What follows belongs to an exercise in optimizing a design on an open flow for small area, a short achievable clock period and few clock cycles; a production flow would make more cautious choices. At most, simulation tests tie the RTL to the original design; equivalence was not proved. Some runs may be left out. An edit can pass the tests and still lose a function that they never use. For runs 2 to 6, only the layout was checked, not whether the RTL still works.

$ cat flow/run.sh
#!/bin/bash
# synth_recipe.tcl (not shown) runs the flow's synth.tcl, then flattens the netlist and writes it again
# the make line also repeats each setting of config.mk as NAME=value (left out here)
make -C /OpenROAD-flow-scripts/flow DESIGN_CONFIG=/design/flow/config.mk WORK_HOME=/design/flow/orfs CLKGATE_MAP_FILE= SYNTH_SCRIPT=/design/flow/synth_recipe.tcl finish
$ cat flow/constraint.sdc
create_clock -name core_clock -period 19.0 [get_ports {clk}]
set_input_delay 3.8000 -clock core_clock [delete_from_list [all_inputs] [get_ports {clk}]]
set_output_delay 3.8000 -clock core_clock [all_outputs]
set_load 0.01 [all_outputs]
$ cat flow/config.mk
export PLATFORM = sky130hd
export DESIGN_NAME = mips_core
export DESIGN_NICKNAME = mips_core
export VERILOG_FILES = /design/flow/design.v
export SDC_FILE = /design/flow/constraint.sdc
export NUM_CORES = 4
export LEC_CHECK = 0
export CAP_MARGIN = 20
export CORE_MARGIN = 2
export CORE_UTILIZATION = 35
export SETUP_SLACK_MARGIN = 0.3
export SLEW_MARGIN = 20
$ cat flow/design.v
module mux
#(parameter width)
(
    input  [width-1:0] in1,
    input  [width-1:0] in2,
    input sel,
    output reg [width-1:0] mux_out
);
always @(*) begin
    case(sel)
    1'b0: mux_out = in1;
    1'b1: mux_out = in2;
    endcase
end
endmodule 
module Adder (
  input      [31:0]  IN_A,
  input      [31:0]  IN_B,
  output reg [31:0] ADD_out
);
always @(*) begin
    ADD_out = IN_A + IN_B; 
end
endmodule 
module shift 
(
    input  [31:0] IN,
    output reg [31:0] OUT
);
always @(*) begin
    OUT = IN <<2;
end
endmodule 
module shif_wid(
    input [25:0] IN,
    output reg [27:0] OUT
);
always @(*) begin
    OUT= {IN,2'b00};
end
endmodule 
module Sign_Ext (
    input      [15:0] sign_in,
    output reg [31:0] sign_out 
);
always @(*) begin
    if (sign_in[15]==1'b0)
      begin 
          sign_out = {16'h0000,sign_in};
      end
    else 
     begin 
        sign_out = {16'hFFFF,sign_in}; 
     end 
end
endmodule 
module PC_plus4(
    input        [31:0] PC_plus4_in,
    output reg   [31:0] PC_plus4_out 
);
always @(*) begin
    PC_plus4_out = PC_plus4_in +32'd4;  
end
endmodule 
module PC (
input        [31:0] PC_in,
input               clk,
input               rst,
output reg   [31:0] PC_out
);
always @(posedge clk , negedge rst) begin
     if (!rst)
      begin
       PC_out <= 32'b0;
      end 
     else
      begin 
          PC_out <= PC_in;
      end
end
endmodule
module reg_file(
    input [4:0] A1,
    input [4:0] A2,
    input [4:0] A3,
    input [31:0] WD3,
    input     clk,
    input     rst,
    input     WE3,
    output wire [31:0] RD1,
    output wire [31:0] RD2   
);
reg [31:0] REG  [31:0];
integer i;
always @(posedge clk , negedge rst) begin
    if (!rst) 
    begin 
        for(i=0; i<32; i=i+1)
        begin
            REG [i] <= { (32) {1'b0} };
        end
    end
    else if (WE3)
    begin
        REG[A3] <= WD3;
    end 
end
assign RD1 = REG[A1];
assign RD2 = REG[A2];
endmodule
module alu(
    input  [31:0] srcA,
    input  [31:0] srcB,
    input  [2:0]  alu_control,
    output reg       zero_flag,
    output reg [31:0] alu_out   
);
always @(*) 
begin
    case(alu_control)
    3'b000: alu_out = srcA & srcB;
    3'b001: alu_out = srcA | srcB;
    3'b010: alu_out = srcA + srcB;
    3'b100: alu_out = srcA - srcB;
    3'b101: alu_out = srcA * srcB;
    3'b110: 
      begin
        if (srcA < srcB) alu_out = 32'hFFFFFFFF;
        else  alu_out =32'b0;
      end
    default: alu_out = 32'b0;  
    endcase
end
always @(*) 
 begin
     if (alu_out == 32'b0 )
     begin
         zero_flag = 1'b1;
     end
     else 
     begin
         zero_flag = 1'b0;
     end  
 end
 endmodule
module DATA(
    input wire clkd,
    input wire rstd,
    input   [31:0] instrd,
    input   [31:0] ReadDatad,
    input   [2:0]  Alucontd,
    input          jumpd,
    input          PCsrcd,
    input          MemtoRegd,
    input          Alusrcd,
    input          RegDstd,
    input          RegWrited, 
    output         zerod,
    output  [31:0] PCd,
    output  [31:0] AluOutd,
    output  [31:0] WriteDatad
);
wire [31:0] mux_out1;
wire [31:0] PCplus4;
wire [31:0] PCbranch;
wire [31:0] PCjump;
wire [31:0] mux_out2;
wire [27:0] shif_out1;
wire [31:0] signlmm;
wire [31:0] shif_out2;
wire [4:0]  WriteReg;
wire [31:0] result;
wire [31:0] Alu1;
wire [31:0] Alu2;
assign PCjump = {PCplus4[31:28],shif_out1};
mux #(.width(32)) mux1 (
    .sel(PCsrcd),
    .in1(PCplus4),
    .in2(PCbranch),
    .mux_out(mux_out1)
);
mux #(.width(32)) mux2 (
    .sel(jumpd),
    .in1(mux_out1),
    .in2(PCjump),
    .mux_out(mux_out2)
);
PC PC_d (
  .PC_in(mux_out2),
  .clk(clkd),
  .rst(rstd),
  .PC_out(PCd)
);
PC_plus4 PC_plus4d (
   .PC_plus4_in(PCd),
   .PC_plus4_out(PCplus4) 
);
shif_wid shif_wid_d (
    .IN(instrd[25:0]),
    .OUT(shif_out1)
);
Sign_Ext  Sign_Ext_d (
    .sign_in(instrd[15:0]),
    .sign_out(signlmm) 
);
shift shiftd (
    .IN(signlmm),
    .OUT(shif_out2)
);
Adder Adderd (
    .IN_A(shif_out2),
    .IN_B(PCplus4),
    .ADD_out(PCbranch)
);
mux #(.width(5)) mux3 (
    .in1(instrd[20:16]),
    .in2(instrd[15:11]),
    .sel(RegDstd),
    .mux_out(WriteReg)
);
reg_file reg_file_d (
    .A1(instrd[25:21]),
    .A2(instrd[20:16]),
    .A3(WriteReg),
    .WD3(result),
    .clk(clkd),
    .rst(rstd),
    .WE3(RegWrited),
    .RD1(Alu1),
    .RD2(WriteDatad)   
);
mux #(.width(32)) mux4 (
    .in1(WriteDatad),
    .in2(signlmm),
    .sel(Alusrcd),
    .mux_out(Alu2)
);
alu alud (
    .srcA(Alu1),
    .srcB(Alu2),
    .alu_control(Alucontd),
    .zero_flag(zerod),
    .alu_out(AluOutd)
);
mux #(.width(32)) mux5 (
    .in1(AluOutd),
    .in2(ReadDatad),
    .sel(MemtoRegd),
    .mux_out(result)
);
endmodule
module control_unit(
    input  [5:0]  opcode,
    input  [5:0]  funct,
    output  reg jump,
    output  reg mem_to_reg,
    output  reg mem_wrt,
    output  reg branch,
    output  reg ALUsrc,
    output  reg reg_des,
    output  reg reg_wrt,
    output  reg  [2:0]  ALU_control   
);
reg  [1:0]  ALUout;
 always @(*) begin
     case(opcode)
      6'b10_0011: begin
          jump = 1'b0;
          ALUout = 2'b00;
          mem_wrt = 1'b0;
          reg_wrt = 1'b1;
          reg_des = 1'b0;
          ALUsrc = 1'b1;
          mem_to_reg = 1'b1;
          branch = 1'b0;
      end 
      6'b10_1011: begin
          jump = 1'b0;
          ALUout = 2'b00;
          mem_wrt = 1'b1;
          reg_wrt = 1'b0;
          reg_des = 1'b0;
          ALUsrc = 1'b1;
          mem_to_reg = 1'b1;
          branch = 1'b0;
      end
      6'b00_0000: begin
          jump = 1'b0;
          ALUout = 2'b10;
          mem_wrt = 1'b0;
          reg_wrt = 1'b1;
          reg_des = 1'b1;
          ALUsrc = 1'b0;
          mem_to_reg = 1'b0;
          branch = 1'b0; 
      end
      6'b00_1000: begin
          jump = 1'b0;
          ALUout = 2'b00;
          mem_wrt = 1'b0;
          reg_wrt = 1'b1;
          reg_des = 1'b0;
          ALUsrc = 1'b1;
          mem_to_reg = 1'b0;
          branch = 1'b0;
      end
      6'b00_0100: begin
          jump = 1'b0;
          ALUout = 2'b01;
          mem_wrt = 1'b0;
          reg_wrt = 1'b0;
          reg_des = 1'b0;
          ALUsrc = 1'b0;
          mem_to_reg = 1'b0;
          branch = 1'b1;
      end
      6'b00_0010: begin
          jump = 1'b1;
          ALUout = 2'b00;
          mem_wrt = 1'b0;
          reg_wrt = 1'b0;
          reg_des = 1'b0;
          ALUsrc = 1'b0;
          mem_to_reg = 1'b0;
          branch = 1'b0;
      end
      default: begin
         jump = 1'b0;
          ALUout = 2'b00;
          mem_wrt = 1'b0;
          reg_wrt = 1'b0;
          reg_des = 1'b0;
          ALUsrc = 1'b0;
          mem_to_reg = 1'b0;
          branch = 1'b0; 
      end 
     endcase
 end
always @(*) begin
    case(ALUout)
    2'b00: ALU_control = 3'b010;
    2'b01: ALU_control = 3'b100;
    2'b10: begin
        case (funct)
        6'b10_0000: ALU_control = 3'b010;
        6'b10_0010: ALU_control = 3'b100;
        6'b10_1010: ALU_control = 3'b110;
        6'b01_1100: ALU_control = 3'b101;
        default:    ALU_control = 3'b010;
        endcase
    end 
    default: ALU_control = 3'b010;  
    endcase
end
endmodule 
module mips_core(
    input         clk,
    input         rst_n,
    output [31:0] imem_addr,
    input  [31:0] imem_data,
    output [31:0] dmem_addr,
    output [31:0] dmem_wdata,
    output        dmem_we,
    input  [31:0] dmem_rdata
);
wire [31:0] PC_top;
wire [31:0] instr;
wire [31:0] ReadData_top;
wire [31:0] AluOut_top;
wire [31:0] WriteData_top;
wire        MemWrite_top;
wire        RegWrite_top;
wire        RegDst_top;
wire        AluSrc_top;
wire        MemtoReg_top;
wire        Branch_top;
wire        jump_top;
wire    [2:0]    Alucont_top;
wire        PCsrc_top;
wire        zero_top;
assign PCsrc_top = zero_top & Branch_top;
assign imem_addr = PC_top;
assign instr     = imem_data;
assign dmem_addr    = AluOut_top;
assign dmem_wdata   = WriteData_top;
assign dmem_we      = MemWrite_top;
assign ReadData_top = dmem_rdata;
DATA DATA_top (
    .clkd(clk),
    .rstd(rst_n),
    .instrd(instr),
    .ReadDatad(ReadData_top),
    .Alucontd(Alucont_top),
    .jumpd(jump_top),
    .PCsrcd(PCsrc_top),
    .MemtoRegd(MemtoReg_top),
    .Alusrcd(AluSrc_top),
    .RegDstd(RegDst_top),
    .RegWrited(RegWrite_top),
    .zerod(zero_top),
    .PCd(PC_top),
    .AluOutd(AluOut_top),
    .WriteDatad(WriteData_top)
);
control_unit control_unit_top (
    .opcode(instr[31:26]),
    .funct(instr[5:0]),
    .jump(jump_top),
    .mem_to_reg(MemtoReg_top),
    .mem_wrt(MemWrite_top),
    .branch(Branch_top),
    .ALUsrc(AluSrc_top),
    .reg_des(RegDst_top),
    .reg_wrt(RegWrite_top),
    .ALU_control(Alucont_top)
);
endmodule
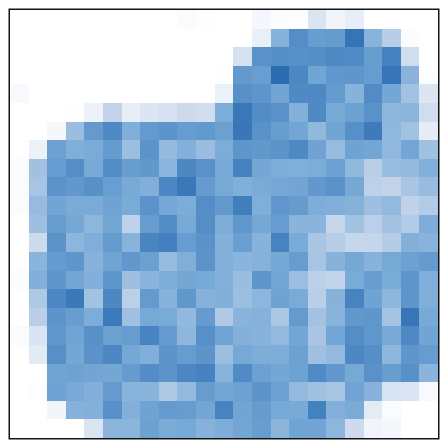
run_1/density.png
The die is cut into 23 by 23 equal tiles; white is low, dark blue is high, 0 to 100% covered.
mean over tiles: 39%
nearly empty tiles: 18%
fullest tile: 76%
emptiest ninth of the die: north-west
tiles over 75% full: 0.20%
Core Area: 0.213 mm2
Initial Utilization: 0.353
final core utilization: 0.415

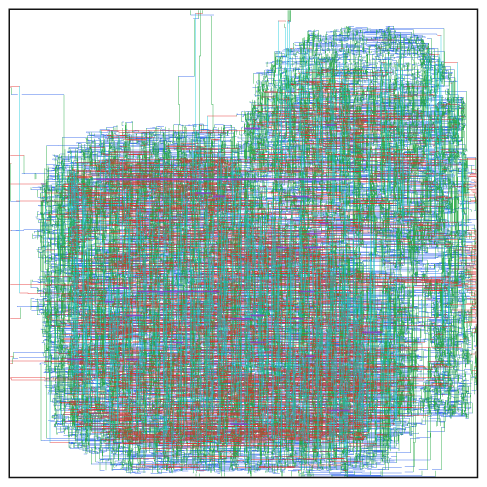
run_1/metal_stack.png
(1 px per um)
legend:
  blue:
    layer: met1
    wire_length: 161 mm
  red:
    layer: met3
    wire_length: 67.2 mm
  purple:
    layer: met5
    wire_length: 637 um
  green:
    layer: met2
    wire_length: 166 mm
  cyan:
    layer: met4
    wire_length: 36.6 mm

==> results.cfg, run 1 <==
[sta]
finalMaxSlewViolations = 0
whs_ns = 0.506
setup_violations = 0
post-route-period-util = 0.974
fmax_mhz = 54.1
skew_ns = 0.0965

[hold_path]
worstHoldEndpoint = DATA_top.reg_file_d.REG[16][26]$_DFFE_PN0P_

[critical_path]
arrival_ns = 14.70
end_kind = primary output

[finish]
drive_gt1_frac = 0.122

[detailed_routing]
via_per_inst = 6.52
drt-met1-wl_mm = 161
vias = 78900

[grt]
antenna_found_initial = 49
grt_start_max_net_pins = 182

[floorplanning]
rows = 169

[outcome]
status = timing/DRC/antenna clean

[yosys]
ys_seq_elements = 1054
synth_flop_cell = dfrtp_1
synth_edf_count = 0
ys_seq_area_frac = 0.352

[clock_network]
clockBufferDepth = 3
clkTransAtPathRegs_ns = 0.06
clkSinkCount = 1054
cts-htree-levels = 3

[placed_design]
dp_cells = 11800
Testbench counts for the RTL of run 1, summed over its fixed seeds: cycles 101,209.
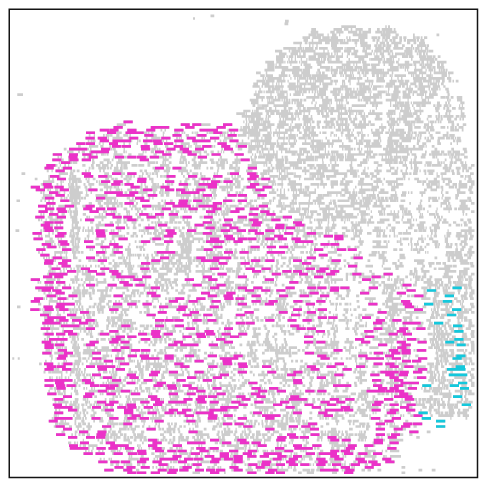
run_1/registers.png
(1 px per um) Other cells in gray.
legend:
  cyan:
    name_in_the_netlist: `DATA_top.PC_d.PC_out`
    placed_flops: 30
    where: south-east
  magenta:
    name_in_the_netlist: `DATA_top.reg_file_d.REG`
    placed_flops: 1024

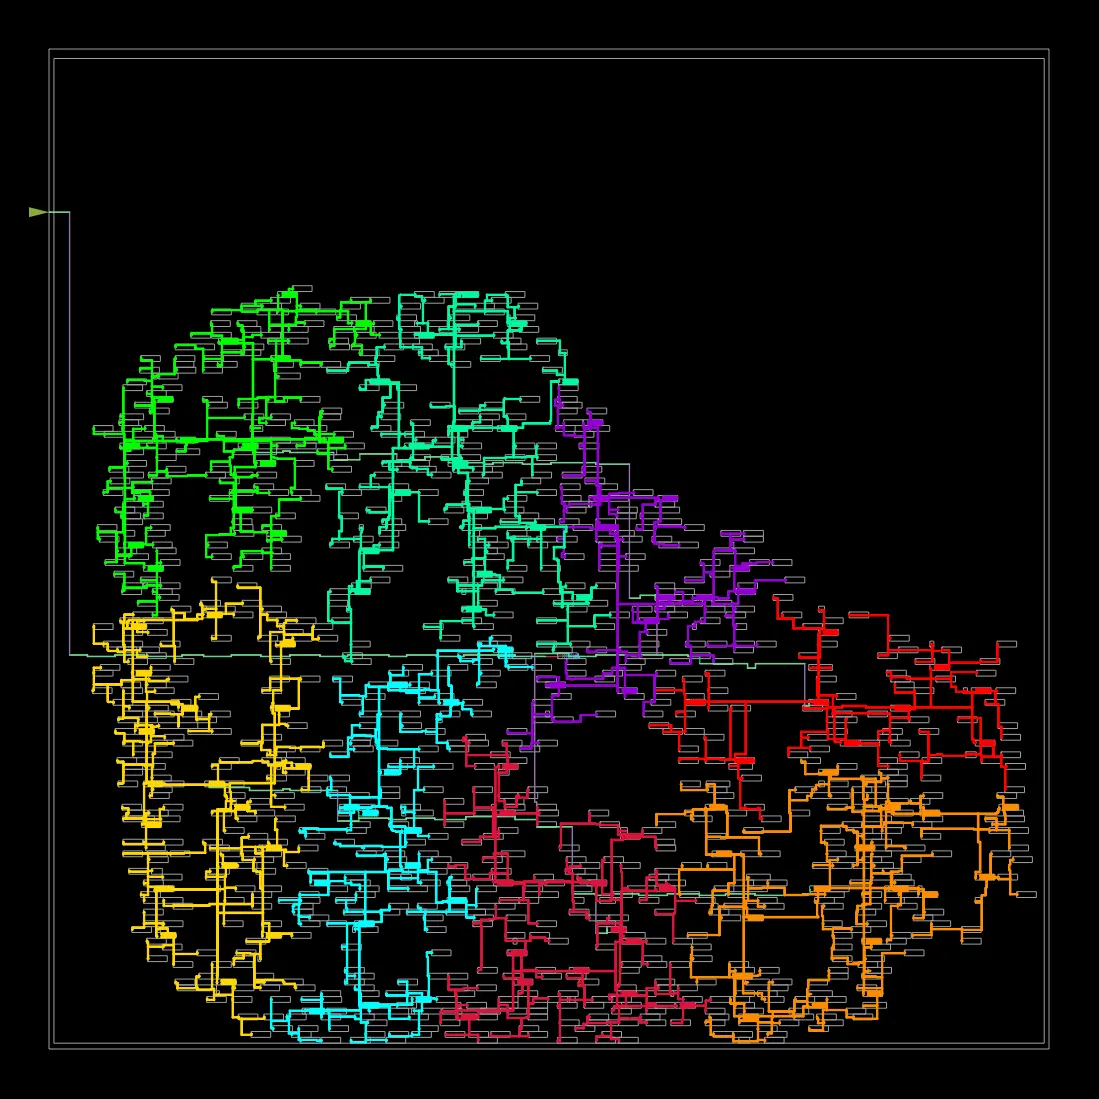
run_1/cts_layout.png
seq_cells: 1054
Root Driver: clkbuf_16

[run 1: worst register-to-register path, delay by kind of cell, from the launching register on]
kind / cells / cell delay (ns)
AO/OA/AOI/OAI: 9 / 2.26
XOR/XNOR: 1 / 0.16
adder cells (fa/ha/maj): 10 / 3.79
buffers and inverters: 12 / 2.05
flip-flops: 1 / 0.49
multiplexers: 1 / 0.38
AND/OR/NAND/NOR: 8 / 2.94
[run 1: registers in the layout (all words and copies together), names as in the netlist]
name and count:
DATA_top.reg_file_d.REG 1024, DATA_top.PC_d.PC_out 30
[run 1: per-stage QoR]
stage | instance area, um2 | worst slack, ns
floorplan | 75000 | 1.56
global placement | 83600 | 0.290
detailed placement | 83600 | 0.297
CTS | 87800 | 0.487
global route | 88100 | 0.247
finish | 88100 | 0.502
[run 1: area by class of cell]
type	instances	area, um2
antenna	42	105
fill	21000	124000
clock inverter	57	883
sequential	1054	26400
multi-input combinational	6498	44200
clock buffer	157	3310
timing repair buffer	840	7370
inverter	637	2390
tap	2821	3530
[run 1: placed cells by master, fill, tap and decap left out, types with 20 or more instances in the layout]
cell,count
a2111oi_0,36
a21o_1,38
a21oi_1,177
a221oi_1,34
a222oi_1,23
a22o_1,40
a22oi_1,568
a31oi_1,47
and3_1,141
and4_1,20
buf_12,49
buf_4,625
clkbuf_16,118
clkbuf_8,21
clkdlybuf4s50_1,149
clkinv_2,23
dfrtp_1,1054
diode_2,42
fa_1,411
ha_1,251
inv_1,619
nand2_1,1463
nand2_4,30
nand2b_1,27
nand3_1,465
nand4_1,227
nor2_1,532
nor2_2,28
nor2_4,27
nor2b_1,31
nor3_1,49
nor4_1,58
o21ai_0,1089
o21ai_1,40
o21bai_1,27
o31ai_1,23
or4_1,21
xnor2_1,105
xor2_1,29
[run 1: logic make-up after synthesis]
group / count (synthesis) / synth area share
AND/OR/NAND/NOR: 3247 / 0.196
AO/OA/AOI/OAI: 2383 / 0.201
buffers and inverters: 1350 / 0.0721
flip-flops: 1054 / 0.352
adder cells (fa/ha/maj): 662 / 0.152
XOR/XNOR: 144 / 0.0186
multiplexers: 60 / 0.00824
other: 1 / 0.0000500
[run 1: synth_stat cells, types with 40 or more instances]
cell / number / area [um2]
and3_1: 142 / 888
a21oi_1: 180 / 901
nand2_1: 1497 / 5620
nor3_1: 53 / 265
dfrtp_1: 1054 / 26400
a31oi_1: 49 / 307
ha_1: 251 / 3140
mux2i_1: 46 / 460
o21ai_1: 41 / 205
nand3_1: 465 / 2330
buf_1: 40 / 150
a22o_1: 40 / 350
fa_1: 411 / 8230
buf_2: 151 / 756
xnor2_1: 105 / 920
nor4_1: 62 / 388
inv_1: 620 / 2330
o21ai_0: 1095 / 5480
a22oi_1: 569 / 4270
nand4_1: 227 / 1420
nor2_1: 581 / 2180
clkbuf_1: 492 / 1850
[run 1: worst max path at each step]
stage	from	to	slack, ns	cells after the start
after floorplan	imem_data[18]	dmem_addr[30]	1.56	46
after global placement	imem_data[17]	dmem_addr[31]	0.29	37
after detailed placement	imem_data[17]	dmem_addr[31]	0.30	37
after CTS	imem_data[16]	dmem_addr[30]	0.49	39
after global routing	imem_data[16]	dmem_addr[30]	0.25	45
final	imem_data[19]	dmem_addr[30]	0.50	40
[run 1: what timing repair did]
action | 4_1_cts | 5_1_grt
gates cloned | 0 | 0
gates resized for setup | 1 | 8
buffers inserted | 0 | 9
pin swaps | 0 | 0
endpoints found under the setup margin | 1 | 8
[run 1: metal layers]
layer  GRT usage  vias up
li1            -    31500
met1       0.491    38500
met2       0.522     6915
met3       0.175     1963
met4       0.254       52
met5      0.0127        -
run_1/cell_classes.png
(1 px per um)
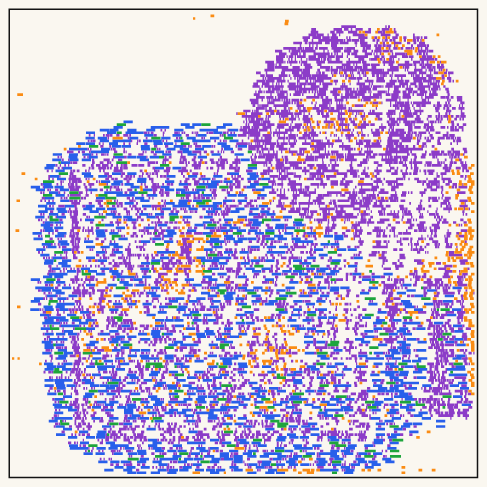

## Run 2: large edit since run 1, in outline
flow/design.v: 417 -> 1020 lines; modules unchanged: 0
  reg_file: edited, 29 -> 30 lines
  mul32lo: new, 856 lines
  mips_core: edited, 62 -> 134 lines
  removed: mux, Adder, shift, shif_wid, Sign_Ext, PC_plus4, PC, alu, DATA, control_unit
==> module reg_file as of run 2 <==
module reg_file(
    input         clk,
    input         rst_n,
    input  [4:0]  ra,
    input  [4:0]  rb,
    input         we,
    input  [4:0]  wa,
    input  [31:0] wd,
    output [31:0] qa,
    output [31:0] qb,
    output        va,
    output        vb
);
reg [31:0] REG [0:31];
reg [31:0] valid;
always @(posedge clk or negedge rst_n) begin
    if (!rst_n)
        valid <= 32'b0;
    else if (we)
        valid[wa] <= 1'b1;
end
always @(posedge clk) begin
    if (we)
        REG[wa] <= wd;
end
assign va = valid[ra];
assign vb = valid[rb];
assign qa = REG[ra];
assign qb = REG[rb];
endmodule
==> module mips_core as of run 2 <==
module mips_core(
    input         clk,
    input         rst_n,
    output [31:0] imem_addr,
    input  [31:0] imem_data,
    output [31:0] dmem_addr,
    output [31:0] dmem_wdata,
    output        dmem_we,
    input  [31:0] dmem_rdata
);
reg  [9:0]  pc;           
reg  [31:0] ir;           
reg         v2;           
reg  [9:0]  pc2;          
reg  [31:0] x3;           
reg  [31:0] y3;           
reg  [31:0] ma3, mb3;     
reg  [4:0]  rd3;
reg         wr3, st3, ld3, mul3;
reg         slt3, lt3;    
reg  [31:0] ws4, wc4;     
reg  [4:0]  rd4;
reg         wr4;
assign imem_addr  = {20'b0, pc, 2'b00};
assign dmem_addr  = x3;
assign dmem_wdata = y3;
assign dmem_we    = st3;
wire [31:0] w4 = ws4 + wc4;
wire [5:0] op = ir[31:26];
wire [5:0] fn = ir[5:0];
wire [4:0] rs = ir[25:21];
wire [4:0] rt = ir[20:16];
wire [4:0] rd = ir[15:11];
wire is_r    = (op == 6'h00);
wire is_lw   = (op == 6'h23);
wire is_sw   = (op == 6'h2B);
wire is_addi = (op == 6'h08);
wire is_beq  = (op == 6'h04);
wire use_rs  = is_r | is_lw | is_sw | is_addi | is_beq;
wire use_rt  = is_r | is_sw | is_beq;
wire f_sub   = (fn == 6'h22);
wire f_slt   = (fn == 6'h2A);
wire f_mul   = (fn == 6'h1C);
wire [31:0] rf_a, rf_b;
wire        rf_va, rf_vb;
reg_file rf (
    .clk(clk), .rst_n(rst_n),
    .ra(rs), .rb(rt),
    .we(wr4), .wa(rd4), .wd(w4),
    .qa(rf_a), .qb(rf_b), .va(rf_va), .vb(rf_vb)
);
wire hit3a = wr3 & (rd3 == rs);
wire hit3b = wr3 & (rd3 == rt);
wire hit4a = wr4 & (rd4 == rs);
wire hit4b = wr4 & (rd4 == rt);
wire [31:0] r3 = slt3 ? {32{lt3}} : x3;     
wire        sa3 = hit3a;
wire        sa4 = ~hit3a & hit4a;
wire        saf = ~hit3a & ~hit4a & rf_va;
wire        sb3 = hit3b;
wire        sb4 = ~hit3b & hit4b;
wire        sbf = ~hit3b & ~hit4b & rf_vb;
wire [31:0] a = ({32{sa3}} & r3) | ({32{sa4}} & w4) | ({32{saf}} & rf_a);
wire [31:0] b = ({32{sb3}} & r3) | ({32{sb4}} & w4) | ({32{sbf}} & rf_b);
wire stall = v2 & (ld3 | mul3) & ((use_rs & hit3a) | (use_rt & hit3b));
wire [31:0] imm  = {{16{ir[15]}}, ir[15:0]};
wire        sub  = is_r & (f_sub | f_slt);
wire [31:0] bop  = is_r ? b : imm;
wire [33:0] sum  = {1'b0, a, 1'b1} + {1'b0, bop ^ {32{sub}}, sub};
wire        ltu  = ~sum[33];
wire [31:0] res  = sum[32:1];
wire       taken    = v2 & is_beq & (a == b);
wire       redirect = taken & ~stall & (rs != rt) & (ir[9:0] != 10'd0);
wire [10:0] btgt2   = {pc2, 1'b1} + {ir[9:0], 1'b1};    
wire [9:0] btgt     = btgt2[10:1];
wire [9:0] pc1 = pc + 10'd1;
wire       f_j = (imem_data[31:26] == 6'h02);
wire       f_b = (imem_data[31:26] == 6'h04) & (imem_data[25:21] == imem_data[20:16]);
wire [9:0] f_btgt = pc1 + imem_data[9:0];
always @(posedge clk or negedge rst_n) begin
    if (!rst_n) begin
        pc <= 10'd0;
        v2 <= 1'b0;
    end else if (stall) begin
        pc <= pc2;
        v2 <= 1'b0;
    end else begin
        if (redirect) begin
            pc <= btgt;
            v2 <= 1'b0;
        end else begin
            pc <= f_j ? imem_data[9:0] : f_b ? f_btgt : pc1;
            v2 <= 1'b1;
        end
    end
end
always @(posedge clk) begin
    ir    <= imem_data;
    pc2   <= pc;
end
always @(posedge clk or negedge rst_n) begin
    if (!rst_n) begin
        wr3 <= 1'b0;
        st3 <= 1'b0;
    end else begin
        wr3 <= v2 & ~stall & (is_r | is_lw | is_addi);
        st3 <= v2 & ~stall & is_sw;
    end
end
always @(posedge clk) begin
    x3   <= res;
    y3   <= b;
    ma3  <= a;
    mb3  <= b & {32{is_r & f_mul}};
    rd3  <= is_r ? rd : rt;
    ld3  <= is_lw;
    mul3 <= is_r & f_mul;
    slt3 <= is_r & f_slt;
    lt3  <= ltu;
end
wire [31:0] ms, mc;
mul32lo mul (.a(ma3), .b(mb3), .s(ms), .c(mc));
always @(posedge clk or negedge rst_n) begin
    if (!rst_n)
        wr4 <= 1'b0;
    else
        wr4 <= wr3;
end
always @(posedge clk) begin
    ws4 <= ld3 ? dmem_rdata : mul3 ? ms : r3;
    wc4 <= (mul3 & ~ld3) ? mc : 32'b0;
    rd4 <= rd3;
end
endmodule
==> flow/flow/run.sh (new file) <==
#!/bin/bash
set -euo pipefail
MARGIN=$(cat flow/margin.txt)
bash standard.sh SETUP_SLACK_MARGIN="$MARGIN" finish > make_finish.log 2>&1
==> flow/flow/margin.txt (new file) <==
13.75
==> flow/standard.sh (new file) <==
#!/bin/bash
# synth_recipe.tcl (not shown) runs the flow's synth.tcl, then flattens the netlist and writes it again
# the make line also repeats each setting of config.mk as NAME=value (left out here)
make -C /OpenROAD-flow-scripts/flow DESIGN_CONFIG=/design/flow/config.mk WORK_HOME=/design/flow/orfs CLKGATE_MAP_FILE= SYNTH_SCRIPT=/design/flow/synth_recipe.tcl "${@:-finish}"
--- a/flow/config.mk
+++ b/flow/config.mk
@@ -8,5 +8,4 @@
 export CAP_MARGIN = 20
 export CORE_MARGIN = 2
-export CORE_UTILIZATION = 35
-export SETUP_SLACK_MARGIN = 0.3
+export CORE_UTILIZATION = 45
 export SLEW_MARGIN = 20
removed: flow/run.sh
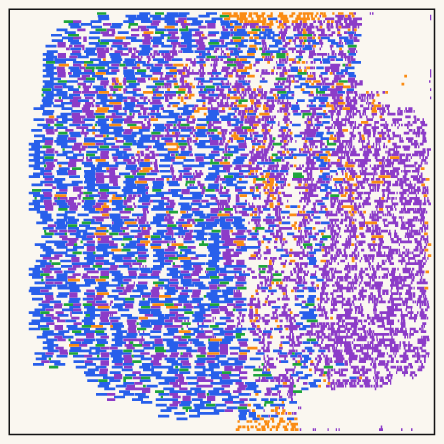
run_2/cell_classes.png
(1 px per um)
legend:
  orange:
    class: other buffers and delay cells
    cells: 559
    share_of_their_area: 7.2%
  purple:
    class: all other logic
    cells: 4648
    share_of_their_area: 47%
  blue:
    class: flip-flops
    cells: 1317
    share_of_their_area: 41%
  green:
    class: clock drivers and dummy loads
    cells: 246
    share_of_their_area: 4.9%
Core Area: 0.176 mm2
Seq/total area: 0.399

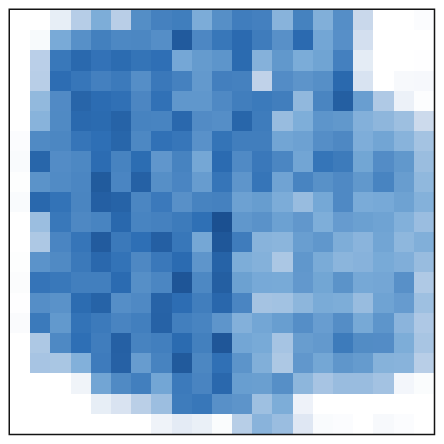
run_2/density.png
(1 px per um) The die is cut into 21 by 21 equal tiles; white is low, dark blue is high, 0 to 100% covered.
nearly empty tiles: 11%
mean over tiles: 50%
fullest tile: 87%
tiles over 75% full: 11%
Initial Utilization: 0.452
final core utilization: 0.529

==> results.cfg, run 2 <==
[sta]
whs_ns = 0.411
finalMaxSlewViolations = 0
fmax_mhz = 177
setup_violations = 0
post-route-period-util = 0.297
skew_ns = 0.0368

[yosys]
ys_seq_area_frac = 0.465
ys_top_cells_by_count = 1024 x edfxtp_1, 735 x nand2_1, 531 x mux4_2
synth_top_area_cell = edfxtp_1
synth_top_area_share = 0.388
synth_edf_count = 1024

[clock_network]
clkTransAtPathRegs_ns = 0.06
cts_root_buf = clkbuf_16
clockBufferDepth = 3

[detailed_routing]
via_per_inst = 6.57
drt-met1-wl_mm = 108

[finish]
final_area_mm2 = 0.0929
largest_reg_flops = 1024
fillers = 14500
final_cell_mix = 1024 x edfxtp_1, 715 x nand2_1, 535 x mux4_2, 365 x o21ai_0, 328 x nor2_1

[critical_path]
end_kind = flip-flop

[outcome]
status = timing/DRC/antenna clean

[placed_design]
place_area_mm2 = 0.0830

[grt]
grt_start_max_net_pins = 84
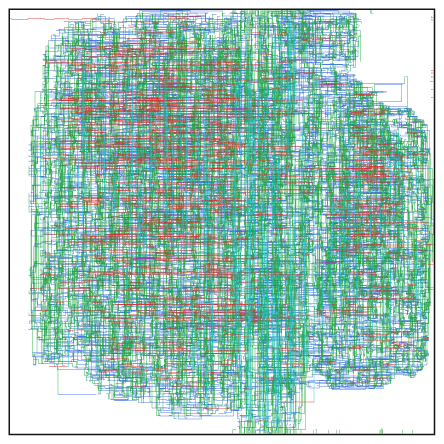
run_2/metal_stack.png
(1 px per um)
Post-Route WL: 297 mm
drt wl/cell: 32.5 um
total number of vias: 59900

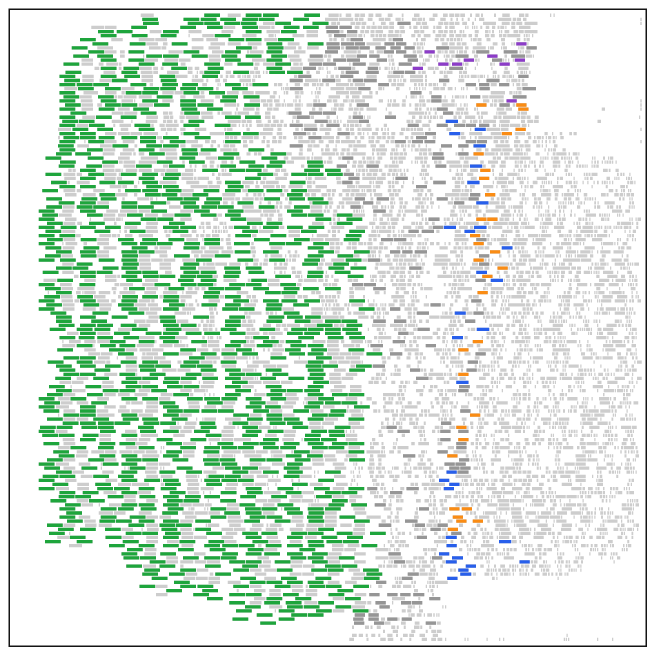
run_2/registers.png
(1.5 px per um) Other sequential cells in the stronger gray, the rest of the logic in the fainter gray.
legend:
  green:
    name_in_the_netlist: `rf.REG`
    placed_flops: 1024
  purple:
    name_in_the_netlist: `pc2`
    placed_flops: 10
    where: north-east
  orange:
    name_in_the_netlist: `wc4`
    placed_flops: 31
    where: a vertical strip on the right
  blue:
    name_in_the_netlist: `mb3`
    placed_flops: 32
not colored: 220

run 2: cell types whose count changed after synthesis, sizes merged, moves of 481 or more:
cell / previous run / this run
edfxtp: 0 / 1024
mux4: 0 / 540
dfrtp: 1054 / 46
o21ai: 1138 / 400
nand2: 1499 / 736
a22oi: 569 / 88
run 2: final cells by class:
class	instances	area (um2)	share of cell area
multi-input combinational	4402	41100	0.442
sequential	1317	37100	0.399
tap	2340	2930	0.0315
inverter	246	957	0.0103
antenna	3	7.51	0.0000808
clock inverter	70	627	0.00675
timing repair buffer	559	6440	0.0694
clock buffer	176	3770	0.0406
run 2: cell families after synthesis:
kind of cell	count (synthesis)	share of synthesized area
simple gates	1497	0.0834
compound gates	1429	0.114
flops	1317	0.465
buf+inv	850	0.0463
mux	799	0.187
fa+ha+maj	408	0.0789
xor+xnor	235	0.0260
other cells	1	0.0000473
run 2: per-layer routing:
metal	vias to the layer above	GRT usage
met5	-	0
met4	10	0.178
met3	796	0.0640
met2	3792	0.519
met1	30400	0.419
li1	24900	-
run 2: repair_timing:
action	4_1_cts	5_1_grt
cloned	54	2
buffers inserted	165	43
hold endpoints to repair	0	0
pin swaps	119	64
hold buffers	0	0
setup endpoints to repair	146	37
resized for setup	711	116
run 2: path summary, 6_finish.rpt:
kind                                start                       to  cells past startpoint
setup / recovery           ir[22]$_DFF_P_              lt3$_DFF_P_                     21
hold / removal             rd3[0]$_DFF_P_           rd4[0]$_DFF_P_                      0
setup reg to reg           ir[22]$_DFF_P_              lt3$_DFF_P_                     21
hold reg to reg            rd3[0]$_DFF_P_           rd4[0]$_DFF_P_                      0
max in group asynchronous           rst_n          pc[2]$_DFF_PN0_                      1
min in group asynchronous           rst_n  rf.valid[6]$_DFFE_PN0P_                      1
run 2: worst register-to-register path, stage by stage (launching register included):
cell       delay, ns
dfxtp_4         0.49
buf_12          0.16
bufbuf_16       0.38
mux4_2          0.38
mux4_2          0.50
mux2i_1         0.41
o21ai_0         0.33
ha_1            0.44
o21ai_1         0.11
nand2b_1        0.07
a21oi_1         0.17
a21o_1          0.16
nor2_2          0.07
nand3_2         0.10
o21ai_2         0.10
o41ai_4         0.20
buf_4           0.20
o31ai_4         0.09
a221o_1         0.34
or4b_4          0.51
a31o_4          0.23
a21oi_1         0.10
run_2/cts_layout.png
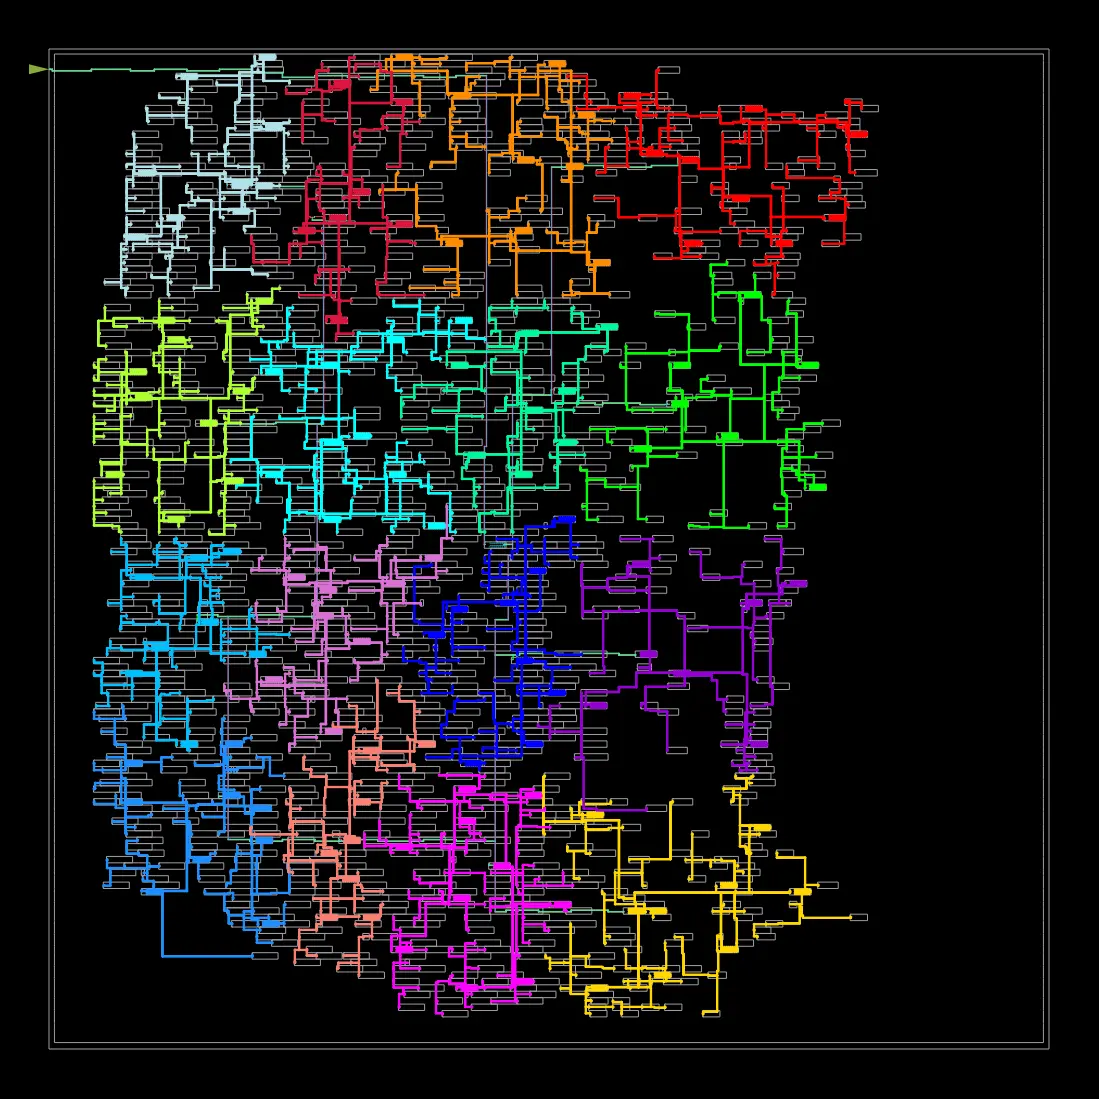

==> inputs of run 3 (changes only) <==
--- a/flow/design.v
+++ b/flow/design.v
@@ -897,4 +897,6 @@
 reg  [9:0]  pc;           
 reg  [31:0] ir;           
+reg  [31:0] qa2, qb2;     
+reg         va2, vb2;     
 reg         v2;           
 reg  [9:0]  pc2;          
@@ -908,4 +910,7 @@
 reg  [4:0]  rd4;
 reg         wr4;
+reg  [31:0] w5;           
+reg  [4:0]  rd5;
+reg         wr5;
 assign imem_addr  = {20'b0, pc, 2'b00};
 assign dmem_addr  = x3;
@@ -932,5 +937,5 @@
 reg_file rf (
     .clk(clk), .rst_n(rst_n),
-    .ra(rs), .rb(rt),
+    .ra(imem_data[25:21]), .rb(imem_data[20:16]),
     .we(wr4), .wa(rd4), .wd(w4),
     .qa(rf_a), .qb(rf_b), .va(rf_va), .vb(rf_vb)
@@ -940,13 +945,17 @@
 wire hit4a = wr4 & (rd4 == rs);
 wire hit4b = wr4 & (rd4 == rt);
+wire hit5a = wr5 & (rd5 == rs);
+wire hit5b = wr5 & (rd5 == rt);
 wire [31:0] r3 = slt3 ? {32{lt3}} : x3;     
 wire        sa3 = hit3a;
 wire        sa4 = ~hit3a & hit4a;
-wire        saf = ~hit3a & ~hit4a & rf_va;
+wire        sa5 = ~hit3a & ~hit4a & hit5a;
+wire        saf = ~hit3a & ~hit4a & ~hit5a & va2;
 wire        sb3 = hit3b;
 wire        sb4 = ~hit3b & hit4b;
-wire        sbf = ~hit3b & ~hit4b & rf_vb;
-wire [31:0] a = ({32{sa3}} & r3) | ({32{sa4}} & w4) | ({32{saf}} & rf_a);
-wire [31:0] b = ({32{sb3}} & r3) | ({32{sb4}} & w4) | ({32{sbf}} & rf_b);
+wire        sb5 = ~hit3b & ~hit4b & hit5b;
+wire        sbf = ~hit3b & ~hit4b & ~hit5b & vb2;
+wire [31:0] a = ({32{sa3}} & r3) | ({32{sa4}} & w4) | ({32{sa5}} & w5) | ({32{saf}} & qa2);
+wire [31:0] b = ({32{sb3}} & r3) | ({32{sb4}} & w4) | ({32{sb5}} & w5) | ({32{sbf}} & qb2);
 wire stall = v2 & (ld3 | mul3) & ((use_rs & hit3a) | (use_rt & hit3b));
 wire [31:0] imm  = {{16{ir[15]}}, ir[15:0]};
@@ -983,4 +992,8 @@
 always @(posedge clk) begin
     ir    <= imem_data;
+    qa2   <= rf_a;
+    qb2   <= rf_b;
+    va2   <= rf_va;
+    vb2   <= rf_vb;
     pc2   <= pc;
 end
@@ -1008,8 +1021,15 @@
 mul32lo mul (.a(ma3), .b(mb3), .s(ms), .c(mc));
 always @(posedge clk or negedge rst_n) begin
-    if (!rst_n)
+    if (!rst_n) begin
         wr4 <= 1'b0;
-    else
+        wr5 <= 1'b0;
+    end else begin
         wr4 <= wr3;
+        wr5 <= wr4;
+    end
+end
+always @(posedge clk) begin
+    w5  <= w4;
+    rd5 <= rd4;
 end
 always @(posedge clk) begin
==> flow/flow/margin.txt (replaced) <==
13.8
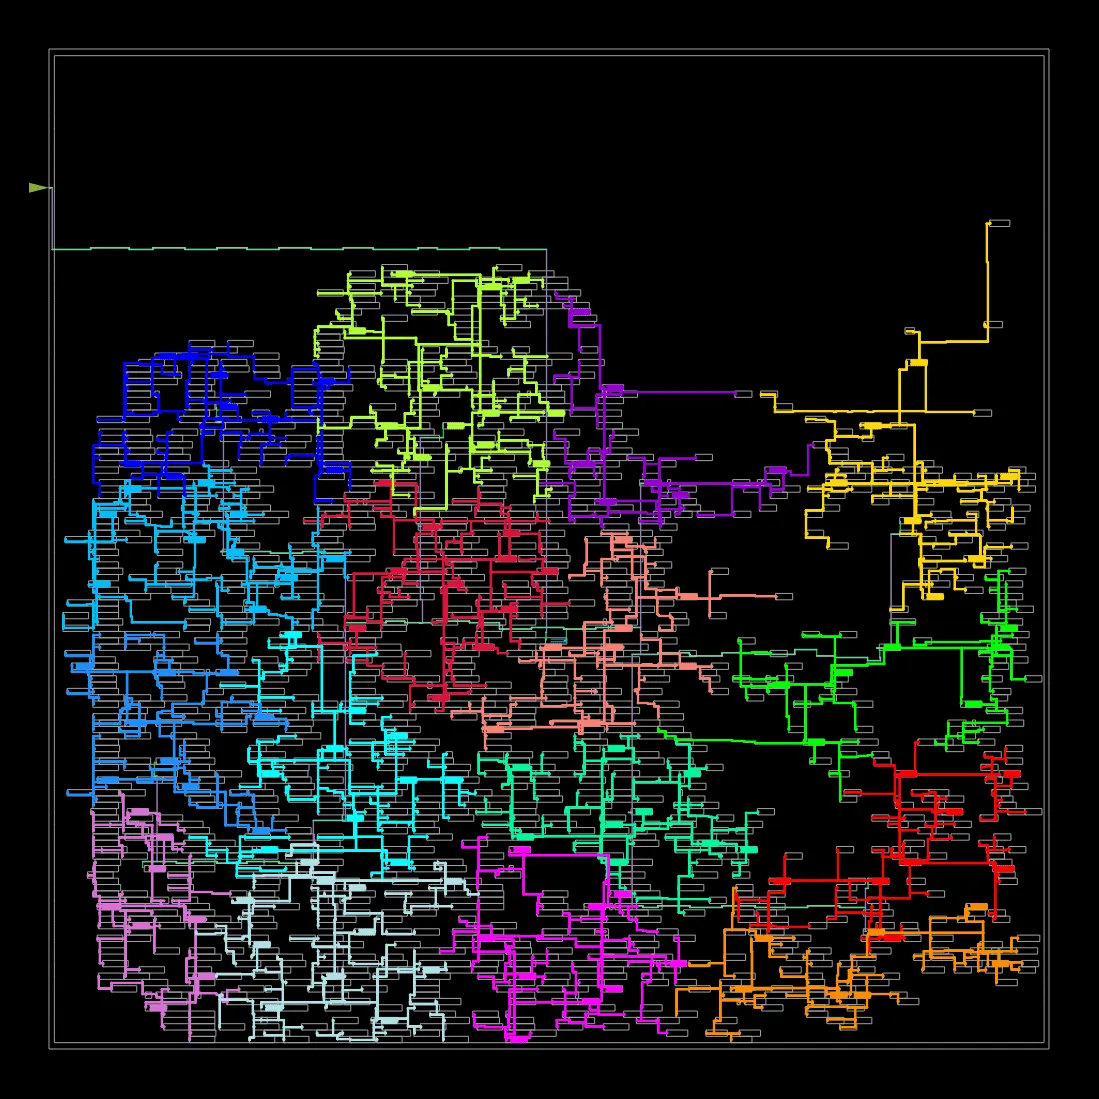
run_3/cts_layout.png
clk sinks: 1421
# H-tree levels: 4
seq_cells: 1421
cts bufs inserted: 144

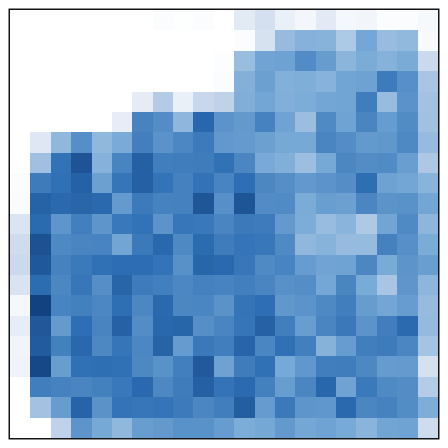
run_3/density.png
The die is cut into 21 by 21 equal tiles; white is low, dark blue is high, 0 to 100% covered.
final core utilization: 0.522
Initial Utilization: 0.452
Core Area: 0.181 mm2

==> results.cfg, run 3 <==
[grt]
antenna_found_initial = 9

[sta]
finalMaxSlewViolations = 0
post-route-period-util = 0.274
skew_ns = 0.0398
setup_violations = 0

[finish]
drive_gt1_frac = 0.256
final_common_cell = edfxtp_1
final_cell_mix = 1024 x edfxtp_1, 660 x mux4_2, 623 x nand2_1, 381 x o21ai_0, 337 x nor2_1
final_area_mm2 = 0.0942

[yosys]
yosysMostFrequentCell = edfxtp_1
synth_top_area_share = 0.377
ys_seq_area_frac = 0.477
synth_flop_cell = edfxtp_1
ys_top_cells_by_count = 1024 x edfxtp_1, 660 x mux4_2, 629 x nand2_1
synth_top_area_cell = edfxtp_1
synth_edf_count = 1024
synthTopCellsByArea = edfxtp_1 38%, mux4_2 18%, dfxtp_1 8.6%

[detailed_routing]
drt_wl_total_mm = 289
wire_per_inst_um = 32.1

[hold_path]
hp-start = rd3[3]$_DFF_P_

[outcome]
status = timing/DRC/antenna clean

[placed_design]
dp_cells = 8558

[critical_path]
startpoint = imem_data[24]
timing.rr.end = lt3$_DFF_P_
end_kind = flip-flop
crit_path_end = qa2[0]$_DFF_P_
arrival_ns = 5.90
r2r-start = ws4[0]$_DFF_P_

[clock_network]
clockBufferDepth = 3
clkTransAtPathRegs_ns = 0.07

[floorplanning]
rows = 156
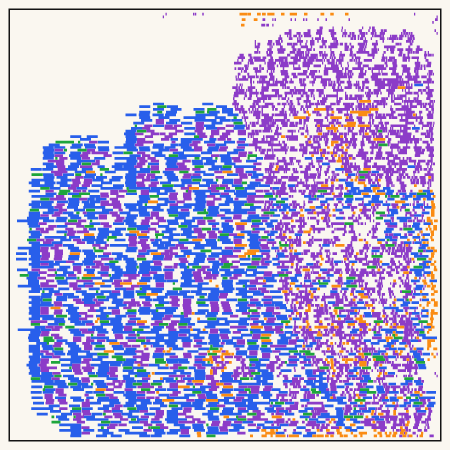
run_3/cell_classes.png
(1 px per um)
legend:
  green:
    class: clock drivers and dummy loads
    cells: 267
    share_of_their_area: 5.3%
  purple:
    class: all other logic
    cells: 4461
    share_of_their_area: 46%
  blue:
    class: flip-flops
    cells: 1421
    share_of_their_area: 43%
  orange:
    class: other buffers and delay cells
    cells: 478
    share_of_their_area: 5.8%

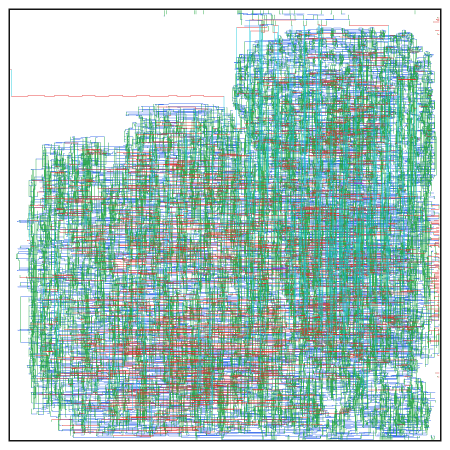
run_3/metal_stack.png
(1 px per um)
GRT Util Overall: 0.306
total number of vias: 59100

[run 3: cell count changes in the layout (fill, tap and decap cells not counted), moves of 35 or more]
cell | previous run | this run
o221ai_1 | 63 | 28
mux4_2 | 535 | 660
dfxtp_1 | 158 | 277
nand2_1 | 715 | 623
mux2_2 | 14 | 78
o22ai_1 | 104 | 47
mux2i_1 | 237 | 54
[run 3: worst min path at each step]
stage / end / cells past startpoint
6_report: rd4[3]$_DFF_P_ / 0
5_1_grt: rd4[3]$_DFF_P_ / 0
4_1_cts: rd4[3]$_DFF_P_ / 0
3_5_place_dp: rd4[3]$_DFF_P_ / 0
3_3_place_gp: rd4[3]$_DFF_P_ / 0
2_1_floorplan: rd5[0]$_DFF_P_ / 0
[run 3: kinds of logic after synthesis]
logic type                 Yosys count  synth area share
DFF                               1421             0.477
and+or+nand+nor                   1387            0.0755
AOI/OAI and AO/OA                 1322             0.101
buffers and inverters              844            0.0408
muxes                              793             0.200
adders and majority gates          401            0.0757
xor gates and xnor gates           282            0.0303
other                                1         0.0000459
[run 3: per-layer routing]
layer | wire (um) | GRT usage | share of wire
met5 | 23 | 0 | 0.000080
met2 | 130000 | 0.467 | 0.45
met3 | 31300 | 0.0685 | 0.11
met4 | 17200 | 0.151 | 0.060
met1 | 110000 | 0.415 | 0.38
[run 3: layout make-up]
| type | count | area (um2) |
|---|---|---|
| fillers | 15000 | 86300 |
| repair inverters | 2 | 10.0 |
| clock buffers | 183 | 3950 |
| multi-input cells | 4210 | 41000 |
| diodes | 2 | 5.00 |
| well taps | 2370 | 2970 |
| clock inverters | 84 | 906 |
| repair buffers | 478 | 5320 |
| flip-flops and latches | 1421 | 39100 |
| inverters | 249 | 942 |
[run 3: timing repair]
item,CTS,global route
buffers inserted,80,49
hold buffers,0,0
pin swaps,47,67
gates resized for setup,545,146
cloned,35,8
setup endpoints to repair,194,62
[run 3: worst max-delay path: stages]
cell    delay, ns
buf_6        0.48
buf_4        0.76
mux4_2       0.48
mux2_2       0.30
[run 3: stage by stage]
| step | hold slack (ns) | setup slack (ns) | util |
|---|---|---|---|
| after floorplan | 0.369 | 13.18 | - |
| after global placement | 0.395 | 10.43 | 0.474 |
| final | 0.394 | 13.80 | 0.522 |
| after global routing | 0.393 | 13.66 | 0.522 |
| after detailed placement | 0.388 | 10.39 | 0.474 |
| after CTS | 0.402 | 13.77 | 0.515 |
run_3/registers.png
(1.5 px per um) Other sequential cells in the stronger gray, the rest of the logic in the fainter gray.
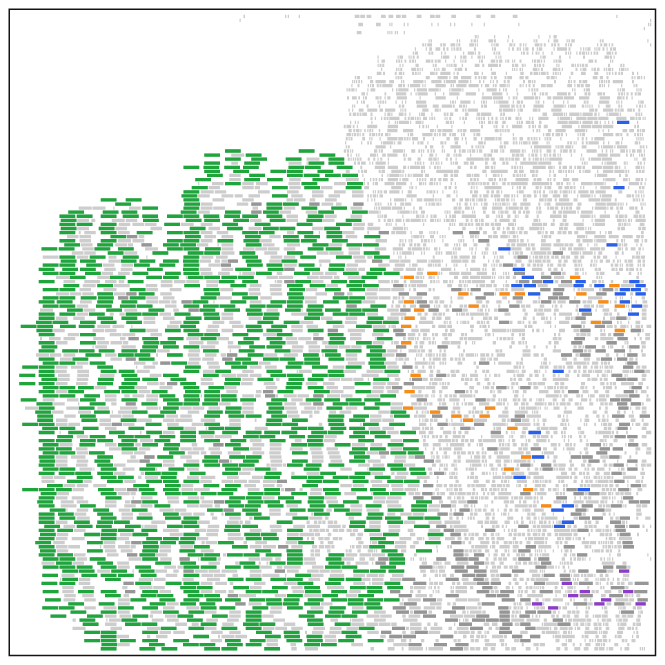

==> inputs of run 4 (changes only) <==
--- a/flow/config.mk
+++ b/flow/config.mk
@@ -10,2 +10,3 @@
 export CORE_UTILIZATION = 45
 export SLEW_MARGIN = 20
+export TNS_END_PERCENT = 20
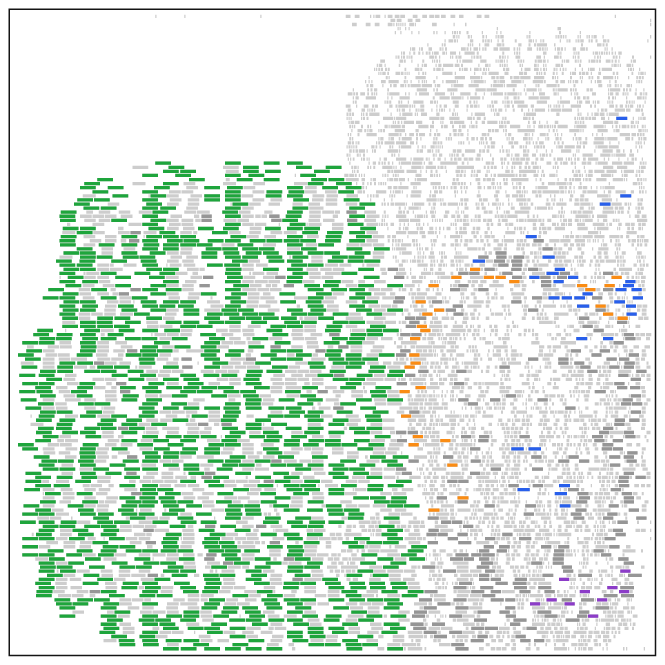
run_4/registers.png
(1.5 px per um) Other sequential cells in the stronger gray, the rest of the logic in the fainter gray.
legend:
  orange:
    name_in_the_netlist: `wc4`
    placed_flops: 31
  blue:
    name_in_the_netlist: `mb3`
    placed_flops: 32
  green:
    name_in_the_netlist: `rf.REG`
    placed_flops: 1024
  purple:
    name_in_the_netlist: `pc2`
    placed_flops: 10
    where: south-east

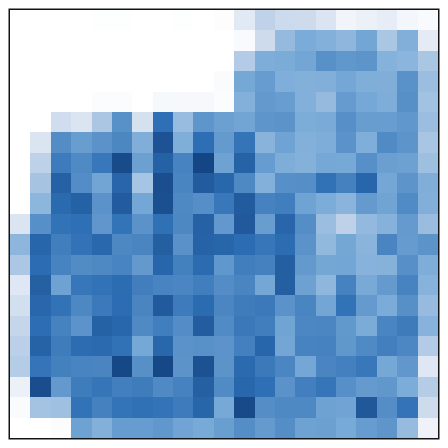
run_4/density.png
The die is cut into 21 by 21 equal tiles; white is low, dark blue is high, 0 to 100% covered.
final core utilization: 0.521

==> results.cfg, run 4 <==
[outcome]
status = timing/DRC/antenna clean

[detailed_routing]
drt_wl_total_mm = 287
wire_per_inst_um = 31.9
ant_nets = 0
vias = 58800
via_per_inst = 6.53

[yosys]
synthTopCellsByArea = edfxtp_1 38%, mux4_2 18%, dfxtp_1 8.6%
async_reset_ff_frac = 0.0331
syn_area_mm2 = 0.0816
yosysMostFrequentCell = edfxtp_1
ys_seq_area_frac = 0.477
synth_edf_count = 1024
synth_top_area_cell = edfxtp_1
synth_top_area_share = 0.377
ys_seq_elements = 1421
synth_flop_cell = edfxtp_1
ys_top_cells_by_count = 1024 x edfxtp_1, 660 x mux4_2, 629 x nand2_1

[sta]
worst_pin_slew_ns = 1.16
rsz0062_at_grt = true
whs_ns = 0.385
slew_headroom = 0.224
fin_crit_ns = 5.31
fmax_mhz = 188
worst_slack_ns = 13.69
finalMaxSlewViolations = 0
post-route-period-util = 0.280
skew_ns = 0.0357
setup_violations = 0

[clock_network]
clkSinkCount = 1421
cts-htree-levels = 4
clockBufferDepth = 3
clkTransAtPathRegs_ns = 0.06
cts_buffers = 147
cts_root_buf = clkbuf_16

[critical_path]
end_kind = flip-flop
arrival_ns = 6.00
crit_fanout = 103

[finish]
final_common_cell = edfxtp_1
drive_gt1_frac = 0.250
regMostFlops = rf.REG
multi_input_area_mm2 = 0.0410
fillers = 15000
largest_reg_flops = 1024
regArea_mm2 = 0.0390
final_cell_mix = 1024 x edfxtp_1, 660 x mux4_2, 623 x nand2_1, 382 x o21ai_0, 337 x nor2_1

[placed_design]
post-place-ws_ns = 11.28
place_area_mm2 = 0.0856

[floorplanning]
die_w_um = 430
initial_core_util = 0.452
boundaryPins = 163
core_area_mm2 = 0.181

[grt]
grt_start_max_net_pins = 104
antenna_found_initial = 24
grt_usage = 0.304

[run]
maxCapViolations = 0
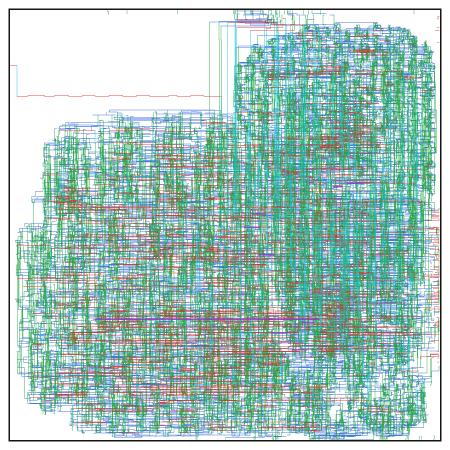
run_4/metal_stack.png
(1 px per um)
legend:
  red:
    layer: met3
    wire_length: 31.1 mm
  green:
    layer: met2
    wire_length: 129 mm
  purple:
    layer: met5
    wire_length: 327 um
  cyan:
    layer: met4
    wire_length: 18300 um
  blue:
    layer: met1
    wire_length: 108 mm

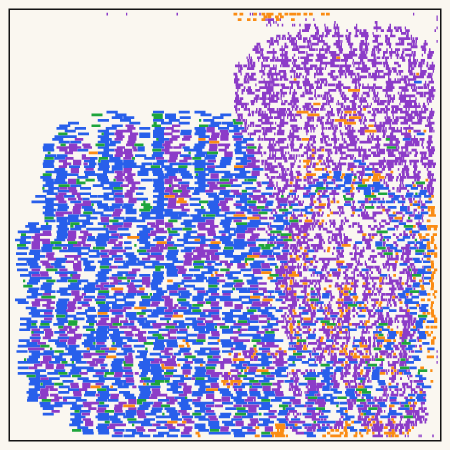
run_4/cell_classes.png
(1 px per um)
legend:
  orange:
    class: other buffers and delay cells
    cells: 473
    share_of_their_area: 5.5%
  blue:
    class: flip-flops
    cells: 1421
    share_of_their_area: 43%
  purple:
    class: all other logic
    cells: 4463
    share_of_their_area: 46%
  green:
    class: clock drivers and dummy loads
    cells: 275
    share_of_their_area: 5.5%
Rows: 156
post-route cell area: 0.0941 mm2
Seq/total area: 0.415

[run 4: cell counts after synthesis]
Identical to the previous run, type by type.
[run 4: final cells by class]
type                            instances  area share
Timing Repair Buffer                  473      0.0535
Tap cell                             2370      0.0315
Clock inverter                         72     0.00953
Multi-Input combinational cell       4212       0.436
Inverter                              249      0.0100
Sequential cell                      1421       0.415
Timing Repair inverter                  2    0.000106
Antenna cell                            9    0.000239
Clock buffer                          203      0.0441
[run 4: path summary, 6_finish.rpt]
path                                      from                       end  slack (ns)  cells past startpoint
worst max-delay path             imem_data[22]            qa2[2]$_DFF_P_       13.69                      5
worst min-delay path            rd3[4]$_DFF_P_            rd4[4]$_DFF_P_        0.38                      0
worst max register to register  rd4[0]$_DFF_P_            x3[30]$_DFF_P_       13.85                     19
worst min register to register  rd3[4]$_DFF_P_            rd4[4]$_DFF_P_        0.38                      0
max in group asynchronous                rst_n           pc[2]$_DFF_PN0_       15.39                      2
min in group asynchronous                rst_n  rf.valid[26]$_DFFE_PN0P_        3.11                      2
[run 4: per-layer routing]
layer / part of all wire / global-route usage
met4: 0.064 / 0.171
met2: 0.45 / 0.463
met1: 0.38 / 0.404
met3: 0.11 / 0.0698
met5: 0.0011 / 0
[run 4: worst max-delay path: stages]
cell,delay (ns)
buf_16,0.36
buf_16,0.39
mux4_2,0.38
mux4_2,0.52
mux2_2,0.28
[run 4: repair_timing]
| item | CTS | global route |
|---|---|---|
| hold buffers | 0 | 0 |
| setup endpoints to repair | 190 | 131 |
| pin swaps | 53 | 80 |
| cloned | 28 | 4 |
| gates resized for setup | 420 | 153 |
| buffers inserted | 61 | 72 |
[run 4: cells by family after synthesis]
logic type,count (synthesis),synth area share
compound gates,1322,0.101
simple gates,1387,0.0755
buf+inv,844,0.0408
mux,793,0.200
flops,1421,0.477
other cells,1,0.0000459
fa+ha+maj,401,0.0757
xor+xnor,282,0.0303
[run 4: stage by stage]
step                      std cells  utilization
after global routing           9007        0.521
after global placement         8561        0.474
final                          9011        0.521
after floorplan                6472            -
after detailed placement       8561        0.474
after CTS                      8925        0.514
run_4/cts_layout.png
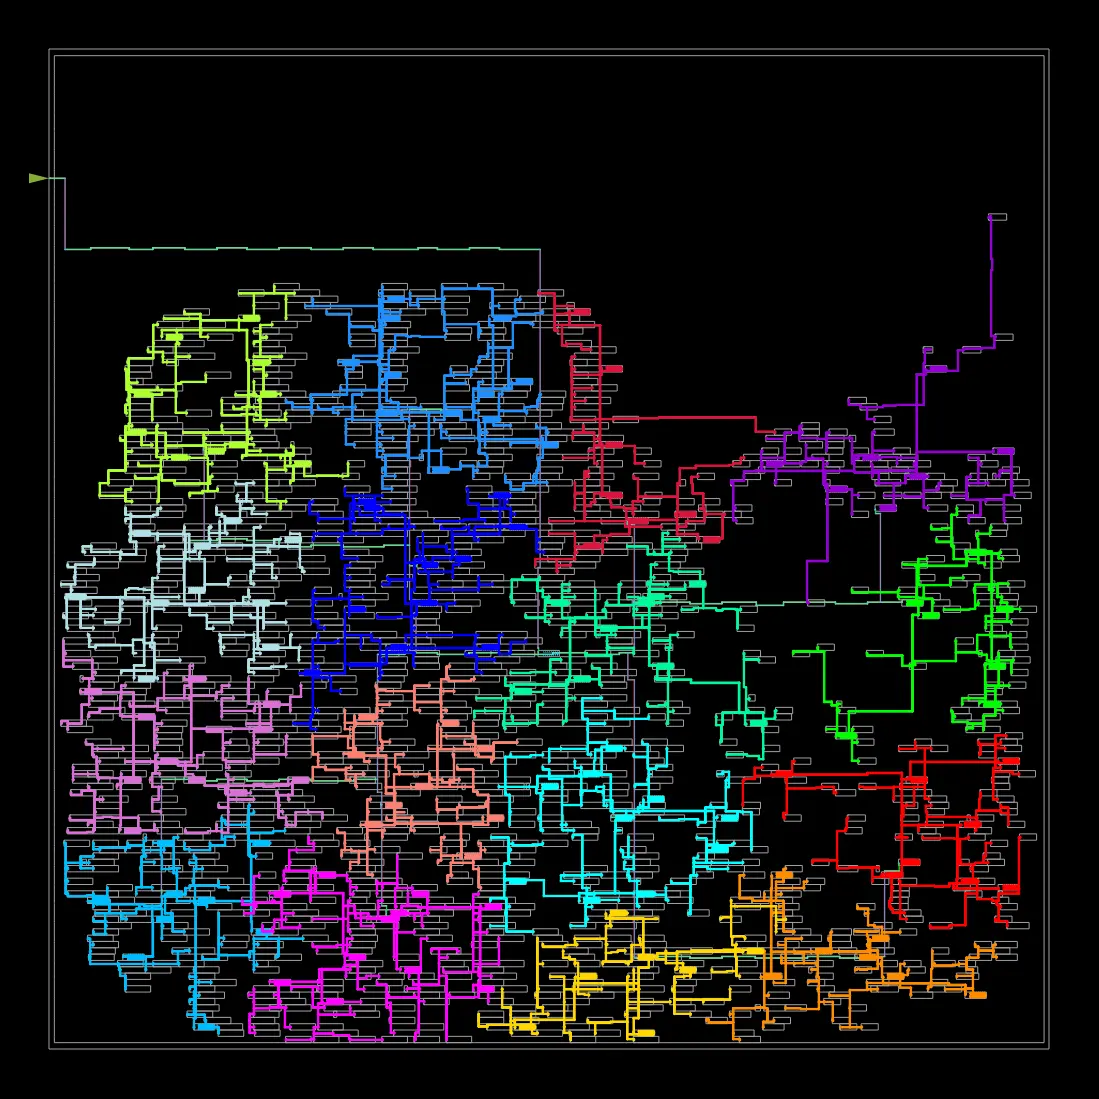

==> inputs of run 5 (changes only) <==
--- a/flow/config.mk
+++ b/flow/config.mk
@@ -9,4 +9,5 @@
 export CORE_MARGIN = 2
 export CORE_UTILIZATION = 45
+export CTS_CLUSTER_DIAMETER = 120
+export CTS_CLUSTER_SIZE = 24
 export SLEW_MARGIN = 20
-export TNS_END_PERCENT = 20
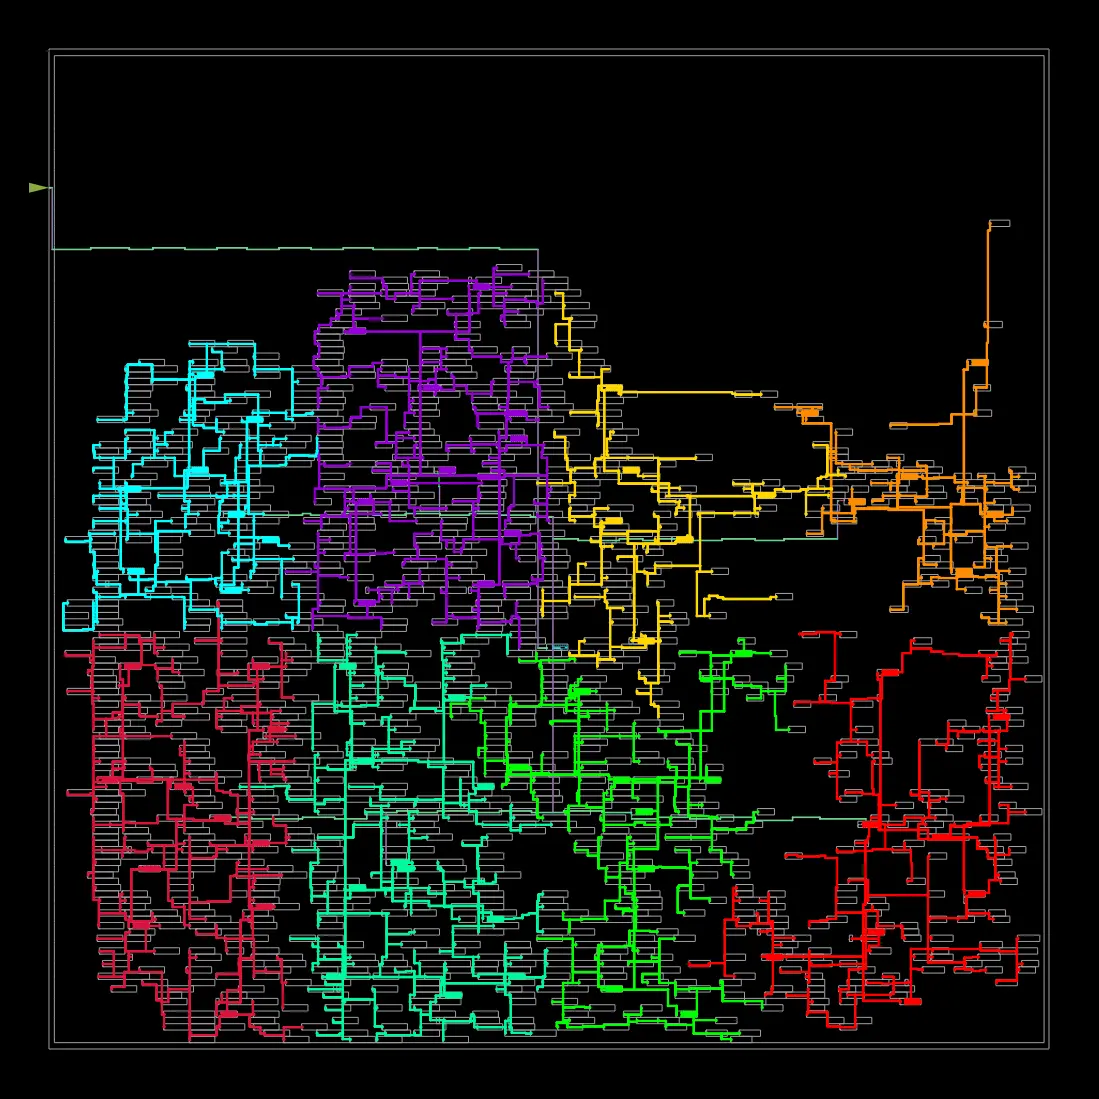
run_5/cts_layout.png
cts bufs inserted: 71
# H-tree levels: 3

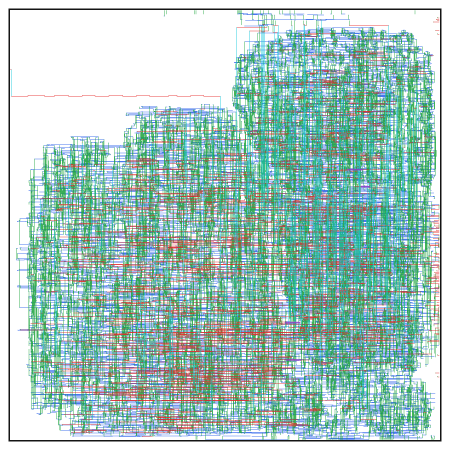
run_5/metal_stack.png
(1 px per um)
legend:
  blue:
    layer: met1
    wire_length: 111 mm
  purple:
    layer: met5
    wire_length: 48.8 um
  green:
    layer: met2
    wire_length: 129 mm
  cyan:
    layer: met4
    wire_length: 17500 um
  red:
    layer: met3
    wire_length: 30.3 mm

==> results.cfg, run 5 <==
[critical_path]
max_stage_delay_ns = 0.75
path_delay_family = buffers and inverters
reg2regPathDepth = 26
worst_path_max_delay_cell = buf_4
crit_path_end = qa2[0]$_DFF_P_
timing.rr.end = x3[24]$_DFF_P_
worst-path-buf-inv = 2
crit_fanout = 37
crit_cells = 4
r2r_setup_slack_ns = 13.84
r2r-start = ir[19]$_DFF_P_

[sta]
post-route-period-util = 0.276
rsz0062_at_grt = true
skew_ns = 0.0528
setup_violations = 0
fmax_mhz = 190
slew_headroom = 0.240
worst_slack_ns = 13.75

[floorplanning]
core_area_mm2 = 0.181
die_w_um = 430
boundaryPins = 163
initial_core_util = 0.452

[detailed_routing]
via_per_inst = 6.61
vias = 58700
drt_wl_total_mm = 287

[placed_design]
post-place-ws_ns = 10.39

[yosys]
synthTopCellsByArea = edfxtp_1 38%, mux4_2 18%, dfxtp_1 8.6%
ys_seq_area_frac = 0.477
yosysMostFrequentCell = edfxtp_1
ys_top_cells_by_count = 1024 x edfxtp_1, 660 x mux4_2, 629 x nand2_1
synth_edf_count = 1024
synth_top_area_share = 0.377

[finish]
regMostFlops = rf.REG
multi_input_area_mm2 = 0.0411
fillers = 15200
drive_gt1_frac = 0.241
final_cell_mix = 1024 x edfxtp_1, 660 x mux4_2, 622 x nand2_1, 378 x o21ai_0, 336 x nor2_1

[grt]
grt_start_max_net_pins = 101
grt_usage = 0.304

[clock_network]
cts_root_buf = clkbuf_16
clkSinkCount = 1421
clockBufferDepth = 3
clkTransAtPathRegs_ns = 0.10

[outcome]
status = timing/DRC/antenna clean

[run]
maxCapViolations = 0
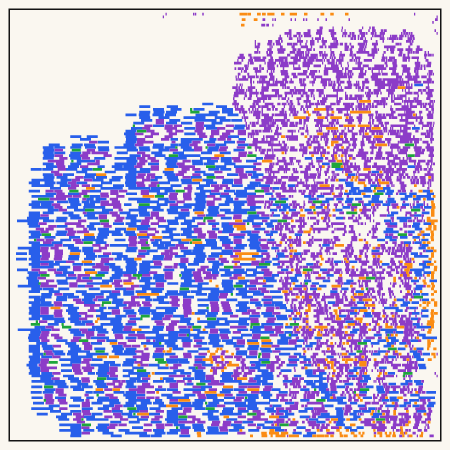
run_5/cell_classes.png
(1 px per um)
legend:
  green:
    class: clock drivers and dummy loads
    cells: 126
    share_of_their_area: 2.4%
  blue:
    class: flip-flops
    cells: 1421
    share_of_their_area: 44%
  orange:
    class: other buffers and delay cells
    cells: 498
    share_of_their_area: 6.5%
  purple:
    class: all other logic
    cells: 4462
    share_of_their_area: 47%

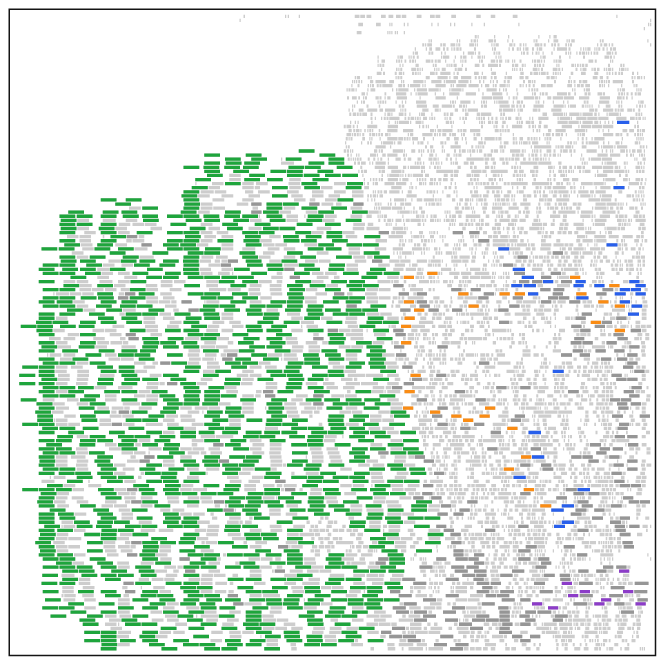
run_5/registers.png
(1.5 px per um) Other sequential cells in the stronger gray, the rest of the logic in the fainter gray.
final core utilization: 0.510
FF+latch area: 0.0391 mm2
Seq/total area: 0.425

-- run 5: cell count changes in the layout (fill, tap and decap cells not counted), moves of 6 or more --
cell / before / now
clkinv_2: 20 / 2
bufinv_16: 12 / 0
buf_16: 18 / 31
xnor2_1: 166 / 160
clkinvlp_4: 15 / 2
clkbuf_16: 154 / 81
clkbuf_1: 34 / 44
dfxtp_1: 294 / 286
clkbuf_8: 20 / 2
a21oi_2: 15 / 21
xnor2_2: 12 / 19
dfxtp_4: 14 / 22
-- run 5: stage by stage --
stage               instances  area, um2
floorplan                6472      83000
global placement         8558      85600
detailed placement       8558      85600
CTS                      8814      90700
global route             8877      92000
finish                   8887      92000
-- run 5: worst min-delay path by stage --
stage	from	slack (ns)	to
global placement	rd3[3]$_DFF_P_	0.40	rd4[3]$_DFF_P_
floorplan	rd4[0]$_DFF_P_	0.37	rd5[0]$_DFF_P_
CTS	rd3[3]$_DFF_P_	0.41	rd4[3]$_DFF_P_
finish	rd3[3]$_DFF_P_	0.39	rd4[3]$_DFF_P_
global route	rd3[4]$_DFF_P_	0.40	rd4[4]$_DFF_P_
detailed placement	rd3[3]$_DFF_P_	0.39	rd4[3]$_DFF_P_
-- run 5: routing by layer --
metal | GRT usage | part of all wire
met1 | 0.419 | 0.39
met2 | 0.462 | 0.45
met3 | 0.0600 | 0.11
met4 | 0.148 | 0.061
met5 | 0 | 0.00017
-- run 5: cell families after synthesis --
family	after synthesis	synth area share
flops	1421	0.477
xor+xnor	282	0.0303
other cells	1	0.0000459
buf+inv	844	0.0408
fa+ha+maj	401	0.0757
compound gates	1322	0.101
simple gates	1387	0.0755
mux	793	0.200
-- run 5: what timing repair did --
action | 4_1_cts | 5_1_grt
pin swaps | 51 | 85
endpoints found under the setup margin | 194 | 61
gates cloned | 39 | 10
buffers inserted | 91 | 51
resized for setup | 442 | 191
-- run 5: final cells by class --
cell class,count,share of cell area
Tap cell,2370,0.0322
Inverter,249,0.0102
Multi-Input combinational cell,4211,0.447
Antenna cell,10,0.000272
Sequential cell,1421,0.425
Clock inverter,11,0.00197
Timing Repair Buffer,498,0.0624
Timing Repair inverter,2,0.000109
Clock buffer,115,0.0211
-- run 5: worst register-to-register path, delay by kind of cell (launching register included) --
| kind | cells | cell delay, ns |
|---|---|---|
| compound gates | 11 | 2.20 |
| buf+inv | 8 | 1.04 |
| simple gates | 3 | 0.64 |
| xor+xnor | 3 | 0.41 |
| flops | 1 | 0.41 |
| fa+ha+maj | 1 | 0.34 |
run_5/density.png
The die is cut into 21 by 21 equal tiles; white is low, dark blue is high, 0 to 100% covered.
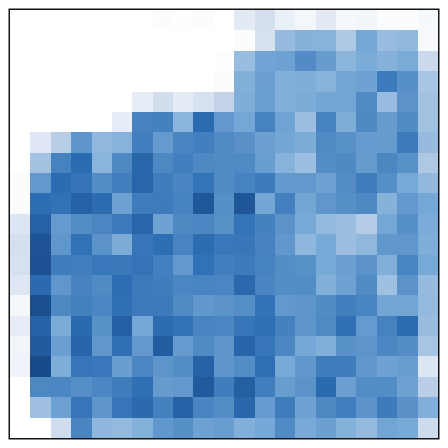

==> inputs of run 6 (changes only) <==
--- a/flow/design.v
+++ b/flow/design.v
@@ -2,11 +2,11 @@
     input         clk,
     input         rst_n,
-    input  [4:0]  ra,
-    input  [4:0]  rb,
+    input  [31:0] sa,
+    input  [31:0] sb,
     input         we,
     input  [4:0]  wa,
     input  [31:0] wd,
-    output [31:0] qa,
-    output [31:0] qb,
+    output reg [31:0] qa,
+    output reg [31:0] qb,
     output        va,
     output        vb
@@ -14,4 +14,5 @@
 reg [31:0] REG [0:31];
 reg [31:0] valid;
+integer i;
 always @(posedge clk or negedge rst_n) begin
     if (!rst_n)
@@ -24,8 +25,14 @@
         REG[wa] <= wd;
 end
-assign va = valid[ra];
-assign vb = valid[rb];
-assign qa = REG[ra];
-assign qb = REG[rb];
+assign va = |(sa & valid);
+assign vb = |(sb & valid);
+always @(*) begin
+    qa = 32'b0;
+    qb = 32'b0;
+    for (i = 0; i < 32; i = i + 1) begin
+        qa = qa | ({32{sa[i]}} & REG[i]);
+        qb = qb | ({32{sb[i]}} & REG[i]);
+    end
+end
 endmodule
 module mul32lo (
@@ -937,5 +944,5 @@
 reg_file rf (
     .clk(clk), .rst_n(rst_n),
-    .ra(imem_data[25:21]), .rb(imem_data[20:16]),
+    .sa(32'd1 << imem_data[25:21]), .sb(32'd1 << imem_data[20:16]),
     .we(wr4), .wa(rd4), .wd(w4),
     .qa(rf_a), .qb(rf_b), .va(rf_va), .vb(rf_vb)
--- a/flow/config.mk
+++ b/flow/config.mk
@@ -9,5 +9,3 @@
 export CORE_MARGIN = 2
 export CORE_UTILIZATION = 45
-export CTS_CLUSTER_DIAMETER = 120
-export CTS_CLUSTER_SIZE = 24
 export SLEW_MARGIN = 20
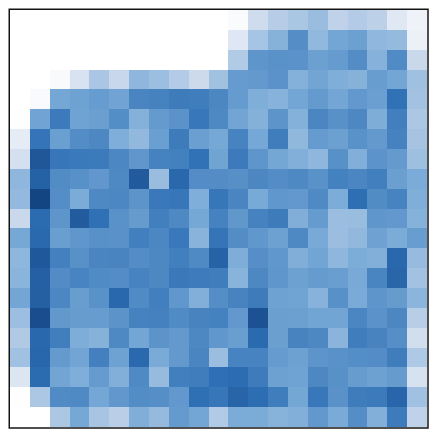
run_6/density.png
(1 px per um) The die is cut into 21 by 21 equal tiles; white is low, dark blue is high, 0 to 100% covered.
Core Area: 0.169 mm2
final core utilization: 0.536
Initial Utilization: 0.454

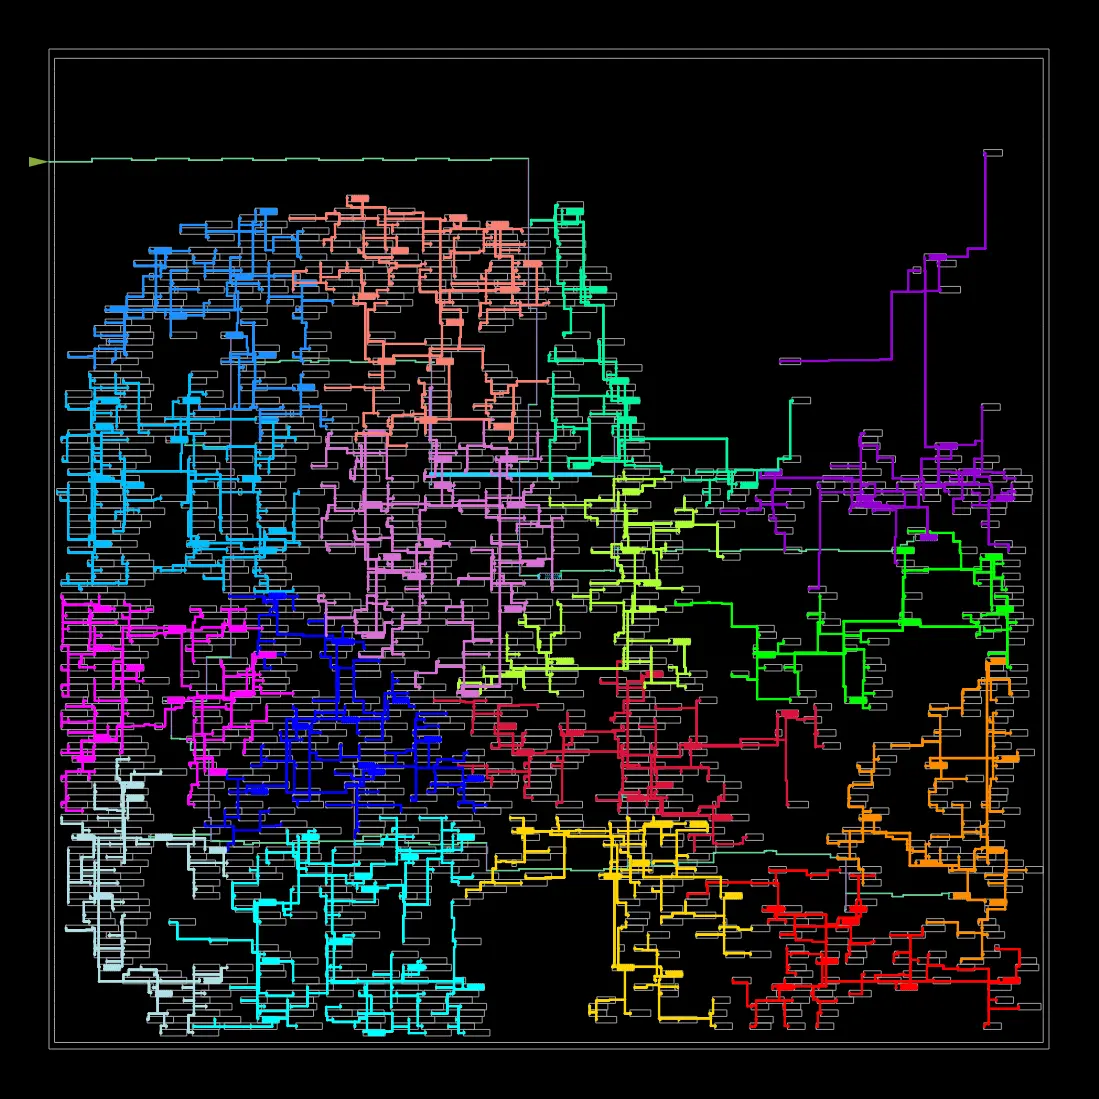
run_6/cts_layout.png
cts bufs inserted: 150
# H-tree levels: 4

==> results.cfg, run 6 <==
[outcome]
status = timing/DRC/antenna clean

[sta]
finalMaxSlewViolations = 0
worst_pin_slew_ns = 1.17
fin_crit_ns = 5.30
setup_violations = 0
post-route-period-util = 0.279
whs_ns = 0.384

[yosys]
yosysMostFrequentCell = edfxtp_1
ys_seq_elements = 1421
async_reset_ff_frac = 0.0331
synthTopCellsByArea = edfxtp_1 40%, dfxtp_1 9.1%, a22oi_1 7.5%
synth_flop_cell = edfxtp_1
ys_top_cells_by_count = 1024 x edfxtp_1, 770 x a22oi_1, 660 x nand2_1
synth_top_area_cell = edfxtp_1
synth_edf_count = 1024
syn_area_mm2 = 0.0769

[finish]
drive_gt1_frac = 0.172
regMostFlops = rf.REG
final_cell_mix = 1024 x edfxtp_1, 666 x a22oi_1, 649 x nand2_1, 384 x o21ai_0, 324 x nor2_1
fillers = 14400
multi_input_area_mm2 = 0.0377

[clock_network]
clkSinkCount = 1421
ctsHoldBuffers = 0
cts_root_buf = clkbuf_16

[critical_path]
reg2regPathDepth = 21
end_kind = flip-flop
crit_fanout = 2

[floorplanning]
die_w_um = 417

[detailed_routing]
vias = 70200
ant_nets = 0
wire_per_inst_um = 38.4

[grt]
grt_usage = 0.411
grt_start_max_net_pins = 84
antenna_found_initial = 20

[hold_path]
worstHoldEndpoint = rd4[0]$_DFF_P_
hp-start = rd3[0]$_DFF_P_
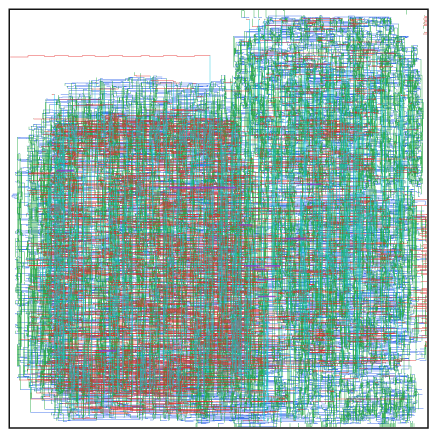
run_6/metal_stack.png
(1 px per um)
legend:
  cyan:
    layer: met4
    wire_length: 33.8 mm
  green:
    layer: met2
    wire_length: 152 mm
  red:
    layer: met3
    wire_length: 55.8 mm
  blue:
    layer: met1
    wire_length: 128 mm
  purple:
    layer: met5
    wire_length: 210 um

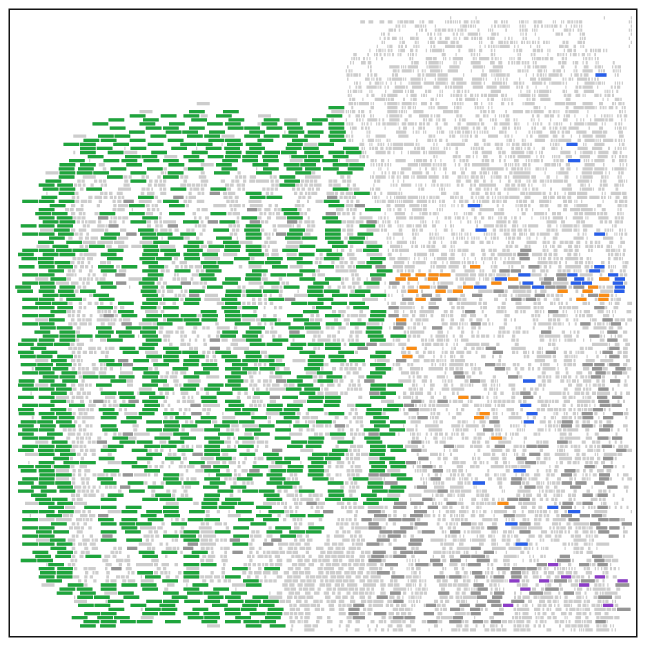
run_6/registers.png
(1.5 px per um) Other sequential cells in the stronger gray, the rest of the logic in the fainter gray.
legend:
  purple:
    name_in_the_netlist: `pc2`
    placed_flops: 10
    where: south-east
  green:
    name_in_the_netlist: `rf.REG`
    placed_flops: 1024
  blue:
    name_in_the_netlist: `mb3`
    placed_flops: 32
  orange:
    name_in_the_netlist: `wc4`
    placed_flops: 31
not colored: 324

==> run 6: stage by stage <==
step / util / instances / instance area, um2 / setup WS [ns]
4_1_cts: 0.530 / 9571 / 89800 / 13.54
3_3_place_gp: 0.487 / 9170 / 82500 / 11.91
5_1_grt: 0.536 / 9624 / 90900 / 13.58
6_report: 0.536 / 9641 / 90900 / 13.70
3_5_place_dp: 0.487 / 9170 / 82500 / 11.90
2_1_floorplan: - / 7246 / 79600 / 13.10
==> run 6: what timing repair did <==
action	in CTS	in global routing
buffers inserted	111	47
setup endpoints to repair	192	110
resized for setup	543	226
pin swaps	55	72
gates cloned	11	4
==> run 6: cell families (layout without fill, tap and decap cells) <==
logic type      count (synthesis)  count (layout)  share of synthesized area
xor+xnor                      275             276                     0.0313
flops                        1421            1421                      0.506
mux                            57              57                    0.00760
fa+ha+maj                     400             400                     0.0803
other cells                     1              39                  0.0000488
buf+inv                       885            1042                     0.0450
simple gates                 1795            1797                      0.110
compound gates               2391            2391                      0.219
==> run 6: cell type report <==
| type | instances | share of cell area |
|---|---|---|
| clock inverter | 81 | 0.0122 |
| multi-input combinational | 4943 | 0.414 |
| tap | 2218 | 0.0305 |
| timing repair buffer | 524 | 0.0574 |
| clock buffer | 198 | 0.0451 |
| sequential | 1421 | 0.430 |
| inverter | 239 | 0.00994 |
| antenna | 17 | 0.000468 |
==> run 6: worst max-delay path: stages <==
cell and delay [ns]:
buf_8 0.10, ha_4 0.16, fa_2 0.35, a21oi_2 0.15
nor2_1 0.06, nor2_1 0.15, o21bai_1 0.10, a21oi_2 0.15
nor2b_1 0.06, o21ai_1 0.13, nand2b_1 0.09, xnor2_1 0.19
nand2_1 0.08, o21ai_2 0.07, a2111oi_2 0.08, a211o_1 0.28
==> run 6: layer usage <==
| metal | share of wire | track usage |
|---|---|---|
| met4 | 0.091 | 0.282 |
| met5 | 0.00056 | 0.00611 |
| met3 | 0.15 | 0.165 |
| met1 | 0.35 | 0.504 |
| met2 | 0.41 | 0.590 |
==> run 6: worst max path at each step <==
| stage | start | to | slack, ns |
|---|---|---|---|
| final | imem_data[0] | pc[8]$_DFF_PN0_ | 13.70 |
| after global routing | mb3[5]$_DFF_P_ | wc4[31]$_SDFF_PN0_ | 13.58 |
| after CTS | mb3[5]$_DFF_P_ | wc4[31]$_SDFF_PN0_ | 13.54 |
| after detailed placement | imem_data[16] | qb2[10]$_DFF_P_ | 11.90 |
| after global placement | imem_data[22] | qa2[28]$_DFF_P_ | 11.91 |
| after floorplan | imem_data[0] | pc[8]$_DFF_PN0_ | 13.10 |
run_6/cell_classes.png
(1 px per um)
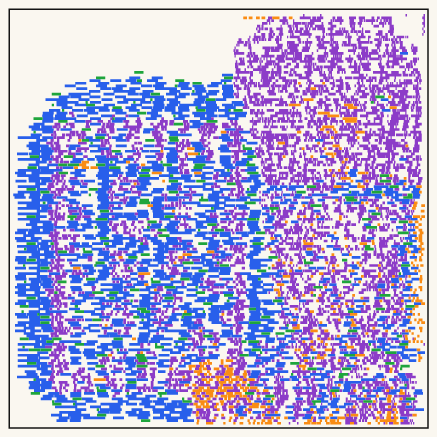

==> inputs of run 7 (changes only) <==
--- a/flow/design.v
+++ b/flow/design.v
@@ -904,8 +904,8 @@
 reg  [9:0]  pc;           
 reg  [31:0] ir;           
-reg  [31:0] qa2, qb2;     
-reg         va2, vb2;     
 reg         v2;           
 reg  [9:0]  pc2;          
+reg  [31:0] sel_a;        
+reg  [31:0] sel_b;        
 reg  [31:0] x3;           
 reg  [31:0] y3;           
@@ -917,7 +917,4 @@
 reg  [4:0]  rd4;
 reg         wr4;
-reg  [31:0] w5;           
-reg  [4:0]  rd5;
-reg         wr5;
 assign imem_addr  = {20'b0, pc, 2'b00};
 assign dmem_addr  = x3;
@@ -944,5 +941,5 @@
 reg_file rf (
     .clk(clk), .rst_n(rst_n),
-    .sa(32'd1 << imem_data[25:21]), .sb(32'd1 << imem_data[20:16]),
+    .sa(sel_a), .sb(sel_b),
     .we(wr4), .wa(rd4), .wd(w4),
     .qa(rf_a), .qb(rf_b), .va(rf_va), .vb(rf_vb)
@@ -952,17 +949,13 @@
 wire hit4a = wr4 & (rd4 == rs);
 wire hit4b = wr4 & (rd4 == rt);
-wire hit5a = wr5 & (rd5 == rs);
-wire hit5b = wr5 & (rd5 == rt);
 wire [31:0] r3 = slt3 ? {32{lt3}} : x3;     
 wire        sa3 = hit3a;
 wire        sa4 = ~hit3a & hit4a;
-wire        sa5 = ~hit3a & ~hit4a & hit5a;
-wire        saf = ~hit3a & ~hit4a & ~hit5a & va2;
+wire        saf = ~hit3a & ~hit4a & rf_va;
 wire        sb3 = hit3b;
 wire        sb4 = ~hit3b & hit4b;
-wire        sb5 = ~hit3b & ~hit4b & hit5b;
-wire        sbf = ~hit3b & ~hit4b & ~hit5b & vb2;
-wire [31:0] a = ({32{sa3}} & r3) | ({32{sa4}} & w4) | ({32{sa5}} & w5) | ({32{saf}} & qa2);
-wire [31:0] b = ({32{sb3}} & r3) | ({32{sb4}} & w4) | ({32{sb5}} & w5) | ({32{sbf}} & qb2);
+wire        sbf = ~hit3b & ~hit4b & rf_vb;
+wire [31:0] a = ({32{sa3}} & r3) | ({32{sa4}} & w4) | ({32{saf}} & rf_a);
+wire [31:0] b = ({32{sb3}} & r3) | ({32{sb4}} & w4) | ({32{sbf}} & rf_b);
 wire stall = v2 & (ld3 | mul3) & ((use_rs & hit3a) | (use_rt & hit3b));
 wire [31:0] imm  = {{16{ir[15]}}, ir[15:0]};
@@ -999,9 +992,7 @@
 always @(posedge clk) begin
     ir    <= imem_data;
-    qa2   <= rf_a;
-    qb2   <= rf_b;
-    va2   <= rf_va;
-    vb2   <= rf_vb;
     pc2   <= pc;
+    sel_a <= 32'd1 << imem_data[25:21];
+    sel_b <= 32'd1 << imem_data[20:16];
 end
 always @(posedge clk or negedge rst_n) begin
@@ -1028,15 +1019,8 @@
 mul32lo mul (.a(ma3), .b(mb3), .s(ms), .c(mc));
 always @(posedge clk or negedge rst_n) begin
-    if (!rst_n) begin
+    if (!rst_n)
         wr4 <= 1'b0;
-        wr5 <= 1'b0;
-    end else begin
+    else
         wr4 <= wr3;
-        wr5 <= wr4;
-    end
-end
-always @(posedge clk) begin
-    w5  <= w4;
-    rd5 <= rd4;
 end
 always @(posedge clk) begin
==> flow/flow/margin.txt (replaced) <==
13.75
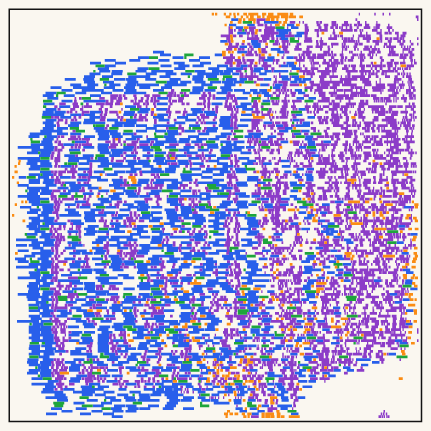
run_7/cell_classes.png
(1 px per um)
legend:
  blue:
    class: flip-flops
    cells: 1381
    share_of_their_area: 46%
  green:
    class: clock drivers and dummy loads
    cells: 278
    share_of_their_area: 6.1%
  purple:
    class: all other logic
    cells: 4968
    share_of_their_area: 43%
  orange:
    class: other buffers and delay cells
    cells: 457
    share_of_their_area: 5.1%

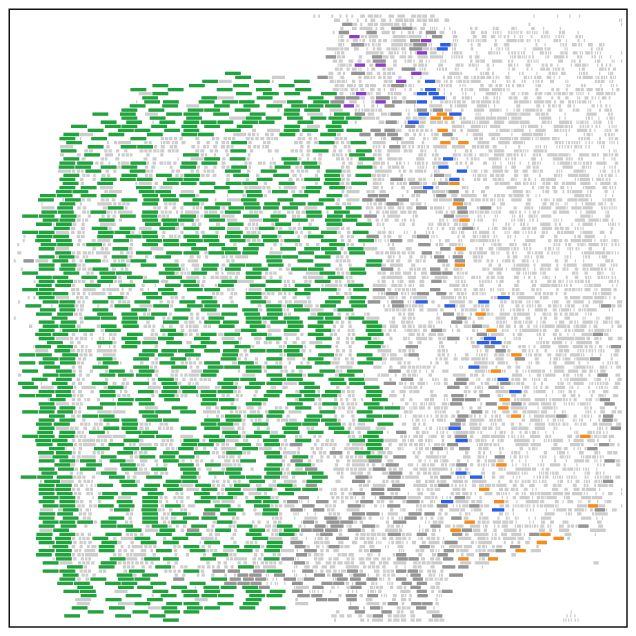
run_7/registers.png
(1.5 px per um) Other sequential cells in the stronger gray, the rest of the logic in the fainter gray.
final core utilization: 0.524
FF+latch area: 0.0385 mm2
Seq/total area: 0.446

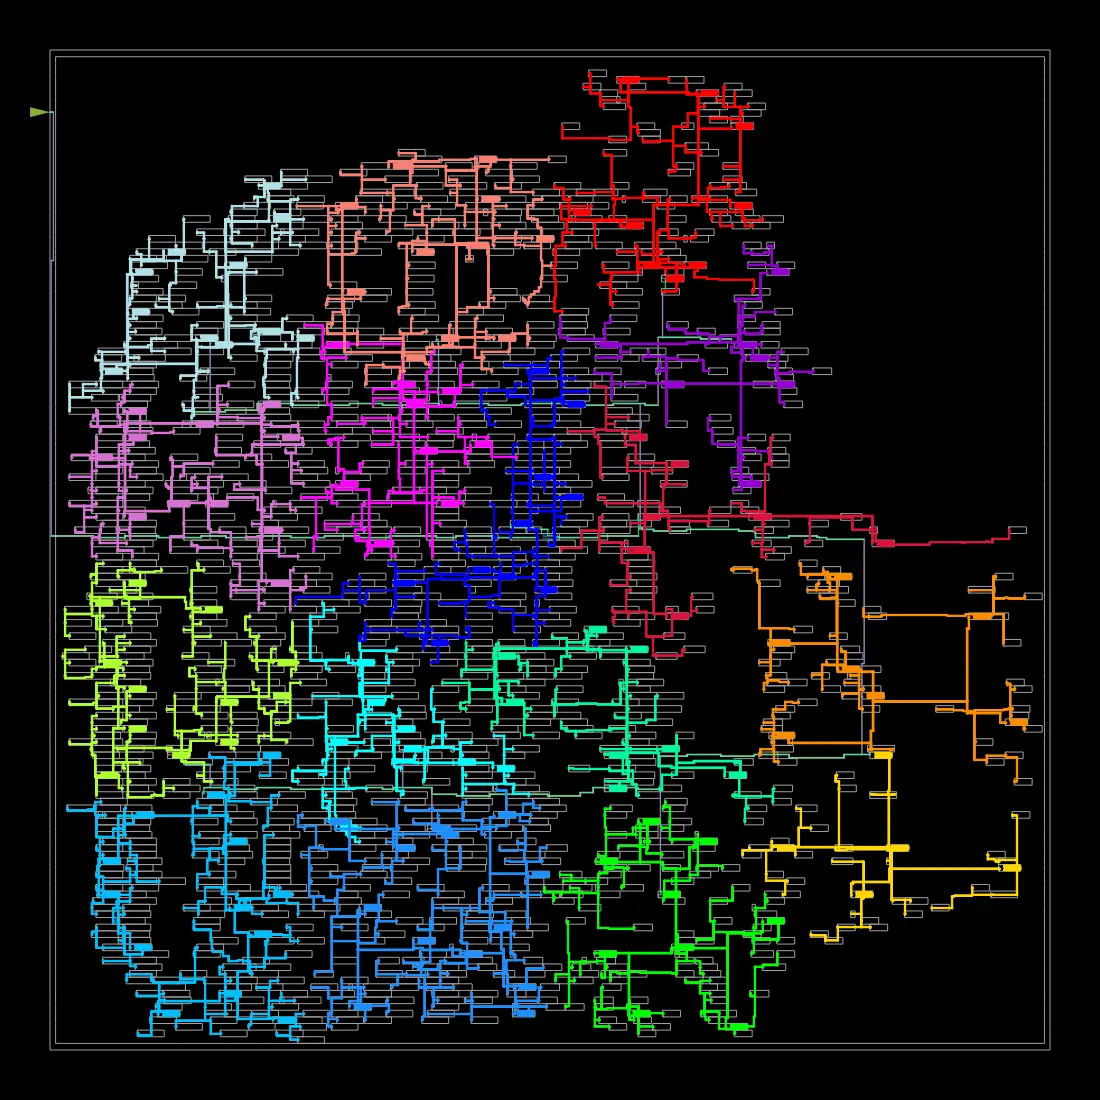
run_7/cts_layout.png
seq_cells: 1381
clk sinks: 1381
cts bufs inserted: 151

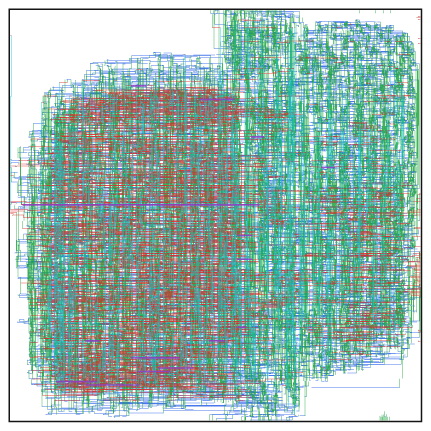
run_7/metal_stack.png
(1 px per um)
legend:
  blue:
    layer: met1
    wire_length: 120 mm
  red:
    layer: met3
    wire_length: 58.1 mm
  purple:
    layer: met5
    wire_length: 573 um
  green:
    layer: met2
    wire_length: 150 mm
  cyan:
    layer: met4
    wire_length: 33.6 mm

==> results.cfg, run 7 <==
[finish]
final_common_cell = edfxtp_1
regMostFlops = rf.REG

[sta]
fmax_mhz = 186
skew_ns = 0.0803
setup_violations = 0
worst_slack_ns = 13.62
rsz0062_at_grt = true
post-route-period-util = 0.283
fin_crit_ns = 5.38

[yosys]
yosysMostFrequentCell = edfxtp_1
synth_top_area_cell = edfxtp_1
syn_area_mm2 = 0.0745
ys_top_cells_by_count = 1024 x edfxtp_1, 974 x a22oi_1, 615 x nand2_1
async_reset_ff_frac = 0.0333
synthTopCellsByArea = edfxtp_1 41%, a22oi_1 9.8%, dfxtp_1 8.4%

[detailed_routing]
via_per_inst = 7.26

[clock_network]
clockBufferDepth = 3
clkTransAtPathRegs_ns = 0.06
cts-htree-levels = 4

[critical_path]
end_kind = flip-flop

[floorplanning]
die_w_um = 411
core_area_mm2 = 0.165

[placed_design]
post-place-ws_ns = 12.37

[outcome]
status = timing/DRC/antenna clean

[grt]
grt_start_max_net_pins = 96
antenna_found_initial = 18

[run]
maxCapViolations = 0
Testbench counts for the RTL of run 7, summed over its fixed seeds: cycles 103,356.
[run 7: critical path, cell delays in order, from the launching register on]
cell	delay [ns]
dfxtp_2	0.31
buf_4	0.29
buf_4	0.39
a22oi_1	0.24
nand4_1	0.18
nor4_4	0.72
nor4_1	0.17
a221o_1	0.41
xnor2_1	0.17
or4b_1	0.56
nor4_2	0.40
nand4_1	0.37
nor4_4	0.35
nand2_4	0.22
or3_1	0.40
nand3_1	0.10
[run 7: cell families (layout without fill, tap and decap cells)]
group / Yosys count / count (layout) / synth area share
simple gates: 1641 / 1642 / 0.104
buf+inv: 875 / 992 / 0.0455
compound gates: 2319 / 2319 / 0.216
other cells: 1 / 35 / 0.0000504
mux: 57 / 57 / 0.00773
fa+ha+maj: 400 / 400 / 0.0829
flops: 1381 / 1381 / 0.512
xor+xnor: 270 / 271 / 0.0318
[run 7: area by class of cell]
class | instances | area [um2]
diodes | 13 | 32.5
clock buffers | 192 | 4050
clock inverters | 86 | 1070
fillers | 14300 | 78400
inverters | 257 | 968
multi-input cells | 4711 | 34700
flip-flops and latches | 1381 | 38500
well taps | 2189 | 2740
repair buffers | 457 | 4250
[run 7: what timing repair did]
| action | in CTS | in global routing |
|---|---|---|
| pin swaps | 38 | 53 |
| gates resized for setup | 517 | 216 |
| buffers inserted | 43 | 51 |
| gates cloned | 6 | 3 |
| endpoints found under the setup margin | 123 | 49 |
[run 7: routing by layer]
layer  vias to the layer above  global-route usage  wire [um]
met5                         -              0.0119        573
met4                        30               0.277      33600
met3                      2049               0.188      58100
met2                      6458               0.602     150000
met1                     32500               0.488     120000
li1                      26400                   -          -
[run 7: metrics by stage]
step	std cells	cell area, um2
floorplan	6965	74700
global placement	8890	78600
detailed placement	8891	78600
CTS	9218	85000
global route	9275	86200
finish	9286	86200
[run 7: worst paths after layout]
path | start | to | slack [ns] | cells after the start
worst max-delay path | sel_a[27]$_SDFF_PN0_ | pc[7]$_DFF_PN0_ | 13.62 | 15
worst min-delay path | rd3[3]$_DFF_P_ | rd4[3]$_DFF_P_ | 0.39 | 0
worst max register to register | sel_a[27]$_SDFF_PN0_ | pc[7]$_DFF_PN0_ | 13.62 | 15
worst min register to register | rd3[3]$_DFF_P_ | rd4[3]$_DFF_P_ | 0.39 | 0
max in group asynchronous | rst_n | pc[0]$_DFF_PN0_ | 15.27 | 2
min in group asynchronous | rst_n | rf.valid[23]$_DFFE_PN0P_ | 3.13 | 2
run_7/density.png
(1 px per um) The die is cut into 21 by 21 equal tiles; white is low, dark blue is high, 0 to 100% covered.
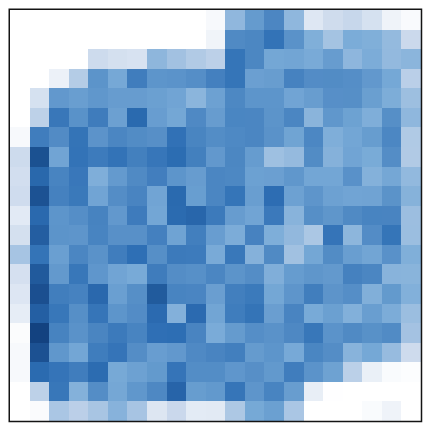

==> inputs of run 8 (changes only) <==
--- a/flow/config.mk
+++ b/flow/config.mk
@@ -9,3 +9,5 @@
 export CORE_MARGIN = 2
 export CORE_UTILIZATION = 45
+export CTS_CLUSTER_DIAMETER = 110
+export CTS_CLUSTER_SIZE = 22
 export SLEW_MARGIN = 20
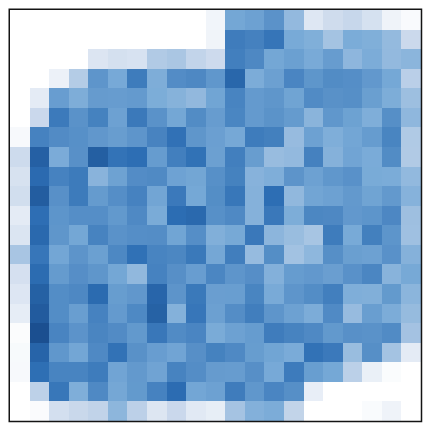
run_8/density.png
(1 px per um) The die is cut into 21 by 21 equal tiles; white is low, dark blue is high, 0 to 100% covered.
mean over tiles: 48%
nearly empty tiles: 9.3%
emptiest ninth of the die: north-west
tiles over 75% full: 4.1%
fullest tile: 87%
Core Area: 0.165 mm2
Initial Utilization: 0.452

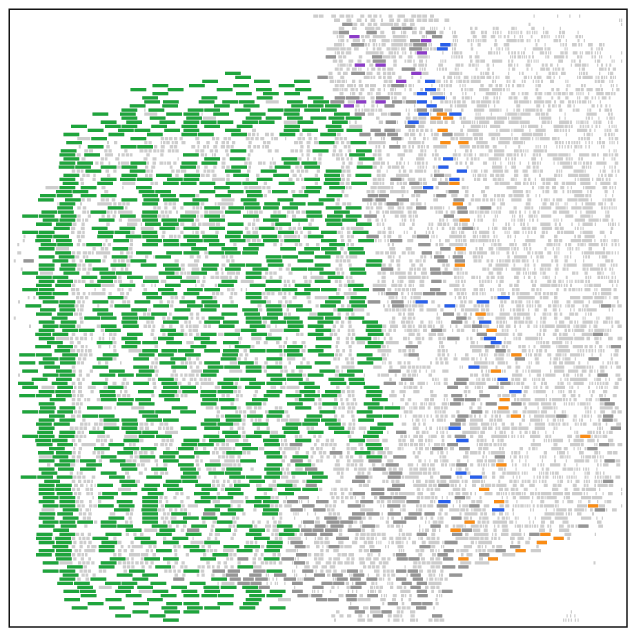
run_8/registers.png
(1.5 px per um) Other sequential cells in the stronger gray, the rest of the logic in the fainter gray.
legend:
  purple:
    name_in_the_netlist: `pc2`
    placed_flops: 10
    where: north
  orange:
    name_in_the_netlist: `wc4`
    placed_flops: 31
    where: a vertical strip on the right
  blue:
    name_in_the_netlist: `mb3`
    placed_flops: 32
    where: a vertical strip on the right
  green:
    name_in_the_netlist: `rf.REG`
    placed_flops: 1024
not colored: 284

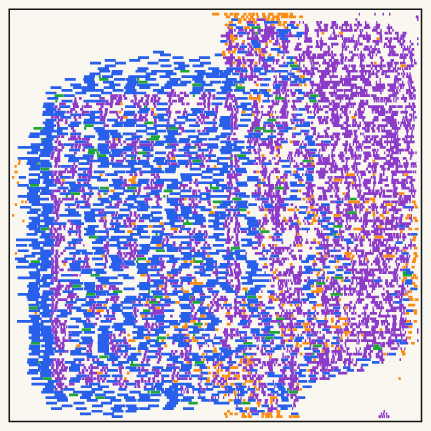
run_8/cell_classes.png
(1 px per um)
legend:
  green:
    class: clock drivers and dummy loads
    cells: 129
    share_of_their_area: 2.8%
  orange:
    class: other buffers and delay cells
    cells: 472
    share_of_their_area: 5.5%
  blue:
    class: flip-flops
    cells: 1381
    share_of_their_area: 48%
  purple:
    class: all other logic
    cells: 4968
    share_of_their_area: 44%

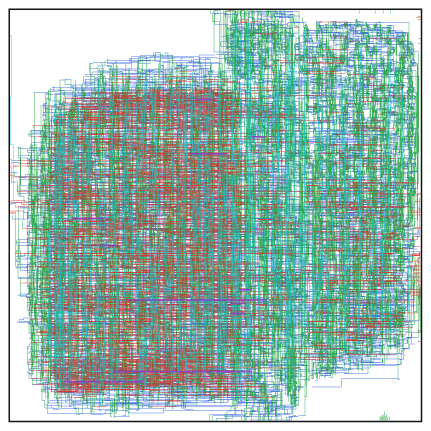
run_8/metal_stack.png
(1 px per um)
legend:
  red:
    layer: met3
    wire_length: 57.3 mm
  green:
    layer: met2
    wire_length: 149 mm
  cyan:
    layer: met4
    wire_length: 33.1 mm
  blue:
    layer: met1
    wire_length: 120 mm
  purple:
    layer: met5
    wire_length: 498 um

==> results.cfg, run 8 <==
[outcome]
status = timing/DRC/antenna clean

[sta]
fmax_mhz = 183
fin_crit_ns = 5.47
finalHoldViolCount = 0
slew_headroom = 0.0720
worst_pin_slew_ns = 1.38
whs_ns = 0.383
skew_ns = 0.0917
post-route-period-util = 0.288
setup_violations = 0
rsz0062_at_grt = true
finalMaxSlewViolations = 0

[hold_path]
worstHoldEndpoint = rd4[4]$_DFF_P_
min_path_cells = 0
hp-start = rd3[4]$_DFF_P_

[clock_network]
clkTransAtPathRegs_ns = 0.10
clkSinkCount = 1381
cts-htree-levels = 3
clockBufferDepth = 3
cts_buffers = 75

[critical_path]
r2r-start = sel_a[10]$_SDFF_PP0_
arrival_ns = 6.13
crit_fanout = 27
r2r_setup_slack_ns = 13.53
end_kind = flip-flop
reg2regPathDepth = 12

[yosys]
syn_area_mm2 = 0.0745
ys_seq_area_frac = 0.512
synth_flop_cell = edfxtp_1
async_reset_ff_frac = 0.0333
synth_top_area_share = 0.413
yosysMostFrequentCell = edfxtp_1
ys_seq_elements = 1381
synth_top_area_cell = edfxtp_1
synthTopCellsByArea = edfxtp_1 41%, a22oi_1 9.8%, dfxtp_1 8.4%
ys_top_cells_by_count = 1024 x edfxtp_1, 974 x a22oi_1, 615 x nand2_1

[grt]
antenna_found_initial = 19
grt_start_max_net_pins = 96
grt_usage = 0.409

[run]
maxCapViolations = 0

[detailed_routing]
drt_wl_total_mm = 359
via_per_inst = 7.30
wire_per_inst_um = 39.3

[finish]
final_area_mm2 = 0.0836
drive_gt1_frac = 0.126
largest_reg_flops = 1024
final_common_cell = edfxtp_1
regMostFlops = rf.REG

[floorplanning]
boundaryPins = 163
rows = 149
die_w_um = 411

[placed_design]
place_area_mm2 = 0.0786
## run 8: cell types whose count changed in the layout (fill, tap and decap cells not counted), sizes merged, moves of 7 or more
cell / delta
clkbuf: -72
clkinv: -44
dlygate4sd2: +19
bufinv: -16
clkdlybuf4s15: -8
clkinvlp: -7
## run 8: cell type report
class	count	area (um2)
Fill cell	14500	81000
Clock inverter	14	264
Multi-Input combinational cell	4711	34700
Sequential cell	1381	38500
Timing Repair Buffer	472	4420
Tap cell	2189	2740
Antenna cell	17	42.5
Clock buffer	115	2030
Inverter	257	968
## run 8: worst max path at each step
stage                         startpoint            endpoint  slack, ns  depth (start not counted)
floorplan                   imem_data[0]     pc[8]$_DFF_PN0_      13.18                         13
global placement            imem_data[0]     pc[8]$_DFF_PN0_      12.34                         14
finish              sel_a[10]$_SDFF_PP0_     pc[7]$_DFF_PN0_      13.53                         12
detailed placement          imem_data[0]     pc[8]$_DFF_PN0_      12.37                         14
CTS                       mb3[9]$_DFF_P_  wc4[31]$_SDFF_PN0_      13.48                         21
global route                imem_data[0]     pc[4]$_DFF_PN0_      13.60                         17
## run 8: worst max-delay path: stages, from the launching register on
cell and delay, ns:
dfxtp_2 0.45, buf_4 0.44, a221oi_1 0.41, nand3_1 0.15
o41ai_2 1.16, o311ai_1 0.53, xor2_1 0.30, nor4_2 0.47
nand4_1 0.36, nor4_4 0.35, nand2_4 0.21, or3_1 0.40
nand3_1 0.10
## run 8: kinds of logic (layout without fill, tap and decap cells)
| kind of cell | after synthesis | in the layout | synth area share |
|---|---|---|---|
| compound gates | 2319 | 2319 | 0.216 |
| xor+xnor | 270 | 271 | 0.0318 |
| fa+ha+maj | 400 | 400 | 0.0829 |
| mux | 57 | 57 | 0.00773 |
| flops | 1381 | 1381 | 0.512 |
| buf+inv | 875 | 858 | 0.0455 |
| simple gates | 1641 | 1642 | 0.104 |
| other cells | 1 | 39 | 0.0000504 |
## run 8: per-stage QoR
| stage | utilization | instances | setup slack, ns |
|---|---|---|---|
| 6_report | 0.508 | 9156 | 13.53 |
| 5_1_grt | 0.508 | 9142 | 13.60 |
| 4_1_cts | 0.499 | 9069 | 13.48 |
| 3_5_place_dp | 0.477 | 8891 | 12.37 |
| 3_3_place_gp | 0.477 | 8890 | 12.34 |
| 2_1_floorplan | - | 6965 | 13.18 |
## run 8: repair_timing
item / in CTS / in global routing
endpoints found under the setup margin: 124 / 36
hold buffers: 0 / 0
resized for setup: 459 / 241
setup buffers: 45 / 64
pin swaps: 43 / 67
gates cloned: 4 / 5
## run 8: per-layer routing
metal,part of all wire,global-route usage,up-vias
li1,-,-,26200
met1,0.33,0.488,32400
met2,0.41,0.597,6407
met3,0.16,0.177,1866
met4,0.092,0.271,24
met5,0.0014,0.00254,-
run_8/cts_layout.png
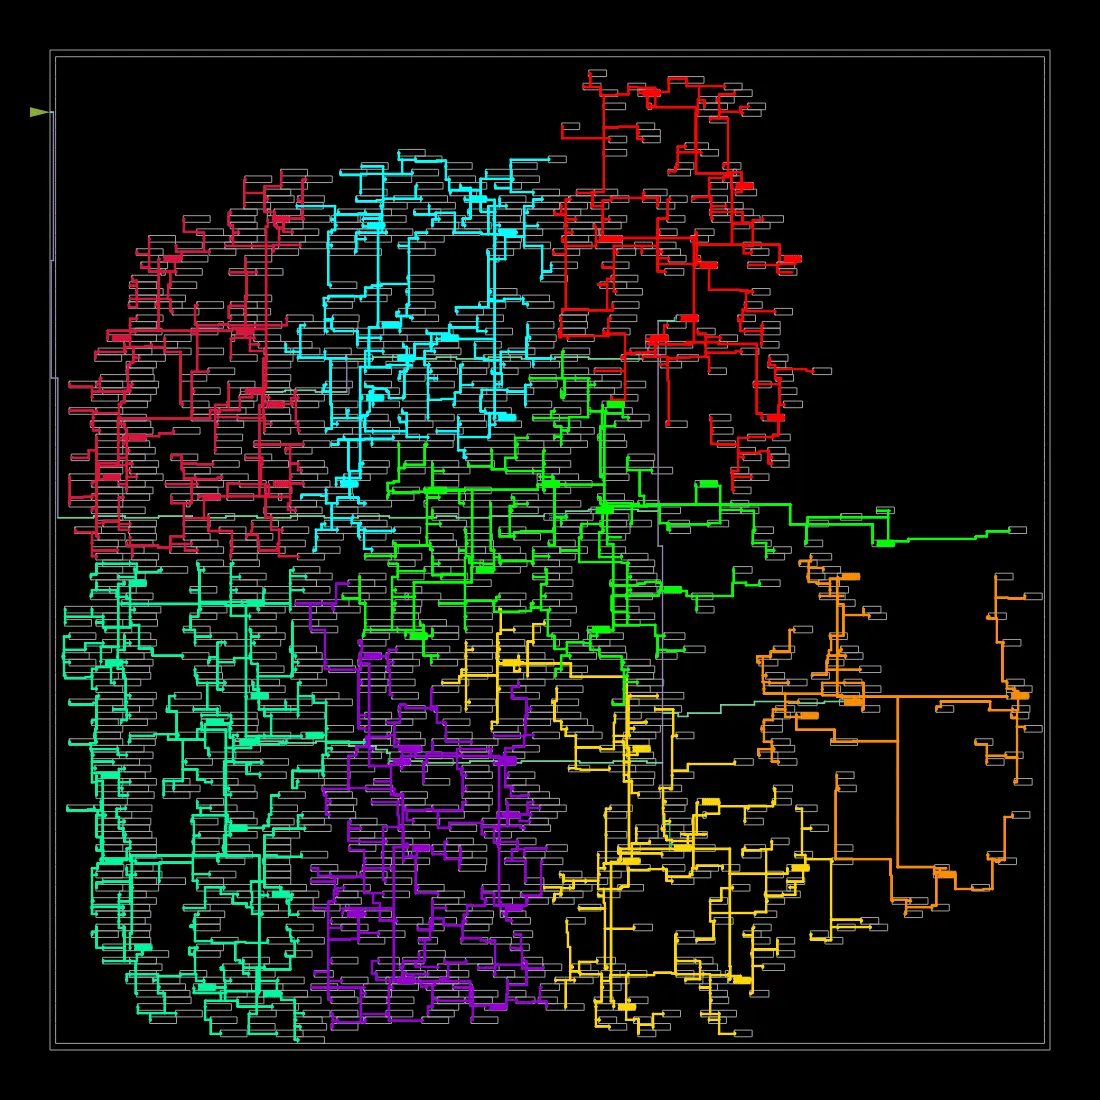

==> inputs of run 9 (changes only) <==
==> flow/flow/margin.txt (replaced) <==
13.85
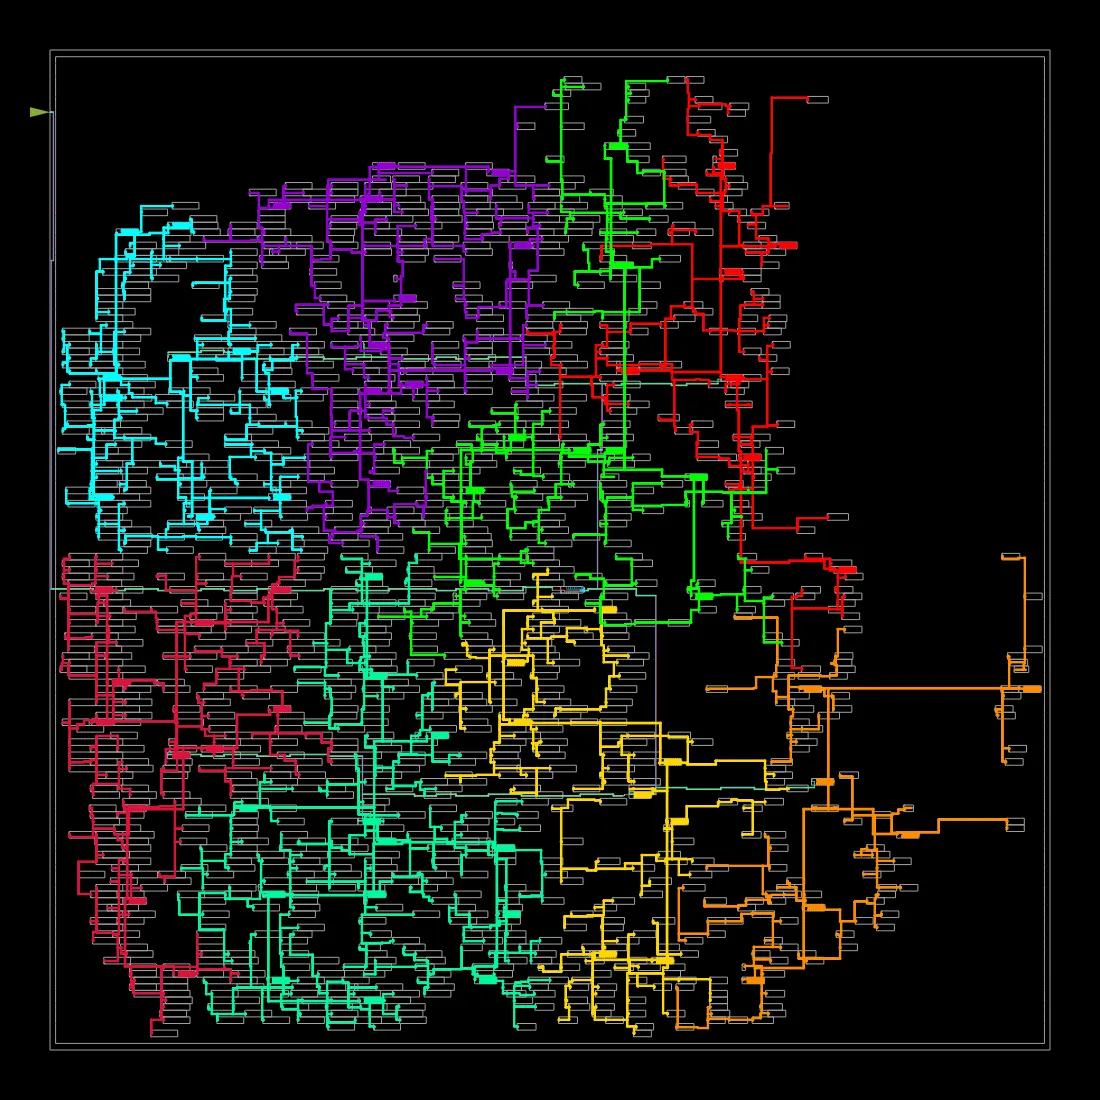
run_9/cts_layout.png
cts bufs inserted: 76
# H-tree levels: 3

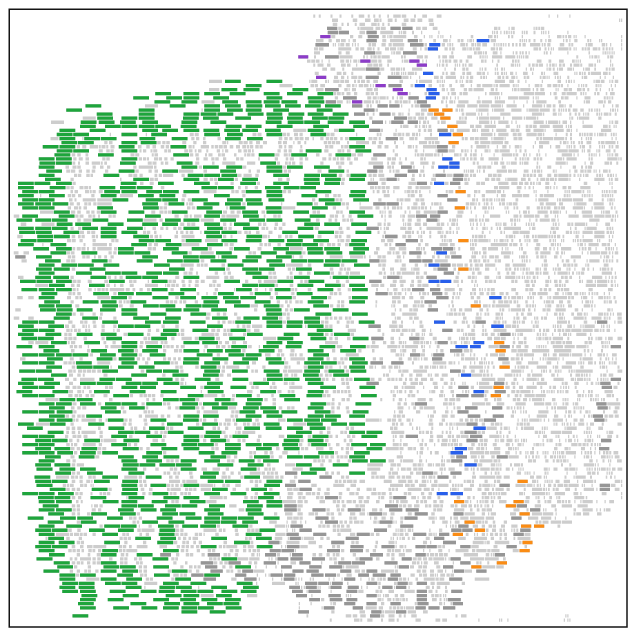
run_9/registers.png
(1.5 px per um) Other sequential cells in the stronger gray, the rest of the logic in the fainter gray.
legend:
  purple:
    name_in_the_netlist: `pc2`
    placed_flops: 10
    where: north
  green:
    name_in_the_netlist: `rf.REG`
    placed_flops: 1024
  blue:
    name_in_the_netlist: `mb3`
    placed_flops: 32
  orange:
    name_in_the_netlist: `wc4`
    placed_flops: 31
    where: a vertical strip on the right
not colored: 284

==> results.cfg, run 9 <==
[floorplanning]
core_area_mm2 = 0.165
boundaryPins = 163
initial_core_util = 0.452
rows = 149
die_w_um = 411

[yosys]
ys_seq_elements = 1381
ys_top_cells_by_count = 1024 x edfxtp_1, 974 x a22oi_1, 615 x nand2_1
synth_top_area_share = 0.413
yosys.area_share.adder = 0.0829
syn_area_mm2 = 0.0745
synth_top_area_cell = edfxtp_1
synth_top_family_by_area = compound AO/OA/AOI/OAI gates
synthTopCellsByArea = edfxtp_1 41%, a22oi_1 9.8%, dfxtp_1 8.4%
synth_xor_area_frac = 0.0318
async_reset_ff_frac = 0.0333
yosysMostFrequentCell = edfxtp_1
muxShareOfSynthArea = 0.00773
yosys.area_share.simple = 0.104

[hold_path]
hp-start = rd3[0]$_DFF_P_

[finish]
final_cell_mix = 1024 x edfxtp_1, 971 x a22oi_1, 606 x nand2_1, 359 x o21ai_0, 346 x nor2_1
final_common_cell = edfxtp_1

[critical_path]
max_stage_delay_ns = 1.03
path_cells = buf_6, a22oi_1, nand4_1, nor4_1, o221ai_1, xnor2_1, o21ai_0, ha_1, a21o_1, a41o_4, a21oi_4, o21ai_1, a21o_1, a21oi_2, nor2_1, a211oi_1
r2r-start = sel_b[19]$_SDFF_PN0_
arrival_ns = 5.97
worst-path-buf-inv = 1
worst_path_max_delay_cell = nor4_1
path_delay_family = compound AO/OA/AOI/OAI gates
crit_fanout = 21

[clock_network]
clockBufferDepth = 3
cts_root_buf = clkbuf_16

[sta]
skew_ns = 0.0799
worst_pin_slew_ns = 1.28
setup_violations = 0
finalMaxSlewViolations = 0
finalHoldViolCount = 0

[outcome]
status = timing/DRC/antenna clean

[placed_design]
place_area_mm2 = 0.0786
dp_cells = 8893
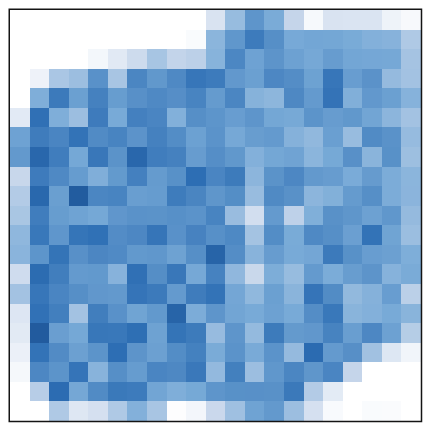
run_9/density.png
(1 px per um) The die is cut into 21 by 21 equal tiles; white is low, dark blue is high, 0 to 100% covered.
fullest tile: 83%
tiles over 75% full: 2.5%
emptiest ninth of the die: north-west
nearly empty tiles: 8.6%
final core utilization: 0.511

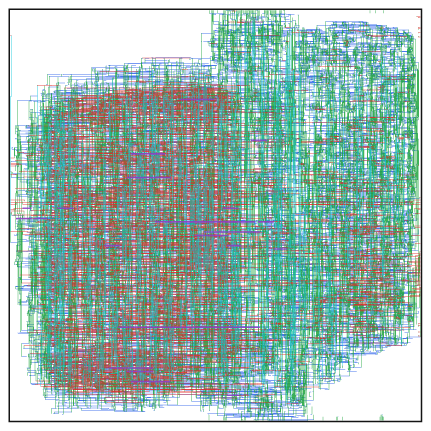
run_9/metal_stack.png
(1 px per um)
total number of vias: 67000
drt wl/cell: 39.7 um
Post-Route WL: 364 mm
GRT Util Overall: 0.415

-- run 9: worst paths after layout --
| kind | cells after the start | to | slack [ns] |
|---|---|---|---|
| worst max-delay path | 16 | lt3$_DFF_P_ | 13.71 |
| worst min-delay path | 0 | rd4[0]$_DFF_P_ | 0.40 |
| worst max register to register | 16 | lt3$_DFF_P_ | 13.71 |
| worst min register to register | 0 | rd4[0]$_DFF_P_ | 0.40 |
| max in group asynchronous | 2 | pc[1]$_DFF_PN0_ | 15.17 |
| min in group asynchronous | 2 | rf.valid[5]$_DFFE_PN0P_ | 3.19 |
-- run 9: logic make-up (layout without fill, tap and decap cells) --
family	Yosys count	count (layout)
adders and majority gates	400	400
other	1	43
AOI/OAI and AO/OA	2319	2319
and+or+nand+nor	1641	1642
buffers and inverters	875	876
xor gates and xnor gates	270	271
DFF	1381	1381
muxes	57	57
-- run 9: timing repair --
item | CTS | global route
gates cloned | 11 | 7
setup endpoints to repair | 130 | 47
resized for setup | 699 | 173
pin swaps | 52 | 64
hold buffers | 0 | 0
buffers inserted | 49 | 62
-- run 9: metal layers --
layer / global-route usage / part of all wire / up-vias / wire length, um
li1: - / - / 26300 / -
met1: 0.485 / 0.33 / 32100 / 119000
met2: 0.598 / 0.41 / 6598 / 149000
met3: 0.197 / 0.17 / 2036 / 60300
met4: 0.287 / 0.097 / 42 / 35200
met5: 0.0116 / 0.0019 / - / 678
-- run 9: through the flow --
| step | setup WS [ns] | util |
|---|---|---|
| final | 13.71 | 0.511 |
| after global routing | 13.63 | 0.511 |
| after CTS | 13.70 | 0.503 |
| after detailed placement | 12.38 | 0.478 |
| after global placement | 12.20 | 0.478 |
| after floorplan | 13.18 | - |
-- run 9: layout make-up --
cell class | count | area (um2) | share of cell area
Antenna cell | 21 | 52.6 | 0.000624
Clock buffer | 118 | 2080 | 0.0247
Clock inverter | 16 | 256 | 0.00305
Inverter | 257 | 968 | 0.0115
Multi-Input combinational cell | 4711 | 34700 | 0.412
Sequential cell | 1381 | 38500 | 0.457
Tap cell | 2189 | 2740 | 0.0325
Timing Repair Buffer | 485 | 4880 | 0.0579

==> port drivers added, routing unchanged <==
How much do the figures lean on ideal ports? The routed layouts below were timed once more, with nothing changed but the port constraints.
Step 1 (the two cells are an assumption about what drives the block):
set clk [get_ports {clk}]
set_driving_cell -lib_cell sky130_fd_sc_hd__clkbuf_16 $clk
set_driving_cell -lib_cell sky130_fd_sc_hd__buf_2 [delete_from_list [all_inputs] $clk]
Step 2 also shifts input and output timing later by t, the mid clock arrival at the registers, as if the neighbouring blocks saw the same clock.
Slacks: ideal ports / drivers / drivers and shift; pairs: ideal ports / drivers.
| run | t (ns) | slack for setup (ns) | cell pins on the clock port's net |
|---|---|---|---|
| run 1 | 0.891 | 0.502 / 0.439 / 0.439 | 1 |
| run 2 | 0.869 | 13.359 / 13.359 / 12.701 | 1 |
| run 3 | 0.899 | 13.796 / 13.688 / 12.789 | 1 |
| run 4 | 0.894 | 13.689 / 13.637 / 12.743 | 1 |
| run 5 | 0.796 | 13.748 / 13.591 / 12.795 | 1 |
| run 6 | 0.914 | 13.701 / 13.708 / 12.832 | 1 |
| run 7 | 0.895 | 13.624 / 13.624 / 12.950 | 1 |
| run 8 | 0.821 | 13.535 / 13.535 / 12.898 | 1 |
| run 9 | 0.838 | 13.715 / 13.715 / 12.985 | 1 |
After both steps setup and hold are still met in every run listed. For run 3, which loses most, drivers alone change the setup slack by -0.108 ns; drivers and shift together by -1.007 ns.
